This is an optimization exercise on Yosys and OpenROAD, whose aim is small area and a short achievable clock period, not a production implementation.
At most, simulation tests tie the RTL to the original design; equivalence was not proved.
Some runs may be left out. An edit can pass the tests and still lose a function that they never use.
The RTL of runs 4 to 9 was laid out without a check of its function.

## flow/design.v in outline (module list and top-level ports)
// module fa: 6 lines
// module aoi21: 5 lines
// module oai21: 5 lines
// module nand2: 5 lines
// module nor2: 5 lines
// module inv1: 5 lines
// module systolic_array: 20682 lines
module systolic_array(
    inp_west0, inp_west4, inp_west8, inp_west12,
    inp_north0, inp_north1, inp_north2, inp_north3,
    result0, result1, result2, result3, result4, result5, result6, result7,
    result8, result9, result10, result11, result12, result13, result14, result15,
    clk, rst, count
);
  // ...
==> flow/run.sh <==
#!/bin/bash
# synth_recipe.tcl (not shown) runs the flow's synth.tcl, then flattens the netlist and writes it again
# the make line also repeats each setting of config.mk as NAME=value (left out here)
make -C /OpenROAD-flow-scripts/flow DESIGN_CONFIG=/design/flow/config.mk WORK_HOME=/design/flow/orfs CLKGATE_MAP_FILE= SYNTH_SCRIPT=/design/flow/synth_recipe.tcl finish
==> flow/config.mk <==
export PLATFORM = sky130hd
export DESIGN_NAME = systolic_array
export DESIGN_NICKNAME = systolic_array
export VERILOG_FILES = /design/flow/design.v
export SDC_FILE = /design/flow/constraint.sdc
export NUM_CORES = 4
export LEC_CHECK = 0
export CAP_MARGIN = 20
export CORE_MARGIN = 2
export CORE_UTILIZATION = 40
export SETUP_SLACK_MARGIN = 0.1
export SLEW_MARGIN = 20
export SYNTH_HIERARCHICAL = 1
==> flow/constraint.sdc <==
create_clock -name core_clock -period 7.0 [get_ports {clk}]
set_input_delay 1.4000 -clock core_clock [delete_from_list [all_inputs] [get_ports {clk}]]
set_output_delay 1.4000 -clock core_clock [all_outputs]
set_load 0.01 [all_outputs]
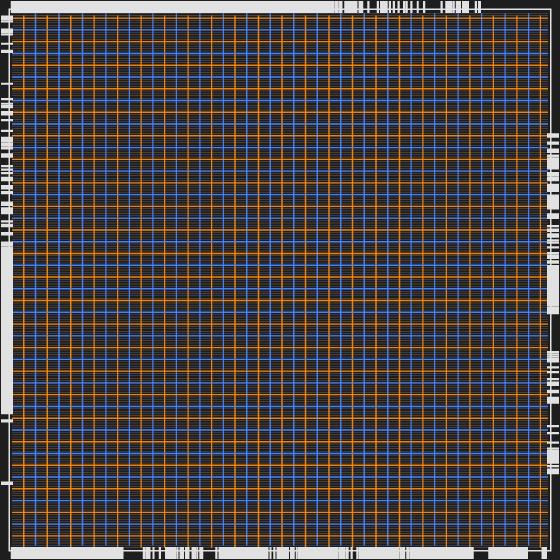
run_1/floorplan.png
Pins as bars on the die edge.
color	net
orange	VSS
blue	VDD
rows	227
met5 straps	45
met4 straps	45
core area: 0.383 mm2

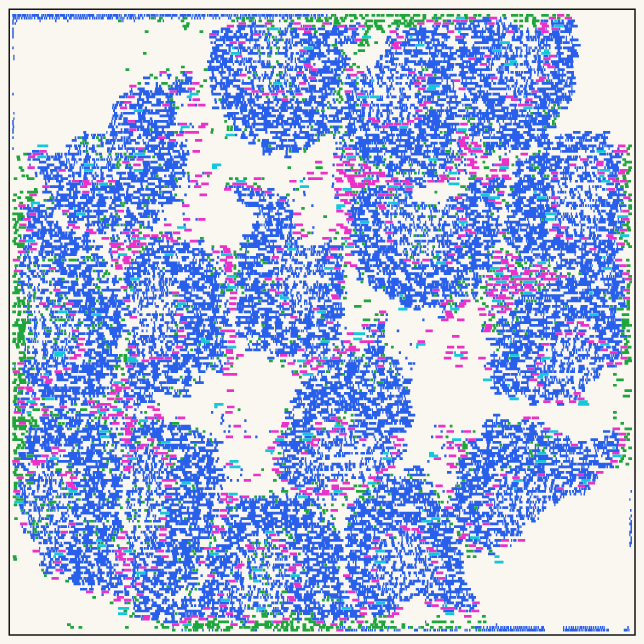
run_1/class_map.png
Scale: 1 px per um.
color	class	cells
cyan	clock drivers and dummy loads	258
blue	remaining logic cells	14297
green	remaining buffers and delay cells	1562
magenta	sequential cells	904

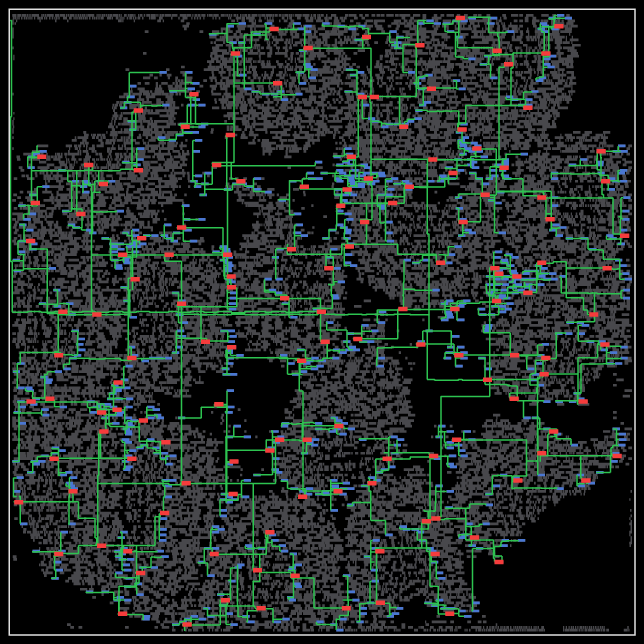
run_1/clock_wires.png
Scale: 1 px per um.
[green] clock wires | length: 20.6 mm
[red] clock-net drivers | count: 145
[blue] flip-flops | count: 904
routed clock nets	146
skew final: 0.0677 ns
latest clock arrival within the worst-skew pair: 0.90 ns

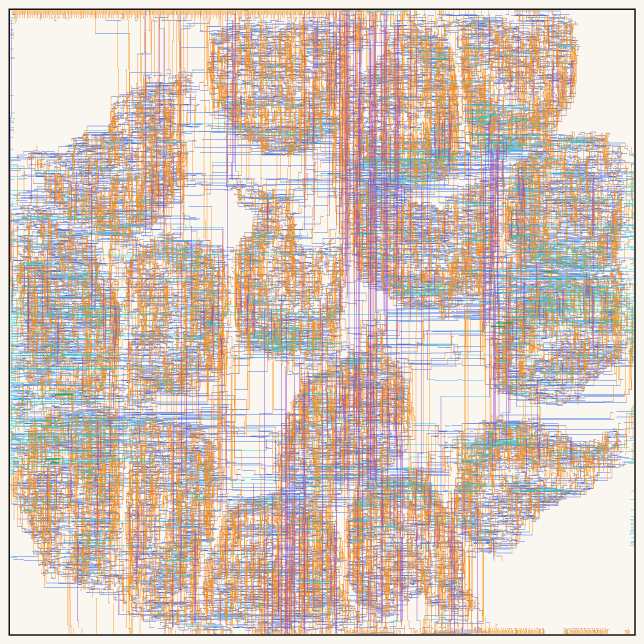
run_1/layers.png
Scale: 1 px per um.
color	layer	wire length
blue	M1	200 mm
green	M5	77.3 um
cyan	M3	36.4 mm
purple	M4	33.0 mm
orange	M2	246 mm
post-DR wirelength/cell: 23.3 um
Tot GR Track Use: 0.268

==> summary.md, run 1 <==
| Metric | Value |
|---|---|
| Max transition margin | 0.272 |
| Placed Area | 0.169 mm2 |
| Fin. Hold Viols | 0 |
| Busiest grt layer | met2 |
| Synth Flop Type | dfxtp_1 |
| CLK BUF | 173 |
| # setup viols final | 0 |
| Fmax | 156 MHz |
| Post-DRT Antenna Nets | 0 |
| Flip-flop and latch area | 0.0181 mm2 |
| Highest routed layer | met5 |
| Final Slew Violations | 0 |
| Stages on worst setup path | 19 |
| Most frequent cell after synthesis | nor2_1 |
| Synth Area in Simple Gates | 0.207 |
| PostCTS Resize Cnt | 0 |
| RSZ-0062 raised after global routing | no |
| Non-Filler Instances | 22.1k |
| Met2 usage | 0.442 |
| Max FO, Critical Path | 10 |
| Final worst setup slack | 0.593 ns |
| Mapped Cells | 16.1k |
| Max clock buf depth | 4 |
| Post-Syn Area | 0.154 mm2 |
| Yosys top cell area share | 0.477 |
| Area-dominant cell class after layout | multi-input gates |
| Critical path endpoint category | flip-flop |
| Hold path cells | 1 |
| Fraction of area in registers | 0.104 |
| R2R cell count | 17 |
| Die Height | 624 um |
| Critical path buffer and inverter count | 3 |
| Iter 0 DRT Violations | 7715 |
| # hold bufs at CTS | 0 |
| # IOs | 1290 |
| Fin crit share | 0.915 |
| Inverters, non-clock | 417 |
| Syn. warnings | 7 |
| Status | complete, no violations |
| Worst Hold Class | reg -> reg |
| Num CTS Buffers | 145 |
| ANT cells | 10 |
| Critical path data required time | 7.69 ns |
run_1/routed.png
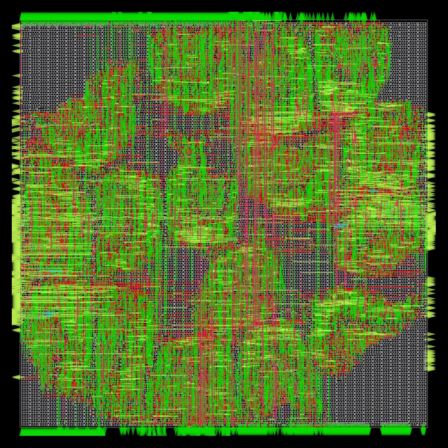

==> run 2: too many edits to list; what changed since run 1 <==
flow/design.v: 20713 -> 21967 lines; modules unchanged: 6
  xor2: new, 5 lines
  xnor2: new, 5 lines
  booth_enc: new, 7 lines
  booth_sel: new, 5 lines
  systolic_array: edited, 20682 -> 21914 lines
==> module xor2 as of run 2 <==
module xor2(a, b, y);
input a, b;
output y;
assign y = a ^ b;
endmodule
==> module xnor2 as of run 2 <==
module xnor2(a, b, y);
input a, b;
output y;
assign y = ~(a ^ b);
endmodule
==> module booth_sel as of run 2 <==
module booth_sel(one, two, neg, a, am, x);
input one, two, neg, a, am;
output x;
assign x = ((one & a) | (two & am)) ^ neg;
endmodule
==> module booth_enc as of run 2 <==
module booth_enc(r2, r1, r0, one, two, neg);
input r2, r1, r0;
output one, two, neg;
assign one = r1 ^ r0;
assign two = (r2 & ~r1 & ~r0) | (~r2 & r1 & r0);
assign neg = r2 & ~(r1 & r0);
endmodule
--- a/flow/config.mk
+++ b/flow/config.mk
@@ -8,6 +8,7 @@
 export CAP_MARGIN = 20
 export CORE_MARGIN = 2
-export CORE_UTILIZATION = 40
-export SETUP_SLACK_MARGIN = 0.1
+export CORE_UTILIZATION = 60
+export SETUP_SLACK_MARGIN = 2.0
 export SLEW_MARGIN = 20
 export SYNTH_HIERARCHICAL = 1
+export TNS_END_PERCENT = 0
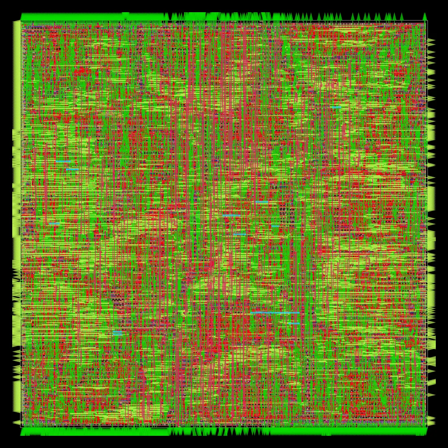
run_2/routed.png
WL met2: 226000 um
DR WL met3: 55300 um
Vias: 118k

==> run 2 against run 1 <==
Effect of this change: still clean; sequential share of layout area is 0.21 points higher; critical path depth is 2 lower; routed wire length is 2.0% lower; register-to-register slack better by 0.43 ns; design area is 0.81% lower; via count is 2.9% higher; clock-buffer cell count is 29 lower; synthesized area is 0.71% higher; flip-flop and latch count stayed put; critical endpoint is now acc3[26]; largest cell class unchanged; highest routed layer unchanged.
==> summary.md, run 2 <==
| Metric | Value |
|---|---|
| Status | complete, no violations |
| Tap cells | 3384 |
| Post-DR wirelength/cell | 25.1 um (+7.6%) |
| Flip-flop and latch area | 0.0183 mm2 (+1.2%) |
| Synth Flop Type | dfxtp_1 |
| Htree depth | 3 |
| Critical path buffer and inverter count | 1 (-2) |
| Area of the multi-input gates | 0.132 mm2 |
| Inverters, non-clock | 417 (unchanged) |
| Critical path endpoint category | flip-flop |
| Minimum clock period | 5.74 ns |
| CTS tree | done |
| First-pass GRT wire length | 776000 um |
| Largest net degree at the start of global routing | 177 |
| Placed Area | 0.165 mm2 (-2.1%) |
| Initial antenna violation count | 47 |
| Fraction of area in registers | 0.106 (+0.00209) |
| Post-DP HPWL | 401000 um |
| Met2 usage | 0.594 (+0.152) |
| Worst Hold Class | reg -> reg |
| Max transition margin | 0.209 (-0.0629) |
| R2R cell count | 16 (-1) |
| ANT cells | 25 (+15) |
| Post-synthesis cell type count | 26 |
| Yosys top cell area share | 0.473 (-0.00334) |
| CLK BUF | 144 (-17%) |
| Hold path cells | 1 (unchanged) |
| Tot GR Track Use | 0.390 (+0.122) |
| PostCTS Resize Cnt | 551 (+551) |
| Fmax | 174 MHz (+12%) |
| RSZ-0062 raised after global routing | yes |
| Area-dominant cell class after layout | multi-input gates |
| Residual DRC | 0 |
| Max clock buf depth | 3 (-1) |
| Iter 0 DRT Violations | 10.4k (+35%) |
| Busiest grt layer | met2 |
| Skew final | 0.0452 ns (-0.0224 ns) |
| Slowest cell on the critical path | fa_1 |
| Highest routed layer | met5 |
| Setup tns final | 0 ns |
| Final Slew Violations | 0 (unchanged) |
| Multi-In Gates | 13.9k |
| Seq cells | 904 |
| Max-cap violations | 0 |
| Num CTS Buffers | 119 (-18%) |
| Fin crit share | 0.820 (-0.0949) |
| Non-Filler Cell Area, Final | 0.172 mm2 |
| Most frequent cell after synthesis | fa_1 |
| Max FO, Critical Path | 8 (-2) |
| Largest family of logic cells by synthesized area | adder cells |
| # hold bufs at CTS | 0 (unchanged) |
| Sequential share of the synthesized area | 0.117 |
| Starting Density | 0.603 |
| Met1 usage | 0.498 |
| Core area | 0.257 mm2 (-33%) |
| EDFF count, synth | 0 |
| Final worst setup slack | 1.26 ns (+0.664 ns) |
| Fraction of area in multi-input gates | 0.764 |
| # setup viols final | 0 (unchanged) |
| Post-DRT Antenna Nets | 0 (unchanged) |
| Post-Syn Area | 0.155 mm2 (+0.71%) |
| Clock tree root driver cell | clkbuf_16 |
| Final WL | 505000 um |
| Fin. Hold Viols | 0 (unchanged) |
| # IOs | 1290 (unchanged) |
| Synth Area in Simple Gates | 0.213 (+0.00552) |
| Met1 WL | 187000 um |
| Delay-heaviest family, CP | adder cells |
| Post-Synth XOR/XNOR Area | 0.0481 |
| Stages on worst setup path | 17 (-2) |
| Clock sinks | 904 |
| Mapped Cells | 16.1k (unchanged) |
| Latest clock arrival within the worst-skew pair | 0.81 ns (-0.09 ns) |
| Critical path data required time | 7.65 ns (-0.04 ns) |
| Syn. warnings | 7 (unchanged) |
| Synth Area in Compound Gates | 0.0666 |
| Post-synthesis async set-or-reset flop share | 0 |
| Die Height | 512 um (-18%) |
| Non-Filler Instances | 20.1k (-8.9%) |
| Post-CTS setup buffers | 97 |
| Dpl cells | 19.7k |
| Width of the chip | 512 um |
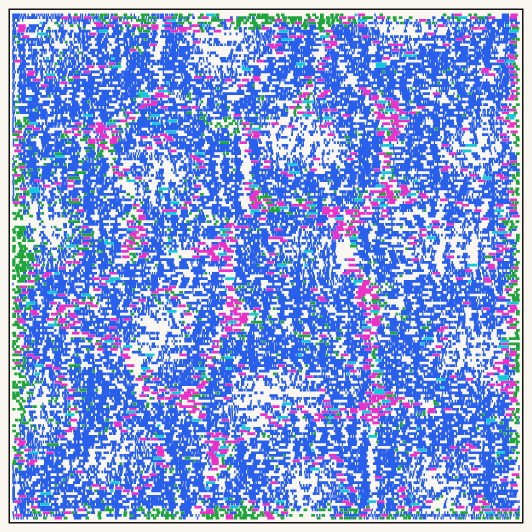
run_2/class_map.png
Scale: 1 px per um.
color	class	cells
magenta	sequential cells	904
cyan	clock drivers and dummy loads	224
green	remaining buffers and delay cells	1274
blue	remaining logic cells	14297

run_2/layers.png
Scale: 1 px per um.
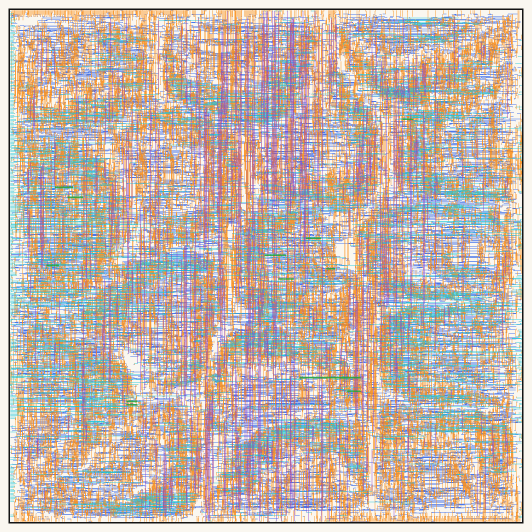

## Run 3: what changed since run 2
--- a/flow/config.mk
+++ b/flow/config.mk
@@ -9,3 +9,3 @@
 export CORE_MARGIN = 2
-export CORE_UTILIZATION = 60
+export CORE_UTILIZATION = 40
 export SETUP_SLACK_MARGIN = 2.0
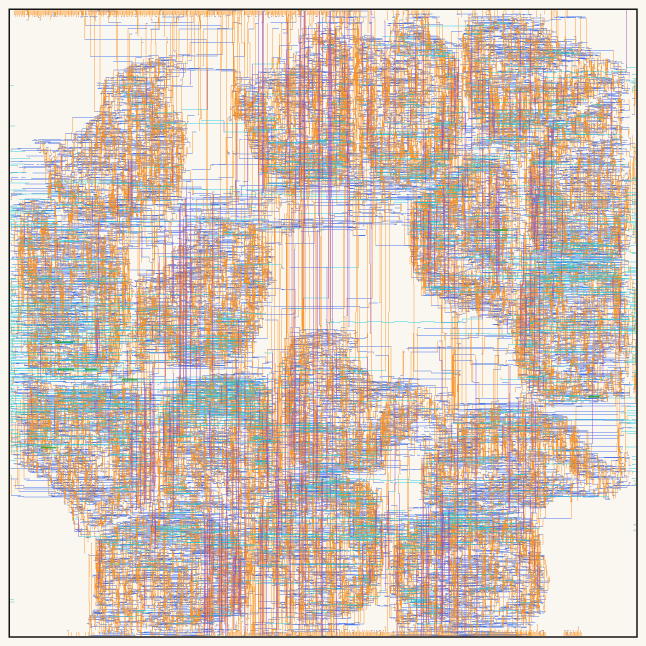
run_3/layers.png
Scale: 1 px per um.
color	layer	wire length
blue	M1	202 mm
purple	M4	28.0 mm
orange	M2	248 mm
green	M5	92.0 um
cyan	M3	40.7 mm
Tot GR Track Use: 0.268
final WL: 520000 um
post-DR wirelength/cell: 23.7 um

==> run 3 against run 2 <==
Effect of this change: setup slack about the same; register-to-register slack worse by 0.04 ns; synthesized area unchanged.
==> summary.md, run 3 <==
| Metric | Value |
|---|---|
| Critical path data required time | 7.71 ns (+0.06 ns) |
| Clock tree root driver cell | clkbuf_16 |
| Mux cell area share after synthesis | 0 |
| Slowest cell on the critical path | fa_1 |
| Max-cap violations | 0 (unchanged) |
| Area of the multi-input gates | 0.131 mm2 (-0.51%) |
| Met1 WL | 202000 um (+8.3%) |
| DR WL met3 | 40700 um (-26%) |
| NonClk Buf Share | 0.0693 |
| WL met2 | 248000 um (+9.9%) |
| Synth Area in Compound Gates | 0.0666 (unchanged) |
| Worst EP arrival | 6.46 ns |
| Tap cells | 5175 (+53%) |
| Avg Inst Size Synth | 9.62 um2 |
| ANT cells | 39 (+56%) |
| Core area | 0.386 mm2 (+50%) |
| Minimum clock period | 5.74 ns (+0.000270 ns) |
| Worst Hold Class | reg -> reg |
| Post-layout nets | 20.9k |
| Fmax | 174 MHz (about the same) |
| Fraction of area in multi-input gates | 0.750 (-0.0139) |
| Latest clock arrival within the worst-skew pair | 0.89 ns (+0.08 ns) |
| Most frequent cell after synthesis | fa_1 |
| Routability congestion estimate | 0.960 |
| Max FO, Critical Path | 12 (+4) |
| Layout cells sized above 1 | 0.134 |
| Syn. warnings | 7 (unchanged) |
| Met1 usage | 0.334 (-0.163) |
| Non-Filler Instances | 22.0k (+9.2%) |
| Critical path endpoint category | flip-flop |
| Initial antenna violation count | 55 (+17%) |
| # IOs | 1290 (unchanged) |
| Clock sinks | 904 (unchanged) |
| Fin. Hold Viols | 0 (unchanged) |
| Mapped Cells | 16.1k (unchanged) |
| # hold bufs at CTS | 0 (unchanged) |
| Inverters, non-clock | 417 (unchanged) |
| Buffers on Ports | 649 |
| PostCTS Resize Cnt | 226 (-59%) |
| Vias | 114k (-3.5%) |
| R2R cell count | 16 (unchanged) |
| Highest routed layer | met5 |
| Yosys top cell area share | 0.473 (unchanged) |
| Non-Filler Cell Area, Final | 0.175 mm2 (+1.3%) |
| Delay-heaviest family, CP | adder cells |
| Max clock buf depth | 4 (+1) |
| Max transition margin | 0.281 (+0.0719) |
| Residual DRC | 0 (unchanged) |
| Multi-In Gates | 13.9k (unchanged) |
| Post-DRT Antenna Nets | 0 (unchanged) |
| Stages on worst setup path | 18 (+1) |
| Final Util | 0.453 |
| Status | complete, no violations |
| Largest family of logic cells by synthesized area | adder cells |
| Width of the chip | 626 um (+22%) |
| Post-Syn Area | 0.155 mm2 (unchanged) |
| Critical path buffer and inverter count | 3 (+2) |
| CTS tree | done |
| Worst-Margin Slew | 1.08 ns |
| Synth Flop Type | dfxtp_1 |
| Post-DP HPWL | 419000 um (+4.5%) |
| Post-Synth XOR/XNOR Area | 0.0481 (unchanged) |
| Area-dominant cell class after layout | multi-input gates |
| # setup viols final | 0 (unchanged) |
| Met2 usage | 0.445 (-0.149) |
| Hold path cells | 2 (+1) |
| Most frequent cells in the layout | fa_1 (3602), nor2_1 (3248), nor2b_1 (1971), nand2_1 (917), dfxtp_1 (809) |
| Top cells by count, synth | fa_1 (3664), nor2_1 (3364), nor2b_1 (2049) |
| Dpl cells | 21.6k (+9.7%) |
| Critical path type | in -> reg |
| Seq cells | 904 (unchanged) |
| EDFF count, synth | 0 (unchanged) |
| Final worst setup slack | 1.26 ns (-0.000270 ns) |
| First-pass GRT wire length | 790000 um (+1.8%) |
| Synth Area in Simple Gates | 0.213 (unchanged) |
| RSZ-0062 raised after global routing | yes |
| Die Height | 626 um (+22%) |
| Starting Density | 0.402 (-0.202) |
| Iter 0 DRT Violations | 7741 (-26%) |
| Post-synthesis async set-or-reset flop share | 0 (unchanged) |
| Post-CTS setup buffers | 12 (-88%) |
| Skew final | 0.0653 ns (+0.0200 ns) |
| Setup tns final | 0 ns (unchanged) |
| Busiest grt layer | met2 |
| Flip-flop and latch area | 0.0182 mm2 (-0.51%) |
| Post-synthesis cell type count | 26 (unchanged) |
| Htree depth | 4 (+1) |
| Placed Area | 0.168 mm2 (+2.0%) |
| Fraction of area in registers | 0.104 (-0.00193) |
| Sequential share of the synthesized area | 0.117 (unchanged) |
| CLK BUF | 165 (+15%) |
| Largest net degree at the start of global routing | 141 (-20%) |
| Final clock-cell share | 0.0296 |
| Fin crit share | 0.820 (about the same) |
| Num CTS Buffers | 144 (+21%) |
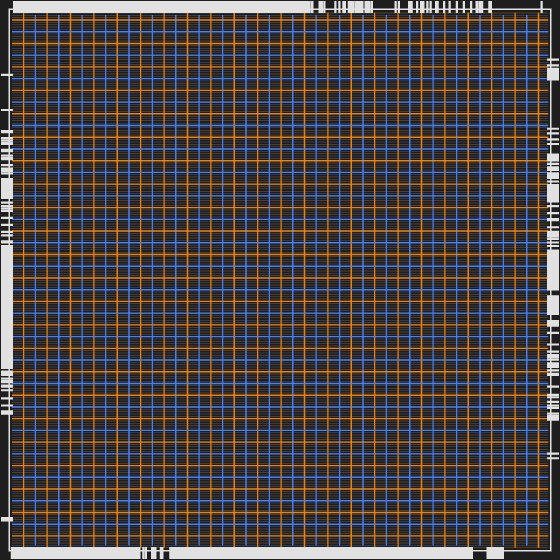
run_3/floorplan.png
Pins as bars on the die edge.
color	net
orange	VSS
blue	VDD
signal pins	1290
rows	228
met5 straps	45
met1 rails	229
met4 straps	45

run_3/placed.png
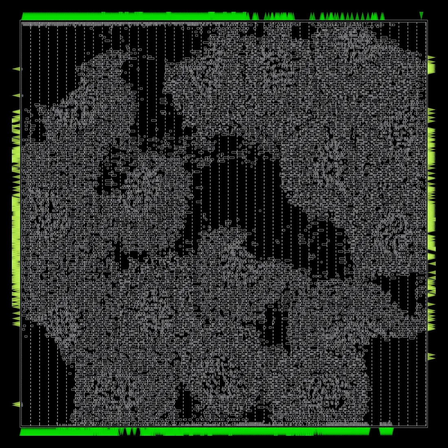

## Run 4: files that changed since run 3, shown whole
==> flow/design.v <==
module block(inp_north, inp_west, clk, rst, outp_south, outp_east, result);
input [15:0] inp_north, inp_west;   
output reg [31:0] outp_south, outp_east;   
input clk, rst;
output reg [31:0] result;   
always @(posedge clk) begin
    if (rst) begin
        result <= 0;
        outp_east <= 0;
        outp_south <= 0;
    end else begin
        result <= result + (inp_west * inp_north);   
        outp_east <= inp_west;   
        outp_south <= inp_north;   
    end
end
endmodule
module systolic_array(
    inp_west0, inp_west4, inp_west8, inp_west12,
    inp_north0, inp_north1, inp_north2, inp_north3,
    result0, result1, result2, result3, result4, result5, result6, result7,
    result8, result9, result10, result11, result12, result13, result14, result15,
    clk, rst,count
);
input wire [31:0] inp_west0, inp_west4, inp_west8, inp_west12,
                  inp_north0, inp_north1, inp_north2, inp_north3;
output wire [63:0] result0, result1, result2, result3, result4, result5, result6, result7,
                   result8, result9, result10, result11, result12, result13, result14, result15;
output reg [7:0] count;
input clk, rst;
wire [31:0] outp_south0, outp_south1, outp_south2, outp_south3, outp_south4, outp_south5, outp_south6, outp_south7,
            outp_south8, outp_south9, outp_south10, outp_south11, outp_south12, outp_south13, outp_south14, outp_south15;
wire [31:0] outp_east0, outp_east1, outp_east2, outp_east3, outp_east4, outp_east5, outp_east6, outp_east7,
            outp_east8, outp_east9, outp_east10, outp_east11, outp_east12, outp_east13, outp_east14, outp_east15;
always @(posedge clk) begin
    if (rst) begin
	count<=0;
    end else begin
	count<=count+1;
    end
end
block P0 (inp_north0, inp_west0, clk, rst, outp_south0, outp_east0, result0[31:0]);
block P1 (inp_north1, outp_east0, clk, rst, outp_south1, outp_east1, result1[31:0]);
block P2 (inp_north2, outp_east1, clk, rst, outp_south2, outp_east2, result2[31:0]);
block P3 (inp_north3, outp_east2, clk, rst, outp_south3, outp_east3, result3[31:0]);
block P4 (outp_south0, inp_west4, clk, rst, outp_south4, outp_east4, result4[31:0]);
block P5 (outp_south1, outp_east4, clk, rst, outp_south5, outp_east5, result5[31:0]);
block P6 (outp_south2, outp_east5, clk, rst, outp_south6, outp_east6, result6[31:0]);
block P7 (outp_south3, outp_east6, clk, rst, outp_south7, outp_east7, result7[31:0]);
block P8 (outp_south4, inp_west8, clk, rst, outp_south8, outp_east8, result8[31:0]);
block P9 (outp_south5, outp_east8, clk, rst, outp_south9, outp_east9, result9[31:0]);
block P10 (outp_south6, outp_east9, clk, rst, outp_south10, outp_east10, result10[31:0]);
block P11 (outp_south7, outp_east10, clk, rst, outp_south11, outp_east11, result11[31:0]);
block P12 (outp_south8, inp_west12, clk, rst, outp_south12, outp_east12, result12[31:0]);
block P13 (outp_south9, outp_east12, clk, rst, outp_south13, outp_east13, result13[31:0]);
block P14 (outp_south10, outp_east13, clk, rst, outp_south14, outp_east14, result14[31:0]);
block P15 (outp_south11, outp_east14, clk, rst, outp_south15, outp_east15, result15[31:0]);
assign result0[63:32] = 32'd0;
assign result1[63:32] = 32'd0;
assign result2[63:32] = 32'd0;
assign result3[63:32] = 32'd0;
assign result4[63:32] = 32'd0;
assign result5[63:32] = 32'd0;
assign result6[63:32] = 32'd0;
assign result7[63:32] = 32'd0;
assign result8[63:32] = 32'd0;
assign result9[63:32] = 32'd0;
assign result10[63:32] = 32'd0;
assign result11[63:32] = 32'd0;
assign result12[63:32] = 32'd0;
assign result13[63:32] = 32'd0;
assign result14[63:32] = 32'd0;
assign result15[63:32] = 32'd0;
endmodule
==> flow/config.mk <==
export PLATFORM = sky130hd
export DESIGN_NAME = systolic_array
export DESIGN_NICKNAME = systolic_array
export VERILOG_FILES = /design/flow/design.v
export SDC_FILE = /design/flow/constraint.sdc
export NUM_CORES = 4
export LEC_CHECK = 0
export CAP_MARGIN = 20
export CORE_MARGIN = 2
export CORE_UTILIZATION = 40
export SETUP_SLACK_MARGIN = 0.1
export SLEW_MARGIN = 20
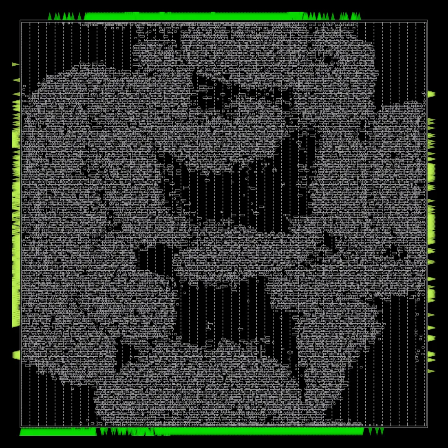
run_4/placed.png
row cnt: 244
Seq cells: 904
fraction of area in registers: 0.0900
Final Util: 0.456
Non-Filler Instances: 27.5k

==> run 4 against run 3 <==
Effect of this change: still clean; utilization grew 0.34 points; setup slack lost 1.0 ns; critical path depth grew 8; synthesized cell count grew 25%; critical path type unchanged; critical endpoint is now P2.result[29].
==> summary.md, run 4 <==
| Metric | Value |
|---|---|
| Status | complete, no violations |
| Die Height | 670 um (+7.0%) |
| Max FO, Critical Path | 8 (-4) |
| Critical path type | in -> reg |
| Tot GR Track Use | 0.230 (-0.0381) |
| Layout cells sized above 1 | 0.0713 (-0.0622) |
| Avg Inst Size Synth | 8.80 um2 (-8.6%) |
| Setup tns final | 0 ns (unchanged) |
| Initial antenna violation count | 51 (-7.3%) |
| Mux cell area share after synthesis | 0.000859 (+0.000859) |
| First-pass GRT wire length | 805000 um (+1.8%) |
| Slowest cell on the critical path | fa_1 |
| Hold path cells | 1 (-1) |
| Busiest grt layer | met2 |
| Largest family of logic cells by synthesized area | adder cells |
| Area of the multi-input gates | 0.135 mm2 (+3.2%) |
| Post-layout nets | 26.9k (+29%) |
| Post-CTS setup buffers | 0 (-12) |
| Final worst setup slack | 0.245 ns (-1.01 ns) |
| Worst-Margin Slew | 1.01 ns (-0.0699 ns) |
| Most frequent cells in the layout | inv_1 (5357), fa_1 (3599), nand2_1 (2408), and2_1 (1921), ha_1 (1581) |
| Minimum clock period | 6.76 ns (+1.01 ns) |
| Vias | 130k (+14%) |
| Post-synthesis async set-or-reset flop share | 0 (unchanged) |
| Post-synthesis cell type count | 76 (+190%) |
| Multi-In Gates | 13.2k (-4.6%) |
| Top cells by count, synth | inv_1 (5357), fa_1 (3600), nand2_1 (2408) |
| Post-Synth XOR/XNOR Area | 0.0200 (-0.0281) |
| Highest routed layer | met5 |
| ANT cells | 43 (+10%) |
| WL met2 | 247000 um (-0.57%) |
| Num CTS Buffers | 143 (-0.69%) |
| Flip-flop and latch area | 0.0181 mm2 (-0.40%) |
| Fmax | 148 MHz (-15%) |
| Post-Syn Area | 0.178 mm2 (+15%) |
| Syn. warnings | 34 (+27) |
| Buffers on Ports | 649 (unchanged) |
| Critical path data required time | 7.81 ns (+0.10 ns) |
| Most frequent cell after synthesis | inv_1 |
| Residual DRC | 0 (unchanged) |
| CLK BUF | 184 (+12%) |
| Routability congestion estimate | 0.920 (-4.2%) |
| Mapped Cells | 20.2k (+25%) |
| Width of the chip | 670 um (+7.0%) |
| Final WL | 511000 um (-1.6%) |
| # hold bufs at CTS | 0 (unchanged) |
| Iter 0 DRT Violations | 6470 (-16%) |
| Worst Hold Class | reg -> reg |
| Skew final | 0.0597 ns (-0.00553 ns) |
| Fin crit share | 0.965 (+0.145) |
| Met1 usage | 0.291 (-0.0431) |
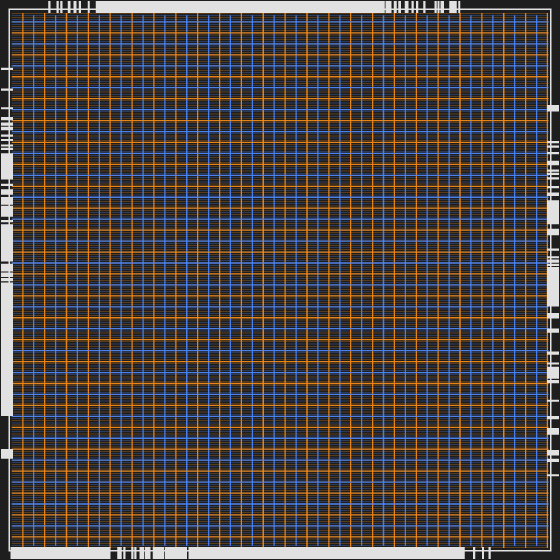
run_4/floorplan.png
Pins as bars on the die edge.
color	net
orange	VSS
blue	VDD
rows	244
met5 straps	48
met4 straps	49
signal pins	1290

run_4/routed.png
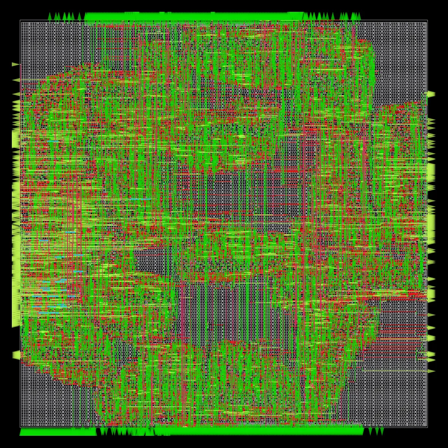

## Run 5: large edit since run 4, in outline
flow/design.v: 74 -> 12112 lines; modules unchanged: 0
  fa: new, 6 lines
  systolic_array: edited, 57 -> 12106 lines
  removed: block
==> module fa as of run 5 <==
module fa(a, b, c, s, co);
input a, b, c;
output s, co;
assign s = a ^ b ^ c;
assign co = (a & b) | (a & c) | (b & c);
endmodule
--- a/flow/config.mk
+++ b/flow/config.mk
@@ -11,2 +11,3 @@
 export SETUP_SLACK_MARGIN = 0.1
 export SLEW_MARGIN = 20
+export SYNTH_HIERARCHICAL = 1
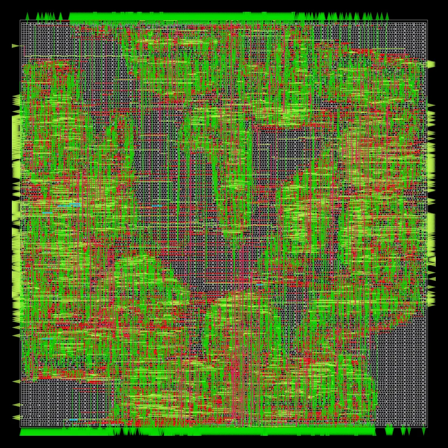
run_5/routed.png
DR WL met3: 34300 um
post-DR wirelength/cell: 24.0 um

==> run 5 against run 4 <==
Effect of this change: largest cell class unchanged; via count is 16% lower; synthesized cell count is 27% lower; utilization up 0.32 points; clock skew up 0.010 ns; setup slack got worse by 0.031 ns.
==> summary.md, run 5 <==
| Metric | Value |
|---|---|
| # hold bufs at CTS | 0 (unchanged) |
| NonClk Buf Share | 0.0924 |
| Mux cell area share after synthesis | 0.00136 (+0.000502) |
| Residual DRC | 0 (unchanged) |
| CLK BUF | 185 (+0.54%) |
| Post-Synth XOR/XNOR Area | 0.0244 (+0.00446) |
| Slowest cell on the critical path | clkdlybuf4s50_1 |
| Multi-In Gates | 12.7k (-4.3%) |
| Flip-flop and latch area | 0.0181 mm2 (-0.26%) |
| Minimum clock period | 6.79 ns (+0.0307 ns) |
| Top cells by count, synth | fa_1 (3600), nor2_1 (2935), nor2b_1 (1632) |
| Largest net degree at the start of global routing | 192 |
| WL met2 | 233000 um (-5.7%) |
| Die Height | 616 um (-8.1%) |
| Post-Syn Area | 0.150 mm2 (-16%) |
| Fin. Hold Viols | 0 |
| Worst EP arrival | 7.52 ns |
| DIE AREA | 0.380 mm2 |
| Sequential share of the synthesized area | 0.121 |
| Worst Hold Class | reg -> reg |
| Fmax | 147 MHz (-0.45%) |
| R2R cell count | 18 |
| Num CTS Buffers | 141 (-1.4%) |
| Fraction of area in multi-input gates | 0.735 |
| Fillcell total | 35.2k |
| Met1 usage | 0.346 (+0.0543) |
| Final Slew Violations | 0 |
| Status | complete, no violations |
| Routability congestion estimate | 0.938 (+2.0%) |
| Non-Filler Instances | 20.7k (-25%) |
| Hold path cells | 1 (unchanged) |
| RSZ-0062 raised after global routing | yes |
| Vias | 110k (-16%) |
| CP Cell Sequence | clkdlybuf4s50_1 > nor2b_1 > fa_1 > fa_1 > fa_1 > fa_1 > fa_1 > ha_1 > ha_1 > ha_1 > a21o_1 > a21o_1 > o21ai_0 > a31oi_1 > or4_1 > a31oi_1 > or3_1 > a32oi_1 > mux2_2 |
| Final WL | 498000 um (-2.5%) |
| Worst-Margin Slew | 1.12 ns (+0.114 ns) |
| Layout cells sized above 1 | 0.109 (+0.0372) |
| Iter 0 DRT Violations | 7168 (+11%) |
| Placed Area | 0.166 mm2 |
| Avg Inst Size Synth | 10.2 um2 (+16%) |
| Tot GR Track Use | 0.265 (+0.0349) |
| ANT cells | 25 (-42%) |
| Seq cells | 904 (unchanged) |
| Skew final | 0.0701 ns (+0.0104 ns) |
| Clock tree root driver cell | clkbuf_16 |
| Critical path data required time | 7.73 ns (-0.08 ns) |
| Mapped Cells | 14.7k (-27%) |
| Fin crit share | 0.969 (+0.00439) |
| Most frequent cell after synthesis | fa_1 |
| Max FO, Critical Path | 6 (-2) |
| First-pass GRT wire length | 760000 um (-5.5%) |
| Final worst setup slack | 0.214 ns (-0.0307 ns) |
| Width of the chip | 616 um (-8.1%) |
| Area of the multi-input gates | 0.126 mm2 (-6.9%) |
| Synth Area in Compound Gates | 0.0639 |
| M3 GR Usage | 0.0458 |
| Largest family of logic cells by synthesized area | adder cells |
| Post-synthesis cell type count | 80 (+5.3%) |
| Reg-to-reg slack, setup | 0.33 ns |
| Syn. warnings | 7 (-79%) |
| Post-layout nets | 20.3k (-25%) |
| Post-CTS setup buffers | 0 (unchanged) |
| # IOs | 1290 |
| Fraction of area in registers | 0.106 (+0.0158) |
| Commonest non-fill, non-tap cell in the layout | fa_1 |
| Initial antenna violation count | 39 (-24%) |
| Drt via density | 5.30 |
| Inverters, non-clock | 98 |
| Startpoint types | primary input |
| Critical path endpoint category | flip-flop |
| Highest routed layer | met5 |
| Buffers on Ports | 649 (unchanged) |
| WHS | 0.448 ns |
| PostCTS Resize Cnt | 0 |
| Post-synthesis async set-or-reset flop share | 0 (unchanged) |
| Setup tns final | 0 ns (unchanged) |
| Number of global-route vias before repair | 120k |
| Busiest grt layer | met2 |
| Most frequent cells in the layout | fa_1 (3597), nor2_1 (2935), nor2b_1 (1628), buf_4 (1116), dfxtp_1 (902) |
| Critical path type | in -> reg |
| Max transition margin | 0.252 |
| Row cnt | 224 (-8.2%) |
| Final Util | 0.459 (+0.00321) |
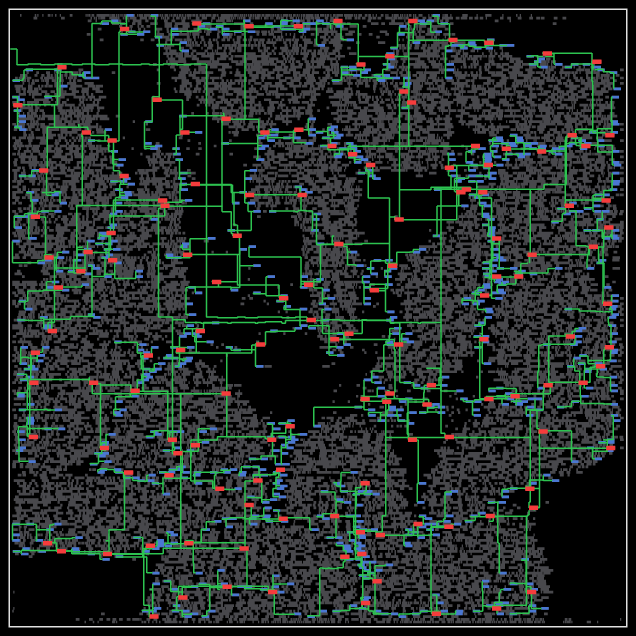
run_5/clock_wires.png
Scale: 1 px per um.
[blue] flip-flops | count: 904
[green] clock wires | length: 20.4 mm
[red] clock-net drivers | count: 141
routed clock nets	142

run_5/class_map.png
Scale: 1 px per um.
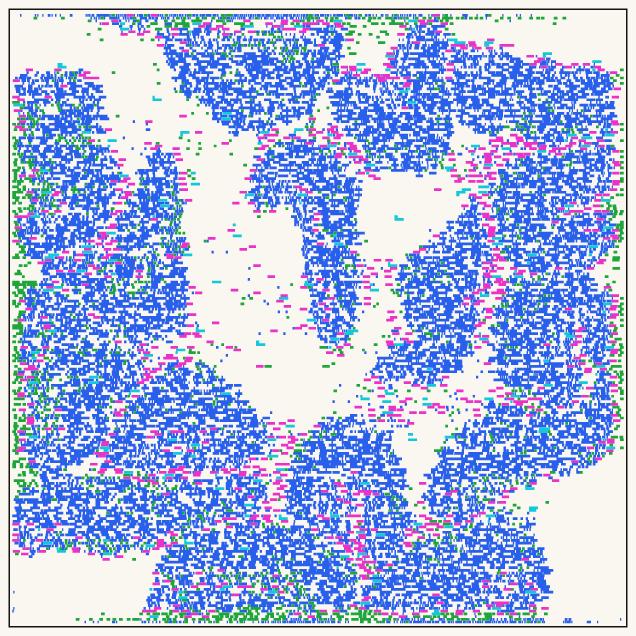

## Run 6: what changed since run 5
--- a/flow/config.mk
+++ b/flow/config.mk
@@ -10,3 +10,3 @@
 export CORE_UTILIZATION = 40
-export SETUP_SLACK_MARGIN = 0.1
+export SETUP_SLACK_MARGIN = 2.5
 export SLEW_MARGIN = 20
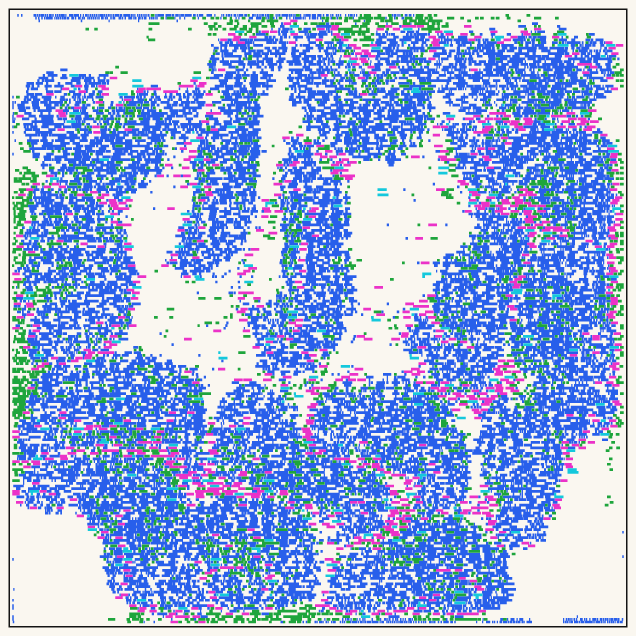
run_6/class_map.png
Scale: 1 px per um.
color	class	cells
cyan	clock drivers and dummy loads	240
blue	remaining logic cells	12782
magenta	sequential cells	904
green	remaining buffers and delay cells	2814

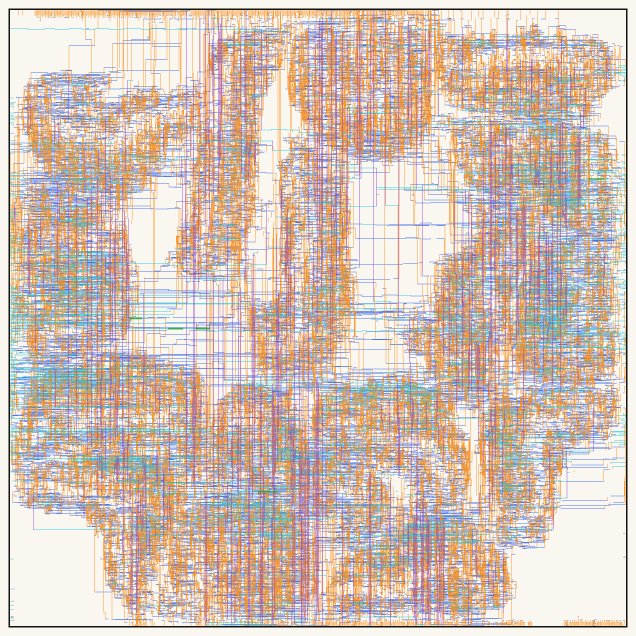
run_6/layers.png
Scale: 1 px per um.
color	layer	wire length
orange	M2	259 mm
cyan	M3	39.4 mm
green	M5	69.0 um
blue	M1	205 mm
purple	M4	37.2 mm
final WL: 541000 um
Tot GR Track Use: 0.282

==> run 6 against run 5 <==
Effect of this change: the layout now fails its checks (antenna violations); highest routed layer unchanged; global-route usage grew 1.7 points; routed wire length grew 8.5%; die area is the same; critical path type unchanged; register-to-register slack gained 0.59 ns; design area grew 17%.
==> summary.md, run 6 <==
| Metric | Value |
|---|---|
| Width of the chip | 616 um (unchanged) |
| Largest family of logic cells by synthesized area | adder cells |
| Die Height | 616 um (unchanged) |
| Worst-Margin Slew | 0.895 ns (-0.226 ns) |
| Seq cells | 904 (unchanged) |
| Post-Synth XOR/XNOR Area | 0.0244 (unchanged) |
| Fin. Hold Viols | 0 (unchanged) |
| # IOs | 1290 (unchanged) |
| Commonest non-fill, non-tap cell in the layout | fa_1 |
| Non-Filler Instances | 21.8k (+5.2%) |
| NonClk Buf Share | 0.141 (+0.0487) |
| Mux cell area share after synthesis | 0.00136 (unchanged) |
| Startpoint types | primary input |
| Fillcell total | 31.9k (-9.4%) |
| Max FO, Critical Path | 5 (-1) |
| Avg Inst Size Synth | 10.2 um2 (unchanged) |
| Fraction of area in registers | 0.0952 (-0.0105) |
| Reg-to-reg slack, setup | 0.92 ns (+0.59 ns) |
| Minimum clock period | 6.10 ns (-0.683 ns) |
| Final worst setup slack | 0.897 ns (+0.683 ns) |
| WHS | 0.488 ns (+0.0395 ns) |
| Most frequent cell after synthesis | fa_1 |
| Post-layout nets | 21.3k (+4.9%) |
| Buffers on Ports | 649 (unchanged) |
| Post-CTS setup buffers | 867 (+867) |
| SO Viols | antenna violations |
| Fin crit share | 0.872 (-0.0976) |
| Post-synthesis async set-or-reset flop share | 0 (unchanged) |
| Critical path endpoint category | flip-flop |
| Number of global-route vias before repair | 127k (+5.7%) |
| ANT cells | 122 (+390%) |
| Skew final | 0.0733 ns (+0.00320 ns) |
| RSZ-0062 raised after global routing | yes |
| Vias | 116k (+5.9%) |
| PostCTS Resize Cnt | 3036 (+3036) |
| Placed Area | 0.172 mm2 (+3.4%) |
| Largest net degree at the start of global routing | 147 (-23%) |
| Status | failed layout checks |
| Routability congestion estimate | 0.914 (-2.6%) |
| M3 GR Usage | 0.0542 (+0.00846) |
| Clock tree root driver cell | clkbuf_16 |
| Setup tns final | 0 ns (unchanged) |
| Slowest cell on the critical path | fa_1 |
| Mapped Cells | 14.7k (unchanged) |
| Initial antenna violation count | 56 (+44%) |
| Top cells by count, synth | fa_1 (3600), nor2_1 (2935), nor2b_1 (1632) |
| Post-DR wirelength/cell | 24.8 um (+3.1%) |
| Post-DRT Antenna Nets | 1 |
| Most frequent cells in the layout | fa_1 (2585), nor2_1 (2519), buf_4 (1422), nor2b_1 (1259), fa_2 (1015) |
| Met1 usage | 0.350 (+0.00421) |
| Critical path data required time | 7.71 ns (-0.02 ns) |
run_6/floorplan.png
Pins as bars on the die edge.
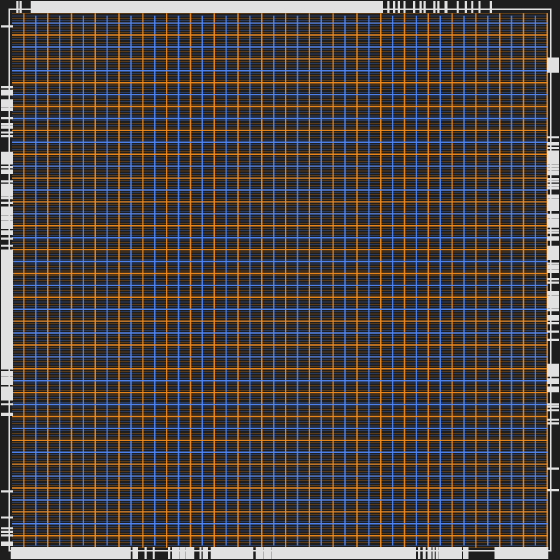

==> run 7: too many edits to list; what changed since run 6 <==
flow/design.v: 12112 -> 21867 lines; modules unchanged: 1
  aoi21: new, 5 lines
  oai21: new, 5 lines
  nand2: new, 5 lines
  nor2: new, 5 lines
  xor2: new, 5 lines
  xnor2: new, 5 lines
  inv1: new, 5 lines
  systolic_array: edited, 12106 -> 21826 lines
==> module nand2 as of run 7 <==
module nand2(a, b, y);
input a, b;
output y;
assign y = ~(a & b);
endmodule
==> module xnor2 as of run 7 <==
module xnor2(a, b, y);
input a, b;
output y;
assign y = ~(a ^ b);
endmodule
==> module inv1 as of run 7 <==
module inv1(a, y);
input a;
output y;
assign y = ~a;
endmodule
==> module xor2 as of run 7 <==
module xor2(a, b, y);
input a, b;
output y;
assign y = a ^ b;
endmodule
==> module aoi21 as of run 7 <==
module aoi21(a1, a2, b1, y);
input a1, a2, b1;
output y;
assign y = ~((a1 & a2) | b1);
endmodule
==> module oai21 as of run 7 <==
module oai21(a1, a2, b1, y);
input a1, a2, b1;
output y;
assign y = ~((a1 | a2) & b1);
endmodule
==> module nor2 as of run 7 <==
module nor2(a, b, y);
input a, b;
output y;
assign y = ~(a | b);
endmodule
--- a/flow/config.mk
+++ b/flow/config.mk
@@ -9,5 +9,6 @@
 export CORE_MARGIN = 2
 export CORE_UTILIZATION = 40
-export SETUP_SLACK_MARGIN = 2.5
+export SETUP_SLACK_MARGIN = 2.0
 export SLEW_MARGIN = 20
 export SYNTH_HIERARCHICAL = 1
+export TNS_END_PERCENT = 0
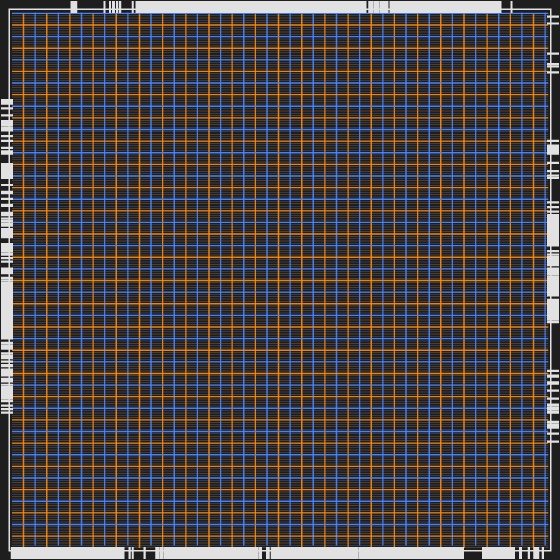
run_7/floorplan.png
Pins as bars on the die edge.
color	net
orange	VSS
blue	VDD
rows	230
met5 straps	46
signal pins	1290
met1 rails	231
met4 straps	46
Die Height: 632 um
core area: 0.393 mm2
width of the chip: 632 um

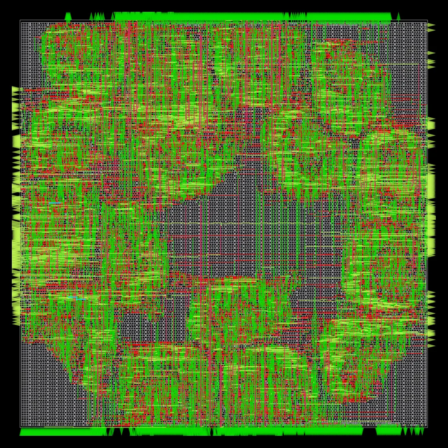
run_7/routed.png
Tot GR Track Use: 0.255
DR WL met3: 34900 um

==> run 7 against run 6 <==
Effect of this change: the run now finishes clean; register-to-register slack better by 0.54 ns; utilization is 7.5 points lower; global-route usage is 2.8 points lower; synthesized area is 5.4% higher; sequential share of layout area is 0.43 points higher; cell count is 3.4% higher; critical endpoint is now acc1[31]; highest routed layer unchanged.
==> summary.md, run 7 <==
| Metric | Value |
|---|---|
| Non-Filler Cell Area, Final | 0.182 mm2 |
| Placed Area | 0.175 mm2 (+1.5%) |
| Num CTS Buffers | 145 |
| Initial antenna violation count | 16 (-71%) |
| Most used cell, CP | fa_1 |
| Max FO, Critical Path | 17 (+12) |
| Post-DRT Antenna Nets | 0 (-1) |
| Minimum clock period | 5.86 ns (-0.238 ns) |
| Worst-Margin Slew | 1.18 ns (+0.283 ns) |
| Fillcell total | 37.2k (+16%) |
| Post-DP HPWL | 410000 um |
| Post-Synth XOR/XNOR Area | 0.0472 (+0.0228) |
| NonClk Buf Share | 0.100 (-0.0410) |
| Buffers on Ports | 649 (unchanged) |
| Status | complete, no violations |
| Slowest Stage Delay on Critical Path | 0.62 ns |
| Setup tns final | 0 ns (unchanged) |
| Reg-to-reg slack, setup | 1.46 ns (+0.54 ns) |
| Fraction of area in registers | 0.0996 (+0.00434) |
| Startpoint types | primary input |
| Latest clock arrival within the worst-skew pair | 0.90 ns |
| Most frequent cell after synthesis | fa_1 |
| Most frequent cells in the layout | fa_1 (3540), nor2_1 (3265), nor2_2 (1004), buf_4 (966), dfxtp_1 (904) |
| Highest routed layer | met5 |
| Skew final | 0.0657 ns (-0.00762 ns) |
| Avg Inst Size Synth | 9.69 um2 (-5.2%) |
| WHS | 0.493 ns (+0.00482 ns) |
| Critical path endpoint category | flip-flop |
| M3 GR Usage | 0.0463 (-0.00794) |
| Non-Filler Instances | 22.6k (+3.4%) |
| Vias | 115k (-1.3%) |
| Number of global-route vias before repair | 127k (+0.21%) |
| Max-cap violations | 0 |
| Clock tree root driver cell | clkbuf_16 |
| Largest family of logic cells by synthesized area | adder cells |
| PostCTS Resize Cnt | 169 (-94%) |
| Mux cell area share after synthesis | 0 (-0.00136) |
| Post-CTS setup buffers | 19 (-98%) |
| Final WL | 506000 um (-6.5%) |
| Top cells by count, synth | fa_1 (3664), nor2_1 (3551), nand2_1 (929) |
| Post-synthesis async set-or-reset flop share | 0 (unchanged) |
| Fin crit share | 0.838 (-0.0341) |
| # IOs | 1290 (unchanged) |
| Mapped Cells | 16.3k (+11%) |
| Largest net degree at the start of global routing | 38 (-74%) |
| ANT cells | 10 (-92%) |
| Commonest non-fill, non-tap cell in the layout | fa_1 |
| Post-DR wirelength/cell | 22.4 um (-9.6%) |
| Met1 usage | 0.329 (-0.0204) |
| Slowest cell on the critical path | clkdlybuf4s50_1 |
| Fin. Hold Viols | 0 (unchanged) |
| Critical path data required time | 7.76 ns (+0.05 ns) |
| Final worst setup slack | 1.14 ns (+0.238 ns) |
run_7/class_map.png
Scale: 1 px per um.
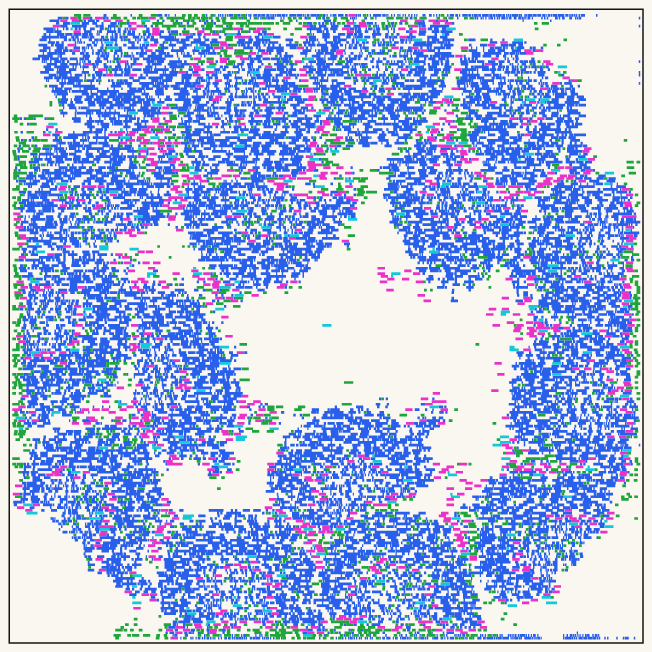

--- run 8: outline of the changes from run 7 ---
flow/design.v: 21867 -> 17593 lines; modules unchanged: 6
  systolic_array: edited, 21826 -> 17562 lines
  removed: xor2, xnor2
--- a/flow/config.mk
+++ b/flow/config.mk
@@ -9,6 +9,5 @@
 export CORE_MARGIN = 2
 export CORE_UTILIZATION = 40
-export SETUP_SLACK_MARGIN = 2.0
+export SETUP_SLACK_MARGIN = 0.1
 export SLEW_MARGIN = 20
 export SYNTH_HIERARCHICAL = 1
-export TNS_END_PERCENT = 0
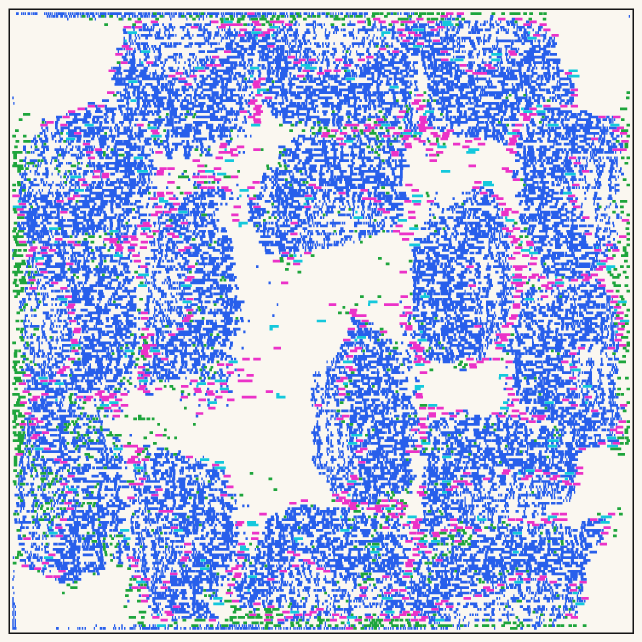
run_8/class_map.png
Scale: 1 px per um.
color	class	cells
cyan	clock drivers and dummy loads	259
blue	remaining logic cells	15359
magenta	sequential cells	904
green	remaining buffers and delay cells	1265
fraction of area in registers: 0.107
row cnt: 227
Final Util: 0.443
core area: 0.381 mm2

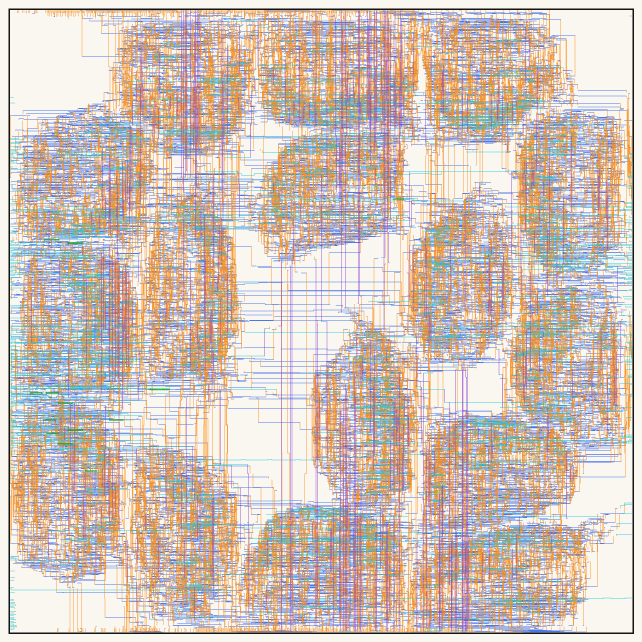
run_8/layers.png
Scale: 1 px per um.
color	layer	wire length
orange	M2	244 mm
blue	M1	225 mm
cyan	M3	40.8 mm
green	M5	166 um
purple	M4	26.8 mm

==> run 8 against run 7 <==
Effect of this change: non-clock buffer count fell by 566; clock-buffer cell count is 15 lower; global-route usage rose by 1.8 points.
==> summary.md, run 8 <==
| Metric | Value |
|---|---|
| Slowest cell on the critical path | dfxtp_1 |
| Non-Filler Instances | 22.8k (+1.1%) |
| Drt via density | 5.44 |
| Buffers on Ports | 649 (unchanged) |
| Minimum clock period | 6.29 ns (+0.430 ns) |
| Max FO, Critical Path | 17 (unchanged) |
| Final WL | 537000 um (+6.3%) |
| Syn. warnings | 7 |
| DR WL met3 | 40800 um (+17%) |
| ANT cells | 18 (+8) |
| Synth Area in Simple Gates | 0.127 |
| Non-Filler Cell Area, Final | 0.169 mm2 (-7.0%) |
| Top cells by count, synth | xnor2_1 (2450), fa_1 (2208), nand2_1 (1836) |
| Tot GR Track Use | 0.273 (+0.0179) |
| Setup tns final | 0 ns (unchanged) |
| Post-DP HPWL | 434000 um (+6.1%) |
| Vias | 124k (+8.1%) |
| Synthesized flop and latch total | 904 |
| Critical path endpoint category | flip-flop |
| PostCTS Resize Cnt | 0 (-100%) |
| Clock tree root driver cell | clkbuf_16 |
| Reg-to-reg slack, setup | 0.71 ns (-0.75 ns) |
| Post-DR wirelength/cell | 23.5 um (+5.1%) |
| Most frequent cells in the layout | xnor2_1 (2450), fa_1 (2208), nand2_1 (1836), a22oi_1 (1680), nor2_1 (1551) |
| Max transition margin | 0.267 |
| Commonest non-fill, non-tap cell in the layout | xnor2_1 |
| RSZ-0062 raised after global routing | no |
| Critical path data required time | 7.77 ns (about the same) |
| DIE AREA | 0.387 mm2 |
| Layout cells sized above 1 | 0.0979 |
| Top cells by area, synth | fa_1 (29%), xnor2_1 (14%), dfxtp_1 (12%) |
| Area Overhead vs Synth | 10.4% |
| Multi-In Gates | 14.3k |
| Routability congestion estimate | 0.971 |
| Synth Area in Compound Gates | 0.166 |
| Placed Area | 0.164 mm2 (-6.2%) |
| Final worst setup slack | 0.706 ns (-0.430 ns) |
| Residual DRC | 0 |
| Die Height | 622 um (-1.6%) |
| Avg Inst Size Synth | 8.76 um2 (-9.6%) |
| Worst Hold Class | reg -> reg |
| NonClk Buf Share | 0.0688 (-0.0314) |
| Grt total ovfl | 0 |
| Max-cap violations | 0 (unchanged) |
| Num CTS Buffers | 145 (unchanged) |
| Fillcell total | 37.6k (+1.1%) |
| Post-layout nets | 20.8k |
| Tap cells | 5038 |
| Most used cell, CP | fa_1 |
| Mapped Cells | 17.5k (+7.2%) |
| Number of global-route vias before repair | 127k (-0.16%) |
| M3 GR Usage | 0.0500 (+0.00374) |
| Post-synthesis async set-or-reset flop share | 0 (unchanged) |
| Met1 usage | 0.363 (+0.0336) |
| Startpoint types | flip-flop |
| Met1 WL | 225000 um |
| Skew final | 0.0640 ns (-0.00169 ns) |
| Htree depth | 4 |
| CTS tree | done |
| Clock sinks | 904 |
| Area-dominant cell class after layout | multi-input gates |
| Mux cell area share after synthesis | 0.000785 (+0.000785) |
| Slowest Stage Delay on Critical Path | 0.70 ns (+0.08 ns) |
| Post-DRT Antenna Nets | 0 (unchanged) |
| Fin crit share | 0.899 (+0.0614) |
| Status | complete, no violations |
| Stages on worst setup path | 20 |
| Post-CTS setup buffers | 0 (-19) |
| Most frequent cell after synthesis | xnor2_1 |
| WHS | 0.507 ns (+0.0147 ns) |
| # IOs | 1290 (unchanged) |
| Width of the chip | 622 um (-1.6%) |
| Critical path buffer and inverter count | 2 |
| Worst-Margin Slew | 1.10 ns (-0.0805 ns) |
| Highest routed layer | met5 |
| Initial antenna violation count | 41 (+25) |
| Iter 0 DRT Violations | 11.7k |
| Latest clock arrival within the worst-skew pair | 0.88 ns (-0.02 ns) |
| Synth Flop Type | dfxtp_1 |
| Post-Synth XOR/XNOR Area | 0.163 (+0.116) |
| Area of the multi-input gates | 0.124 mm2 |
| Largest net degree at the start of global routing | 151 (+300%) |
| # hold bufs at CTS | 0 |
| Largest family of logic cells by synthesized area | adder cells |
| Fin. Hold Viols | 0 (unchanged) |
run_8/clock_wires.png
Scale: 1 px per um.
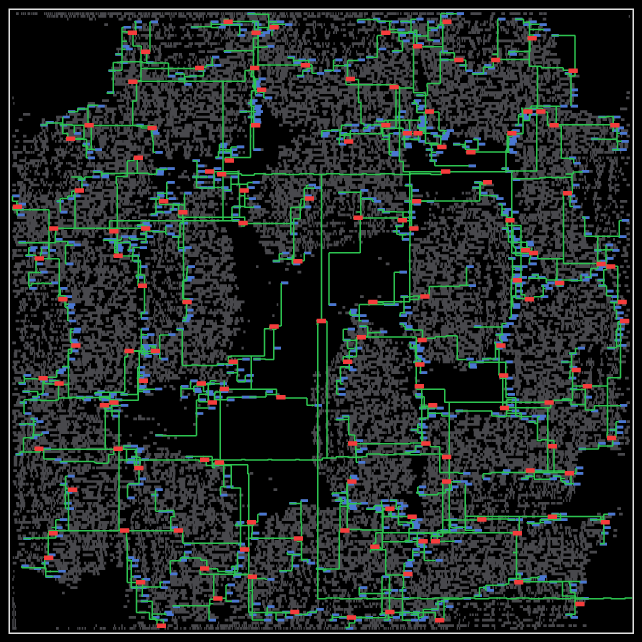

==> run 9: too many edits to list; what changed since run 8 <==
flow/design.v: 17593 -> 23152 lines; modules unchanged: 6
  xor2: new, 5 lines
  xnor2: new, 5 lines
  booth_enc: new, 7 lines
  booth_sel: new, 5 lines
  systolic_array: edited, 17562 -> 23099 lines
==> module xor2 as of run 9 <==
module xor2(a, b, y);
input a, b;
output y;
assign y = a ^ b;
endmodule
==> module booth_enc as of run 9 <==
module booth_enc(r2, r1, r0, one, two, neg);
input r2, r1, r0;
output one, two, neg;
assign one = r1 ^ r0;
assign two = (r2 & ~r1 & ~r0) | (~r2 & r1 & r0);
assign neg = r2 & ~(r1 & r0);
endmodule
==> module xnor2 as of run 9 <==
module xnor2(a, b, y);
input a, b;
output y;
assign y = ~(a ^ b);
endmodule
==> module booth_sel as of run 9 <==
module booth_sel(one, two, neg, a, am, x);
input one, two, neg, a, am;
output x;
assign x = ((one & a) | (two & am)) ^ neg;
endmodule
--- a/flow/config.mk
+++ b/flow/config.mk
@@ -9,5 +9,6 @@
 export CORE_MARGIN = 2
 export CORE_UTILIZATION = 40
-export SETUP_SLACK_MARGIN = 0.1
+export SETUP_SLACK_MARGIN = 2.0
 export SLEW_MARGIN = 20
 export SYNTH_HIERARCHICAL = 1
+export TNS_END_PERCENT = 0
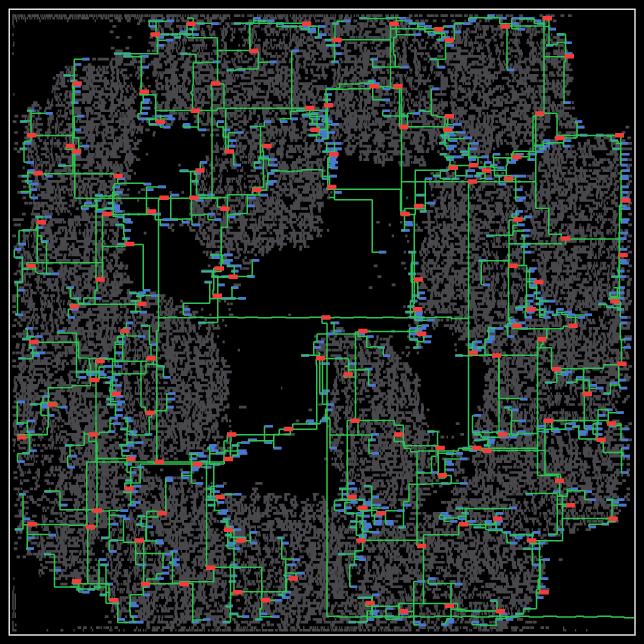
run_9/clock_wires.png
Scale: 1 px per um.
[blue] flip-flops | count: 904
[green] clock wires | length: 20.6 mm
[red] clock-net drivers | count: 142
flops lie	widely spread
routed clock nets	143

==> run 9 against run 8 <==
Effect of this change: cell count rose by 0.63%; non-clock buffer count rose by 422; global-route usage fell by 0.46 points; flip-flop and latch count did not move; design area rose by 5.3%; critical endpoint is now acc12[31]; largest cell class unchanged.
==> summary.md, run 9 <==
| Metric | Value |
|---|---|
| Startpoint types | primary input |
| Minimum clock period | 5.46 ns (-0.833 ns) |
| Post-layout nets | 21.0k (+1.1%) |
| Final Util | 0.465 (+0.0222) |
| Tot GR Track Use | 0.268 (-0.00461) |
| Critical path data required time | 7.73 ns (-0.04 ns) |
| Iter 0 DRT Violations | 10.5k (-10%) |
| Status | complete, no violations |
| Top cells by count, synth | fa_1 (2299), xnor2_1 (2281), a22oi_1 (1695) |
| Placed Area | 0.165 mm2 (+0.94%) |
| Top cells by area, synth | fa_1 (30%), xnor2_1 (13%), dfxtp_1 (12%) |
| Largest family of logic cells by synthesized area | adder cells |
| Drt via density | 5.41 (-0.57%) |
| Post-DRT Antenna Nets | 0 (unchanged) |
| Largest net degree at the start of global routing | 144 (-4.6%) |
| Skew final | 0.0552 ns (-0.00884 ns) |
| Synth Flop Type | dfxtp_1 |
| Synth Area in Simple Gates | 0.130 (+0.00289) |
| Max FO, Critical Path | 18 (+1) |
| Most frequent cells in the layout | xnor2_1 (2276), fa_1 (2252), a22oi_1 (1695), nand2_1 (1457), nor2_1 (1034) |
| Post-CTS setup buffers | 398 (+398) |
| Syn. warnings | 7 (unchanged) |
| Width of the chip | 624 um (+0.31%) |
| Post-synthesis async set-or-reset flop share | 0 (unchanged) |
| Stages on worst setup path | 20 (unchanged) |
| DIE AREA | 0.390 mm2 (+0.61%) |
| Multi-In Gates | 14.1k (-1.4%) |
| Commonest non-fill, non-tap cell in the layout | xnor2_1 |
| Tap cells | 5038 (unchanged) |
| Area of the multi-input gates | 0.129 mm2 (+3.9%) |
| PostCTS Resize Cnt | 970 (+970) |
| Worst-Margin Slew | 1.01 ns (-0.0867 ns) |
| Latest clock arrival within the worst-skew pair | 0.89 ns (about the same) |
| WHS | 0.509 ns (+0.00216 ns) |
| Clock sinks | 904 (unchanged) |
| NonClk Buf Share | 0.0876 (+0.0188) |
| Met1 usage | 0.355 (-0.00837) |
| Post-Synth XOR/XNOR Area | 0.168 (+0.00491) |
| Clock tree root driver cell | clkbuf_16 |
| Slowest cell on the critical path | fa_1 |
| Htree depth | 4 (unchanged) |
| Residual DRC | 0 (unchanged) |
| CTS tree | done |
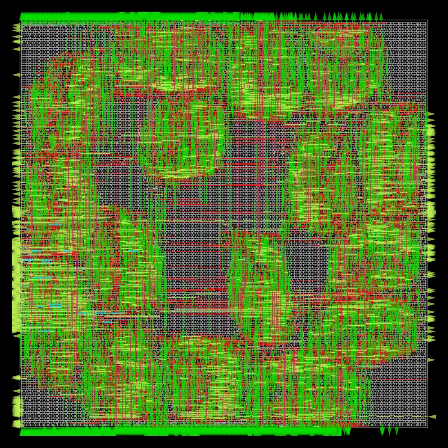
run_9/routed.png
highest routed layer: met5
met1 WL: 218000 um

run_9/layers.png
Scale: 1 px per um.
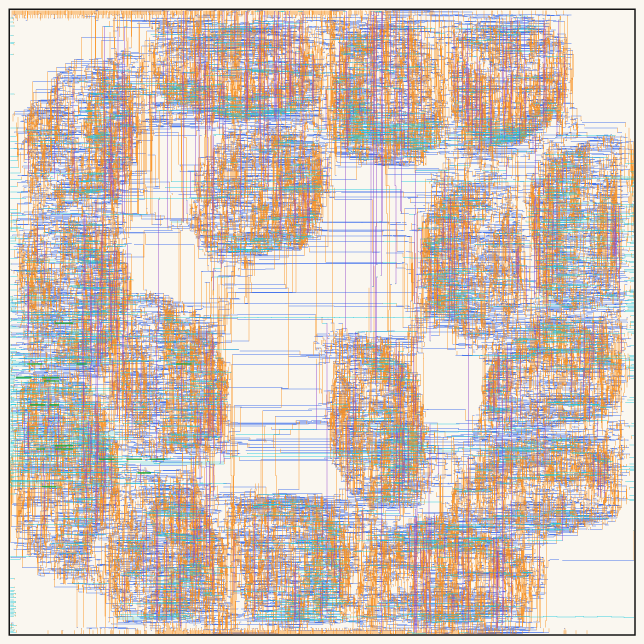

--- run 10: outline of the changes from run 9 ---
flow/design.v: 23152 -> 23231 lines; modules unchanged: 10
  systolic_array: edited, 23099 -> 23178 lines
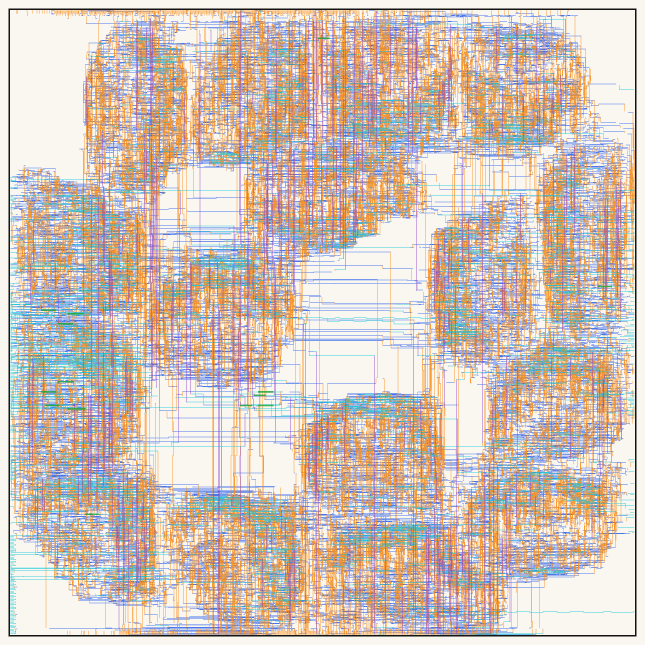
run_10/layers.png
Scale: 1 px per um.
color	layer	wire length
purple	M4	30.9 mm
green	M5	184 um
blue	M1	223 mm
orange	M2	253 mm
cyan	M3	43.9 mm
Tot GR Track Use: 0.276
post-DR wirelength/cell: 23.6 um
Vias: 127k
final WL: 550000 um

==> run 10 against run 9 <==
Effect of this change: synthesized cell count increased by 0.46%; design area increased by 3.3%; hold slack got worse by 0.030 ns; clock skew increased by 0.027 ns; global-route usage increased by 0.76 points; die area increased by 0.21%; highest routed layer unchanged.
==> summary.md, run 10 <==
| Metric | Value |
|---|---|
| Buffers on Ports | 649 |
| Die Height | 625 um |
| Width of the chip | 625 um (+0.11%) |
| Synth Area in Simple Gates | 0.122 (-0.00839) |
| Flip-flop and latch area | 0.0185 mm2 |
| Synth Flop Type | dfxtp_1 |
| Stages on worst setup path | 17 (-15%) |
| Largest net degree at the start of global routing | 154 (+6.9%) |
| Multi-In Gates | 14.1k (+0.11%) |
| Most frequent cell after synthesis | xnor2_1 |
| Post-Synth XOR/XNOR Area | 0.175 (+0.00759) |
| Placed Area | 0.165 mm2 (about the same) |
| Post-synthesis async set-or-reset flop share | 0 (unchanged) |
| Status | complete, no violations |
| Startpoint types | primary input |
| Met1 usage | 0.357 (+0.00220) |
| Slowest cell on the critical path | fa_2 |
| Iter 0 DRT Violations | 11.0k (+4.4%) |
| Post-CTS setup buffers | 607 (+53%) |
| Fillcell total | 36.7k |
| CTS tree | done |
| Synthesized flop and latch total | 904 |
| Clock tree root driver cell | clkbuf_16 |
| Number of global-route vias before repair | 130k |
| Pre-antenna DRT Iters | 8 |
| DR WL met3 | 43900 um |
| Area of the multi-input gates | 0.132 mm2 (+2.4%) |
| Most used cell, CP | fa_1 |
| Non-Filler Instances | 23.3k |
| DIE AREA | 0.391 mm2 (+0.21%) |
| Area Overhead vs Synth | 19.2% |
| Most frequent cells in the layout | xnor2_1 (2376), fa_1 (2093), a22oi_1 (1750), nand2_1 (1442), buf_4 (1026) |
| Reg-to-reg slack, setup | 1.84 ns |
| PostCTS Resize Cnt | 1797 (+85%) |
| Fin. Hold Viols | 0 |
| Post-layout nets | 21.2k (+0.91%) |
| # hold bufs at CTS | 0 |
| Skew final | 0.0818 ns (+0.0266 ns) |
| Routability congestion estimate | 0.956 |
| Tap cells | 5060 (+0.44%) |
| Syn. warnings | 7 (unchanged) |
| Sequential share of the synthesized area | 0.117 |
| Max-cap violations | 0 |
| Latest clock arrival within the worst-skew pair | 0.91 ns (+0.02 ns) |
| Met2 usage | 0.439 |
| Drt via density | 5.44 (+0.65%) |
| Met1 WL | 223000 um (+2.3%) |
| Starting Density | 0.401 |
| Residual DRC | 0 (unchanged) |
| Critical path type | in -> reg |
| Highest routed layer | met5 |
| Top cells by count, synth | xnor2_1 (2417), fa_1 (2208), a22oi_1 (1781) |
| CP Cell Sequence | clkdlybuf4s50_1 > buf_12 > a22oi_1 > xnor2_1 > fa_1 > fa_2 > fa_1 > fa_1 > fa_2 > nor2_4 > nor2_2 > nand2_1 > nor2_1 > nand2_1 > o21ai_2 > xor2_1 > nor2b_1 |
| Top cells by area, synth | fa_1 (29%), xnor2_1 (14%), dfxtp_1 (12%) |
| Max FO, Critical Path | 11 (-7) |
| NonClk Buf Share | 0.0982 (+0.0106) |
| Worst-Margin Slew | 1.09 ns (+0.0841 ns) |
| Critical path data required time | 7.81 ns (+0.08 ns) |
| Largest family of logic cells by synthesized area | adder cells |
| Buffers, non-clock | 1895 |
| Fmax | 191 MHz |
| Hold path cells | 1 |
| WL met2 | 253000 um |
| Htree depth | 4 (unchanged) |
| Clock sinks | 904 (unchanged) |
| Minimum clock period | 5.24 ns (-0.224 ns) |
| M3 GR Usage | 0.0529 |
| WHS | 0.479 ns (-0.0302 ns) |
| Post-DRT Antenna Nets | 0 (unchanged) |
| Area-dominant cell class after layout | multi-input gates |
| Mapped Cells | 17.1k |
| Commonest non-fill, non-tap cell in the layout | xnor2_1 |
| Slowest Stage Delay on Critical Path | 0.62 ns |
| Yosys top cell area share | 0.287 |
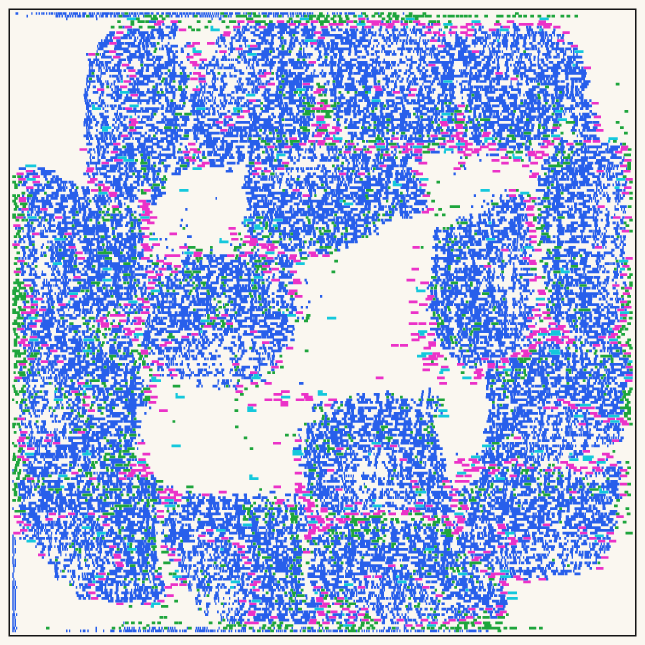
run_10/class_map.png
Scale: 1 px per um.
color	class	cells
green	remaining buffers and delay cells	1895
blue	remaining logic cells	15144
cyan	clock drivers and dummy loads	259
magenta	sequential cells	904
Final Util: 0.478
row cnt: 228
fraction of area in registers: 0.101

run_10/clock_wires.png
Scale: 1 px per um.
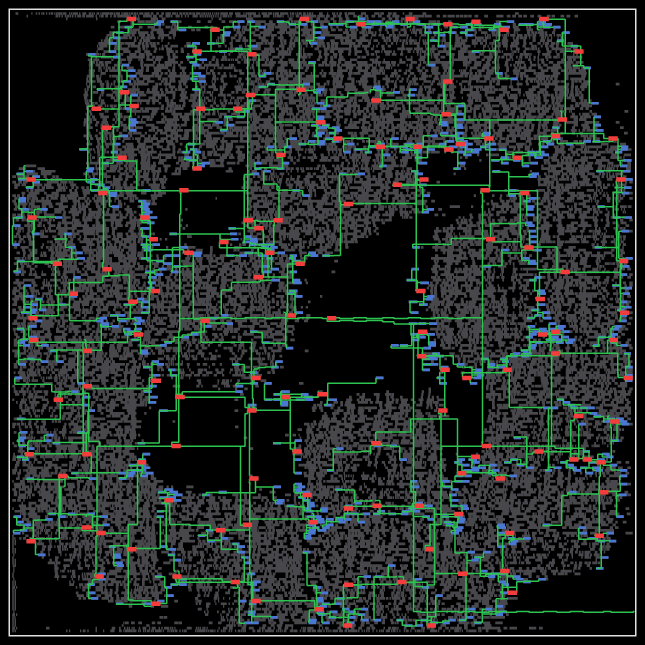

## Run 11: large edit since run 10, in outline
flow/design.v: 23231 -> 22841 lines; modules unchanged: 10
  systolic_array: edited, 23178 -> 22788 lines
==> flow/flow/run.sh (new file) <==
#!/bin/bash
# The standard layout, with plain buf_2 cells as the port buffers instead of the
# delay buffer that buffer_ports picks by default. Every port still gets a buffer.
set -euo pipefail
export BUFFER_PORTS_ARGS="-buffer_cell sky130_fd_sc_hd__buf_2"
bash standard.sh > standard_flow.log 2>&1
==> flow/standard.sh (new file) <==
#!/bin/bash
# synth_recipe.tcl (not shown) runs the flow's synth.tcl, then flattens the netlist and writes it again
# the make line also repeats each setting of config.mk as NAME=value (left out here)
make -C /OpenROAD-flow-scripts/flow DESIGN_CONFIG=/design/flow/config.mk WORK_HOME=/design/flow/orfs CLKGATE_MAP_FILE= SYNTH_SCRIPT=/design/flow/synth_recipe.tcl "${@:-finish}"
removed: flow/run.sh
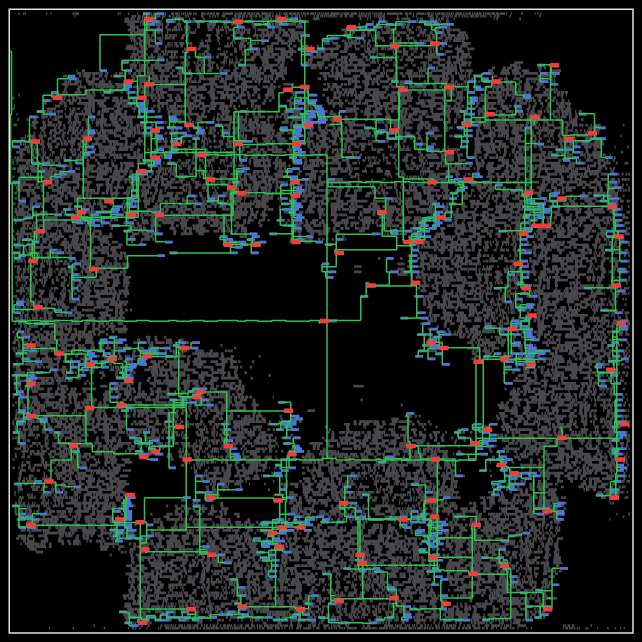
run_11/clock_wires.png
Scale: 1 px per um.
[blue] flip-flops | count: 1040
[green] clock wires | length: 20.6 mm
[red] clock-net drivers | count: 147
routed clock nets	148
latest clock arrival within the worst-skew pair: 0.94 ns
skew final: 0.0824 ns

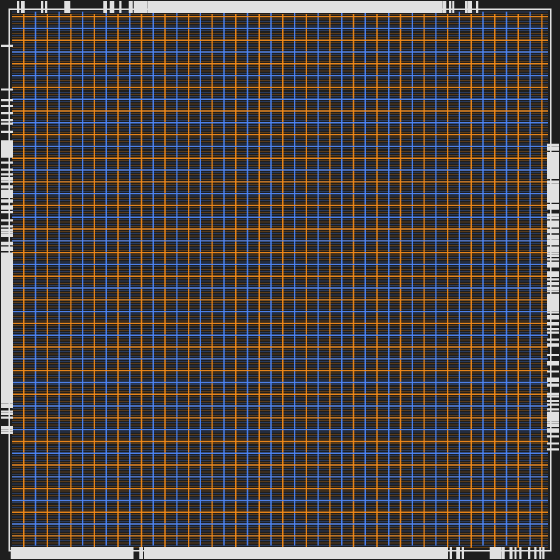
run_11/floorplan.png
Pins as bars on the die edge.
color	net
blue	VDD
orange	VSS
met4 straps	45
signal pins	1290
rows	227
met5 straps	45

==> run 11 against run 10 <==
Effect of this change: still clean on timing, DRC and antenna; critical path depth is 2 higher; global-route usage is 1.7 points lower; routed wire length is 6.7% lower; synthesized cell count is 1.8% lower; setup slack better by 0.19 ns; flip-flop and latch count is 136 higher; hold slack hardly changed; cell count is 5.7% lower; largest cell class unchanged.
==> summary.md, run 11 <==
| Metric | Value |
|---|---|
| Minimum clock period | 5.05 ns (-0.190 ns) |
| Startpoint types | primary input |
| # hold bufs at CTS | 0 (unchanged) |
| Slowest cell on the critical path | fa_2 |
| Final WL | 514000 um (-6.7%) |
| Width of the chip | 622 um (-0.43%) |
| Iter 0 DRT Violations | 10.6k (-3.8%) |
| Mapped Cells | 16.8k (-1.8%) |
| Hold path cells | 1 (unchanged) |
| Synth Flop Type | dfxtp_1 |
| Most frequent cell after synthesis | xnor2_1 |
| Max FO, Critical Path | 6 (-5) |
| Post-DRT Antenna Nets | 0 (unchanged) |
| Fillcell total | 37.3k (+1.7%) |
| Yosys top cell area share | 0.289 (+0.00248) |
| Placed Area | 0.159 mm2 (-3.8%) |
| Most frequent cells in the layout | xnor2_1 (2406), fa_1 (2147), a22oi_1 (1905), nand2_1 (1350), inv_1 (1001) |
| Flip-flop and latch area | 0.0212 mm2 (+15%) |
| Largest family of logic cells by synthesized area | adder cells |
| Number of global-route vias before repair | 123k (-5.1%) |
| M3 GR Usage | 0.0535 (+0.000585) |
| Clock tree root driver cell | clkbuf_16 |
| Sequential share of the synthesized area | 0.136 (+0.0188) |
| Fmax | 198 MHz (+3.8%) |
| PostCTS Resize Cnt | 353 (-80%) |
| DIE AREA | 0.387 mm2 (-0.85%) |
| Slowest Stage Delay on Critical Path | 0.64 ns (+0.02 ns) |
| Multi-In Gates | 13.6k (-3.8%) |
| CTS tree | done |
| Area of the multi-input gates | 0.125 mm2 (-5.1%) |
| Routability congestion estimate | 0.966 (+1.0%) |
| Synth Area in Simple Gates | 0.110 (-0.0121) |
| Row cnt | 227 (-0.44%) |
| Htree depth | 4 (unchanged) |
| CP Cell Sequence | buf_2 > nand2b_4 > o21ai_4 > buf_12 > a22oi_1 > xnor2_2 > fa_2 > fa_2 > fa_2 > fa_1 > fa_2 > nand2_1 > o21ai_2 > a21oi_2 > o21ai_4 > inv_1 > o21ai_1 > a21oi_2 > xnor2_1 |
| Commonest non-fill, non-tap cell in the layout | xnor2_1 |
| Tap cells | 5038 (-0.43%) |
| Met2 usage | 0.408 (-0.0307) |
| WHS | 0.480 ns (+0.000462 ns) |
| Worst-Margin Slew | 1.04 ns (-0.0560 ns) |
| Top cells by count, synth | xnor2_1 (2431), fa_1 (2208), a22oi_1 (1920) |
| Residual DRC | 0 (unchanged) |
| Drt via density | 5.47 (+0.43%) |
| Status | complete, no violations |
| Area Overhead vs Synth | 10.1% |
| Highest routed layer | met5 |
| Synthesized flop and latch total | 1040 (+15%) |
| Critical path type | in -> reg |
| Post-Synth XOR/XNOR Area | 0.177 (+0.00155) |
| Fraction of area in registers | 0.126 (+0.0255) |
| NonClk Buf Share | 0.0403 (-0.0578) |
| Die Height | 622 um (-0.43%) |
| Final Util | 0.442 (-0.0361) |
| Post-synthesis async set-or-reset flop share | 0 (unchanged) |
| Largest net degree at the start of global routing | 149 (-3.2%) |
| Post-CTS setup buffers | 29 (-95%) |
| Met1 WL | 218000 um (-2.3%) |
| Non-Filler Instances | 22.0k (-5.7%) |
| Area-dominant cell class after layout | multi-input gates |
run_11/layers.png
Scale: 1 px per um.
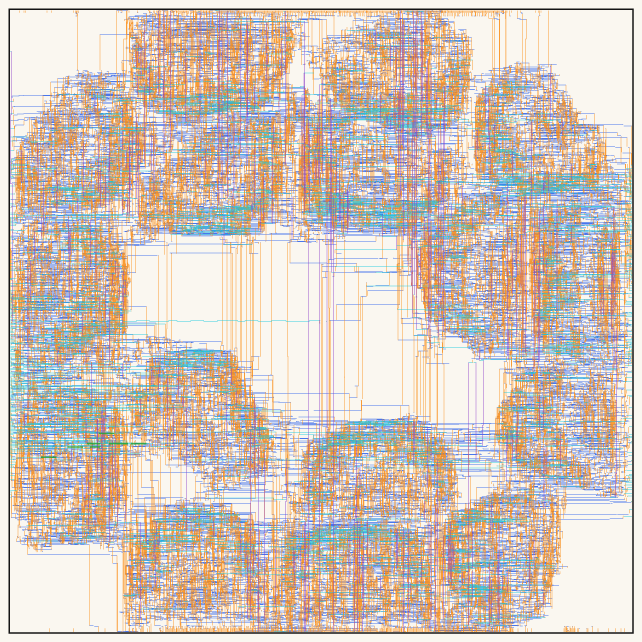

## Run 12: what changed since run 11
==> flow/run.sh (new file) <==
#!/bin/bash
# synth_recipe.tcl (not shown) runs the flow's synth.tcl, then flattens the netlist and writes it again
# the make line also repeats each setting of config.mk as NAME=value (left out here)
make -C /OpenROAD-flow-scripts/flow DESIGN_CONFIG=/design/flow/config.mk WORK_HOME=/design/flow/orfs CLKGATE_MAP_FILE= SYNTH_SCRIPT=/design/flow/synth_recipe.tcl finish
removed: flow/flow/run.sh
removed: flow/standard.sh
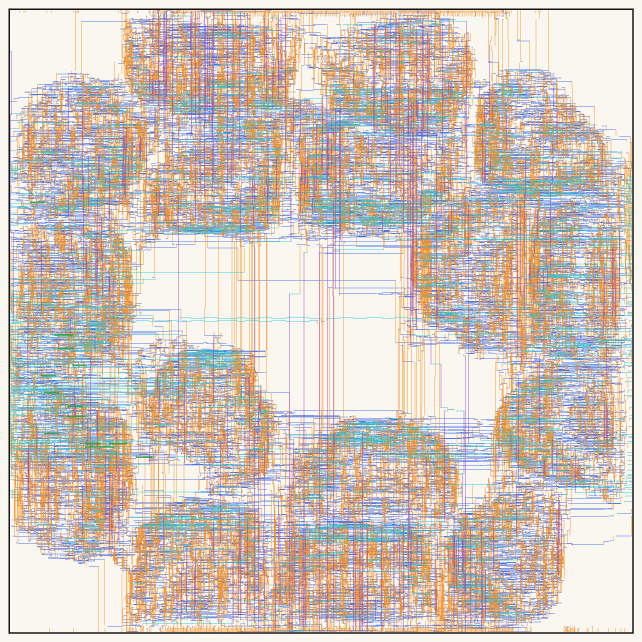
run_12/layers.png
Scale: 1 px per um.
color	layer	wire length
green	M5	198 um
cyan	M3	45.4 mm
purple	M4	22.5 mm
blue	M1	219 mm
orange	M2	233 mm

==> run 12 against run 11 <==
Effect of this change: setup slack lost 0.042 ns; still clean on timing, DRC and antenna; highest routed layer unchanged; global-route usage grew 0.24 points; routed wire length grew 1.2%.
==> summary.md, run 12 <==
| Metric | Value |
|---|---|
| Post-DP HPWL | 404000 um |
| Status | complete, no violations |
| Startpoint types | primary input |
| Multi-In Gates | 13.6k (+0.0074%) |
| Pre-antenna DRT Iters | 6 |
| Flip-flop and latch area | 0.0211 mm2 (-0.51%) |
| First-pass GRT wire length | 781000 um |
| CLK BUF | 179 |
| Die Height | 622 um (unchanged) |
| Slowest Stage Delay on Critical Path | 0.59 ns (-0.05 ns) |
| Met2 usage | 0.408 (about the same) |
| Highest routed layer | met5 |
| Critical path type | in -> reg |
| Fmax | 196 MHz (-0.82%) |
| Skew final | 0.0520 ns (-0.0305 ns) |
| Fillcell total | 36.9k (-1.1%) |
| Htree depth | 4 (unchanged) |
| DR WL met3 | 45400 um |
| M3 GR Usage | 0.0555 (+0.00203) |
| Max FO, Critical Path | 6 (unchanged) |
| Number of global-route vias before repair | 123k (-0.034%) |
| PostCTS Resize Cnt | 701 (+99%) |
| Syn. warnings | 7 |
| Post-CTS setup buffers | 30 (+3.4%) |
| Area Overhead vs Synth | 13.1% |
| Placed Area | 0.164 mm2 (+3.0%) |
| Drt via density | 5.44 (-0.42%) |
| Met1 WL | 219000 um (+0.77%) |
| Post-Synth XOR/XNOR Area | 0.177 (unchanged) |
| Top cells by count, synth | xnor2_1 (2431), fa_1 (2208), a22oi_1 (1920) |
| Layout cells sized above 1 | 0.155 |
| Most frequent cell after synthesis | xnor2_1 |
| Largest net degree at the start of global routing | 146 (-2.0%) |
| Fin crit share | 0.727 |
| Delay-heaviest family, CP | adder cells |
| Most frequent cells in the layout | xnor2_1 (2408), fa_1 (2143), a22oi_1 (1896), nand2_1 (1346), inv_1 (1000) |
| Routability congestion estimate | 0.970 (+0.38%) |
| CP Cell Sequence | clkdlybuf4s15_2 > ha_4 > nand2b_4 > clkinvlp_4 > buf_12 > xnor2_2 > fa_1 > fa_1 > fa_2 > fa_1 > fa_2 > nor2_4 > nor2_1 > buf_4 > a21oi_4 > o21ai_1 > a21oi_2 > o21ai_2 > xor2_1 |
| Hold path cells | 2 (+1) |
| Iter 0 DRT Violations | 10.8k (+2.6%) |
| DIE AREA | 0.387 mm2 (unchanged) |
| Clock tree root driver cell | clkbuf_16 |
| Non-Filler Instances | 22.2k (+0.99%) |
| Row cnt | 227 (unchanged) |
| CTS tree | done |
| Post-DRT Antenna Nets | 0 (unchanged) |
| Final WL | 520000 um (+1.2%) |
| Commonest non-fill, non-tap cell in the layout | xnor2_1 |
| Yosys top cell area share | 0.289 (unchanged) |
| Area-dominant cell class after layout | multi-input gates |
| Residual DRC | 0 (unchanged) |
| Final Slew Violations | 0 |
| Met1 usage | 0.353 |
| Latest clock arrival within the worst-skew pair | 0.90 ns (-0.04 ns) |
| Post-synthesis async set-or-reset flop share | 0 (unchanged) |
| Synth Area in Simple Gates | 0.110 (unchanged) |
| Mapped Cells | 16.8k (unchanged) |
| Non-Filler Cell Area, Final | 0.173 mm2 |
| Area of the multi-input gates | 0.125 mm2 (about the same) |
| R2R cell count | 19 |
| Post-synthesis cell type count | 35 |
| Minimum clock period | 5.09 ns (+0.0418 ns) |
| NonClk Buf Share | 0.0663 (+0.0259) |
| Slowest cell on the critical path | fa_1 |
| Synth Flop Type | dfxtp_1 |
| Worst-Margin Slew | 1.14 ns (+0.101 ns) |
| Sequential share of the synthesized area | 0.136 (unchanged) |
| Synthesized flop and latch total | 1040 (unchanged) |
| Width of the chip | 622 um (unchanged) |
| Largest family of logic cells by synthesized area | adder cells |
| WHS | 0.484 ns (+0.00409 ns) |
| # hold bufs at CTS | 0 (unchanged) |
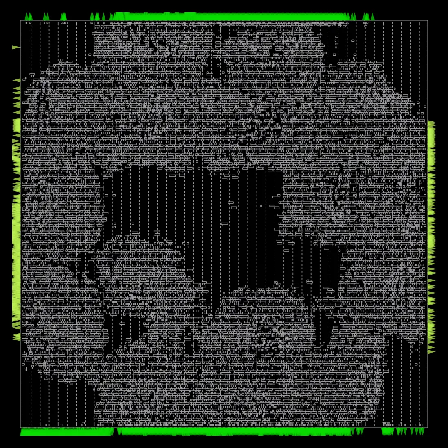
run_12/placed.png
Final Util: 0.453
tap cells: 5038
Seq cells: 1040
fraction of area in registers: 0.122

run_12/routed.png
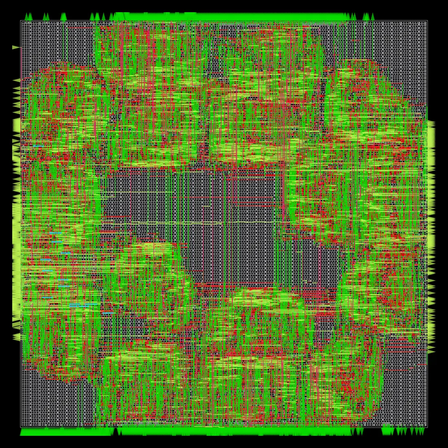

--- run 13: outline of the changes from run 12 ---
flow/design.v: 22841 -> 22169 lines; modules unchanged: 10
  systolic_array: edited, 22788 -> 22116 lines
==> flow/flow/run.sh (new file) <==
#!/bin/bash
# The standard layout, with plain buf_2 cells as the port buffers instead of the
# delay buffer that buffer_ports picks by default. Every port still gets a buffer.
set -euo pipefail
export BUFFER_PORTS_ARGS="-buffer_cell sky130_fd_sc_hd__buf_2"
bash standard.sh > standard_flow.log 2>&1
==> flow/standard.sh (new file) <==
#!/bin/bash
# synth_recipe.tcl (not shown) runs the flow's synth.tcl, then flattens the netlist and writes it again
# the make line also repeats each setting of config.mk as NAME=value (left out here)
make -C /OpenROAD-flow-scripts/flow DESIGN_CONFIG=/design/flow/config.mk WORK_HOME=/design/flow/orfs CLKGATE_MAP_FILE= SYNTH_SCRIPT=/design/flow/synth_recipe.tcl "${@:-finish}"
removed: flow/run.sh
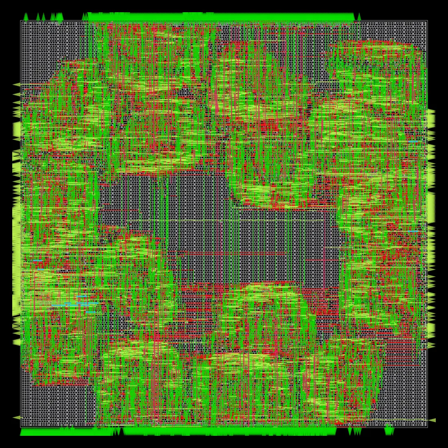
run_13/routed.png
WL met2: 237000 um
final WL: 518000 um

==> run 13 against run 12 <==
Effect of this change: largest cell class unchanged; still clean; utilization shrank 0.68 points; register-to-register slack is essentially flat; via count shrank 0.59%; synthesized area shrank 1.6%; cell count shrank 1.3%; non-clock buffer count shrank 258; clock-buffer cell count grew 3.
==> summary.md, run 13 <==
| Metric | Value |
|---|---|
| Non-Filler Cell Area, Final | 0.167 mm2 (-3.2%) |
| Post-synthesis async set-or-reset flop share | 0 (unchanged) |
| Post-synthesis cell type count | 33 (-5.7%) |
| Most frequent cells in the layout | xnor2_1 (2403), fa_1 (2097), a22oi_1 (1908), nand2_1 (1351), inv_1 (1000) |
| Status | complete, no violations |
| Largest net degree at the start of global routing | 124 (-15%) |
| Max transition margin | 0.348 |
| Slowest Stage Delay on Critical Path | 0.56 ns (-0.03 ns) |
| CP Cell Sequence | buf_4 > buf_16 > buf_6 > buf_12 > nor2b_2 > fa_1 > fa_2 > fa_1 > fa_2 > fa_2 > nor2_4 > o21ai_1 > a21oi_2 > inv_1 > a21oi_1 > o21ai_1 > a21oi_2 > xnor2_1 |
| Routability congestion estimate | 0.964 (-0.62%) |
| Most frequent cell after synthesis | xnor2_1 |
| Worst-Margin Slew | 0.976 ns (-0.164 ns) |
| Met1 WL | 217000 um (-0.98%) |
| Top cells by count, synth | xnor2_1 (2431), fa_1 (2208), a22oi_1 (1920) |
| Post-DP HPWL | 397000 um (-1.8%) |
| # hold bufs at CTS | 0 (unchanged) |
| M3 GR Usage | 0.0502 (-0.00531) |
| Fraction of area in registers | 0.127 (+0.00457) |
| Number of global-route vias before repair | 123k (-0.12%) |
| Post-DRT Antenna Nets | 0 (unchanged) |
| Delay-heaviest family, CP | adder cells |
| Non-Filler Instances | 21.9k (-1.3%) |
| Width of the chip | 617 um (-0.82%) |
| Die Height | 617 um (-0.82%) |
| Busiest grt layer | met2 |
| Skew final | 0.0765 ns (+0.0246 ns) |
| Yosys top cell area share | 0.294 (+0.00485) |
| Area Overhead vs Synth | 11.4% |
| Met1 usage | 0.358 (+0.00481) |
| Mapped Cells | 16.8k (+0.0060%) |
| Area-dominant cell class after layout | multi-input gates |
| CTS tree | done |
| Clock tree root driver cell | clkbuf_16 |
| Synth Area in Simple Gates | 0.112 (+0.00188) |
| Startpoint types | flip-flop |
| DR WL met3 | 43400 um (-4.4%) |
| Iter 0 DRT Violations | 10.9k (+1.1%) |
| DIE AREA | 0.381 mm2 (-1.6%) |
| Fin crit share | 0.716 (-0.0112) |
| Final Slew Violations | 0 (unchanged) |
| Latest clock arrival within the worst-skew pair | 0.87 ns (-0.03 ns) |
| Hold path cells | 2 (unchanged) |
| WHS | 0.486 ns (+0.00205 ns) |
| NonClk Buf Share | 0.0400 (-0.0262) |
| Sequential share of the synthesized area | 0.138 (+0.00228) |
| Seq cells | 1040 (unchanged) |
| Pre-antenna DRT Iters | 6 (unchanged) |
| Largest family of logic cells by synthesized area | adder cells |
| Synth Flop Type | dfxtp_1 |
| Max FO, Critical Path | 17 (+11) |
| Tap cells | 4994 (-0.87%) |
| Minimum clock period | 5.01 ns (-0.0786 ns) |
| Row cnt | 225 (-0.88%) |
| Met2 usage | 0.422 (+0.0141) |
| First-pass GRT wire length | 778000 um (-0.29%) |
| CLK BUF | 182 (+1.7%) |
| Fillcell total | 36.9k (-0.16%) |
| Fmax | 200 MHz (+1.6%) |
| Final Util | 0.447 (-0.00680) |
| Commonest non-fill, non-tap cell in the layout | xnor2_1 |
| PostCTS Resize Cnt | 425 (-39%) |
| Drt via density | 5.48 (+0.77%) |
| Final worst setup slack | 1.99 ns |
| Layout cells sized above 1 | 0.158 (+0.00334) |
| Synthesized flop and latch total | 1040 (unchanged) |
| Residual DRC | 0 (unchanged) |
| Highest routed layer | met5 |
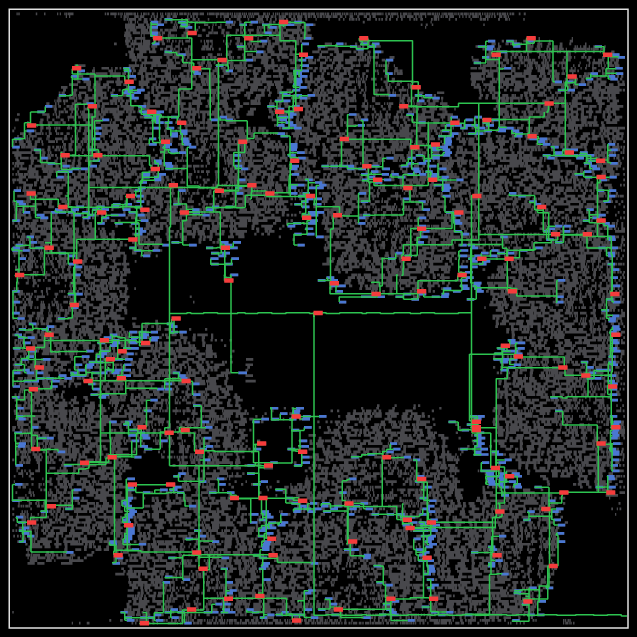
run_13/clock_wires.png
Scale: 1 px per um.
[red] clock-net drivers | count: 151
[green] clock wires | length: 21.2 mm
[blue] flip-flops | count: 1040
flops lie	widely spread
routed clock nets	152

run_13/layers.png
Scale: 1 px per um.
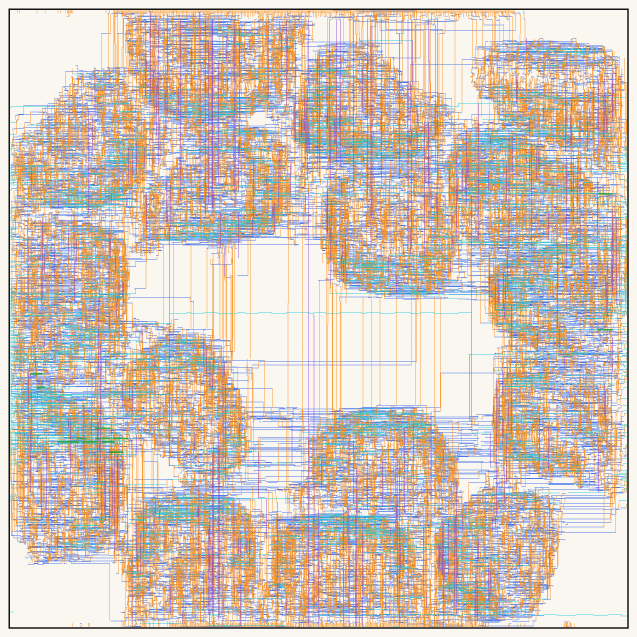

## Run 14: what changed since run 13
--- a/flow/config.mk
+++ b/flow/config.mk
@@ -10,3 +10,3 @@
 export CORE_UTILIZATION = 40
-export SETUP_SLACK_MARGIN = 2.0
+export SETUP_SLACK_MARGIN = 3.0
 export SLEW_MARGIN = 20
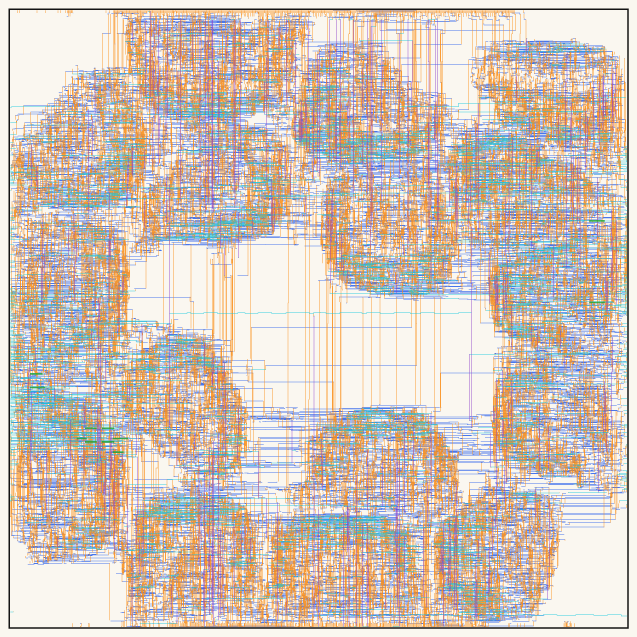
run_14/layers.png
Scale: 1 px per um.
color	layer	wire length
green	M5	126 um
blue	M1	217 mm
purple	M4	20000 um
orange	M2	237 mm
cyan	M3	43.3 mm

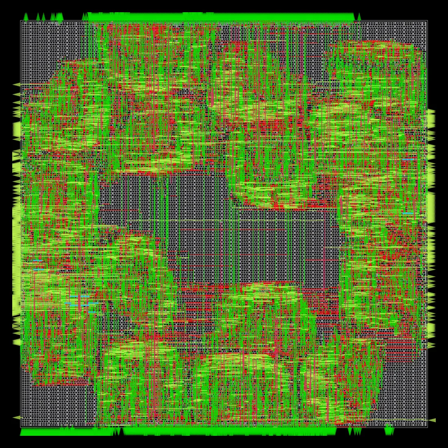
run_14/routed.png
Tot GR Track Use: 0.267
met1 WL: 217000 um
post-DR wirelength/cell: 23.6 um

==> run 14 against run 13 <==
Effect of this change: still clean on timing, DRC and antenna; critical path depth unchanged; global-route usage rose by 0.21 points; cell count hardly changed; design area shrank 0.66%; synthesized cell count stayed put; first-iteration DRC count fell by 2.3%; via count about the same; setup slack got worse by 0.057 ns; clock skew grew 0.0019 ns; critical path type is now in -> reg.
==> summary.md, run 14 <==
| Metric | Value |
|---|---|
| Status | complete, no violations |
| Clock tree root driver cell | clkbuf_16 |
| PostCTS Resize Cnt | 1067 (+150%) |
| CLK BUF | 182 (unchanged) |
| Sequential share of the synthesized area | 0.138 (unchanged) |
| Number of global-route vias before repair | 124k (+0.70%) |
| DIE AREA | 0.381 mm2 (unchanged) |
| Largest family of logic cells by synthesized area | adder cells |
| Mapped Cells | 16.8k (unchanged) |
| Fmax | 197 MHz (-1.1%) |
| Area Overhead vs Synth | 10.6% |
| Fraction of area in registers | 0.127 (+0.000684) |
| Routability congestion estimate | 0.964 (unchanged) |
| Highest routed layer | met5 |
| NonClk Buf Share | 0.0407 (+0.000657) |
| DR WL met3 | 43300 um (-0.41%) |
| Row cnt | 225 (unchanged) |
| Startpoint types | primary input |
| Fillcell total | 37.0k (+0.40%) |
| Post-DRT Antenna Nets | 0 (unchanged) |
| CP Cell Sequence | buf_4 > ha_1 > buf_4 > a22oi_2 > xnor2_2 > fa_2 > fa_2 > fa_2 > fa_1 > fa_2 > nor2_4 > nor2_4 > a21oi_4 > o21ai_2 > buf_4 > a21oi_2 > o21ai_2 > xor2_1 |
| M3 GR Usage | 0.0509 (+0.000655) |
| Drt via density | 5.48 (-0.14%) |
| Worst-Margin Slew | 1.15 ns (+0.178 ns) |
| Non-Filler Instances | 21.9k (+0.046%) |
| Slowest Stage Delay on Critical Path | 0.57 ns (about the same) |
| Fin crit share | 0.724 (+0.00818) |
| Pre-antenna DRT Iters | 6 (unchanged) |
| Post-synthesis cell type count | 33 (unchanged) |
| Busiest grt layer | met2 |
| Final WL | 518000 um (-0.11%) |
| Met2 usage | 0.425 (+0.00355) |
| Synthesized flop and latch total | 1040 (unchanged) |
| Synth Area in Simple Gates | 0.112 (unchanged) |
| Hold path cells | 2 (unchanged) |
| WL met2 | 237000 um (about the same) |
| Die Height | 617 um (unchanged) |
| Post-DP HPWL | 397000 um (unchanged) |
| Most frequent cells in the layout | xnor2_1 (2403), fa_1 (2119), a22oi_1 (1907), nand2_1 (1371), inv_1 (1000) |
| Seq cells | 1040 (unchanged) |
| Final Slew Violations | 0 (unchanged) |
| Post-synthesis async set-or-reset flop share | 0 (unchanged) |
| Iter 0 DRT Violations | 10.7k (-2.3%) |
| Commonest non-fill, non-tap cell in the layout | xnor2_1 |
| CTS tree | done |
| WHS | 0.487 ns (+0.00137 ns) |
| # hold bufs at CTS | 0 (unchanged) |
| Largest net degree at the start of global routing | 124 (unchanged) |
| Synth Flop Type | dfxtp_1 |
| Tap cells | 4994 (unchanged) |
| Width of the chip | 617 um (unchanged) |
| Max FO, Critical Path | 8 (-9) |
| Top cells by count, synth | xnor2_1 (2431), fa_1 (2208), a22oi_1 (1920) |
| Skew final | 0.0784 ns (+0.00186 ns) |
| Non-Filler Cell Area, Final | 0.166 mm2 (-0.66%) |
| Met1 usage | 0.360 (+0.00228) |
| Minimum clock period | 5.07 ns (+0.0573 ns) |
| Most frequent cell after synthesis | xnor2_1 |
| Stages on worst setup path | 18 |
| Residual DRC | 0 (unchanged) |
| Max transition margin | 0.229 (-0.119) |
| Final worst setup slack | 1.93 ns (-0.0573 ns) |

[port drivers added, routing unchanged]
The flow's constraints put no driver on any port. The routed layouts listed below were extracted and timed again, unchanged, in two steps.
Step 1: set_driving_cell puts a clkbuf_16 on clk and a buf_2 on each other input, an assumption about the parent block.
Step 2 times the ports against the registers' clock, not the clock port: input delays grow and output delays shrink by t, the midpoint of the rising clock arrivals with the driver on.
a / b / c = ideal ports / drivers / drivers and shift; a / b = the first two.
| run | t (ns) | slack for setup (ns) | hold slack, ns |
|---|---|---|---|
| run 1 | 0.967 | 0.593 / 0.601 / -0.366 | 0.447 / 0.447 / 0.447 |
| run 2 | 0.867 | 1.257 / 1.304 / 0.437 | 0.447 / 0.447 / 0.447 |
| run 3 | 0.978 | 1.257 / 1.152 / 0.173 | 0.512 / 0.512 / 0.512 |
| run 4 | 0.980 | 0.245 / 0.280 / -0.700 | 0.478 / 0.478 / 0.478 |
| run 5 | 0.964 | 0.214 / 0.212 / -0.752 | 0.448 / 0.448 / 0.448 |
| run 6 | 0.974 | 0.897 / 0.871 / -0.103 | 0.488 / 0.488 / 0.488 |
| run 7 | 0.968 | 1.135 / 0.861 / -0.106 | 0.493 / 0.493 / 0.493 |
| run 8 | 0.976 | 0.706 / 0.706 / -0.160 | 0.507 / 0.507 / 0.507 |
| run 9 | 0.982 | 1.539 / 1.575 / 0.593 | 0.509 / 0.509 / 0.509 |
| run 10 | 0.989 | 1.763 / 1.634 / 0.644 | 0.479 / 0.479 / 0.479 |
| run 11 | 0.998 | 1.953 / 2.016 / 1.027 | 0.480 / 0.480 / 0.480 |
| run 12 | 0.965 | 1.911 / 1.959 / 0.994 | 0.484 / 0.484 / 0.484 |
| run 13 | 0.968 | 1.989 / 1.989 / 1.067 | 0.486 / 0.486 / 0.486 |
| run 14 | 0.968 | 1.932 / 1.986 / 1.018 | 0.487 / 0.487 / 0.487 |
For run 7, which loses most, drivers alone change the setup slack by -0.274 ns; drivers and shift together by -1.241 ns.
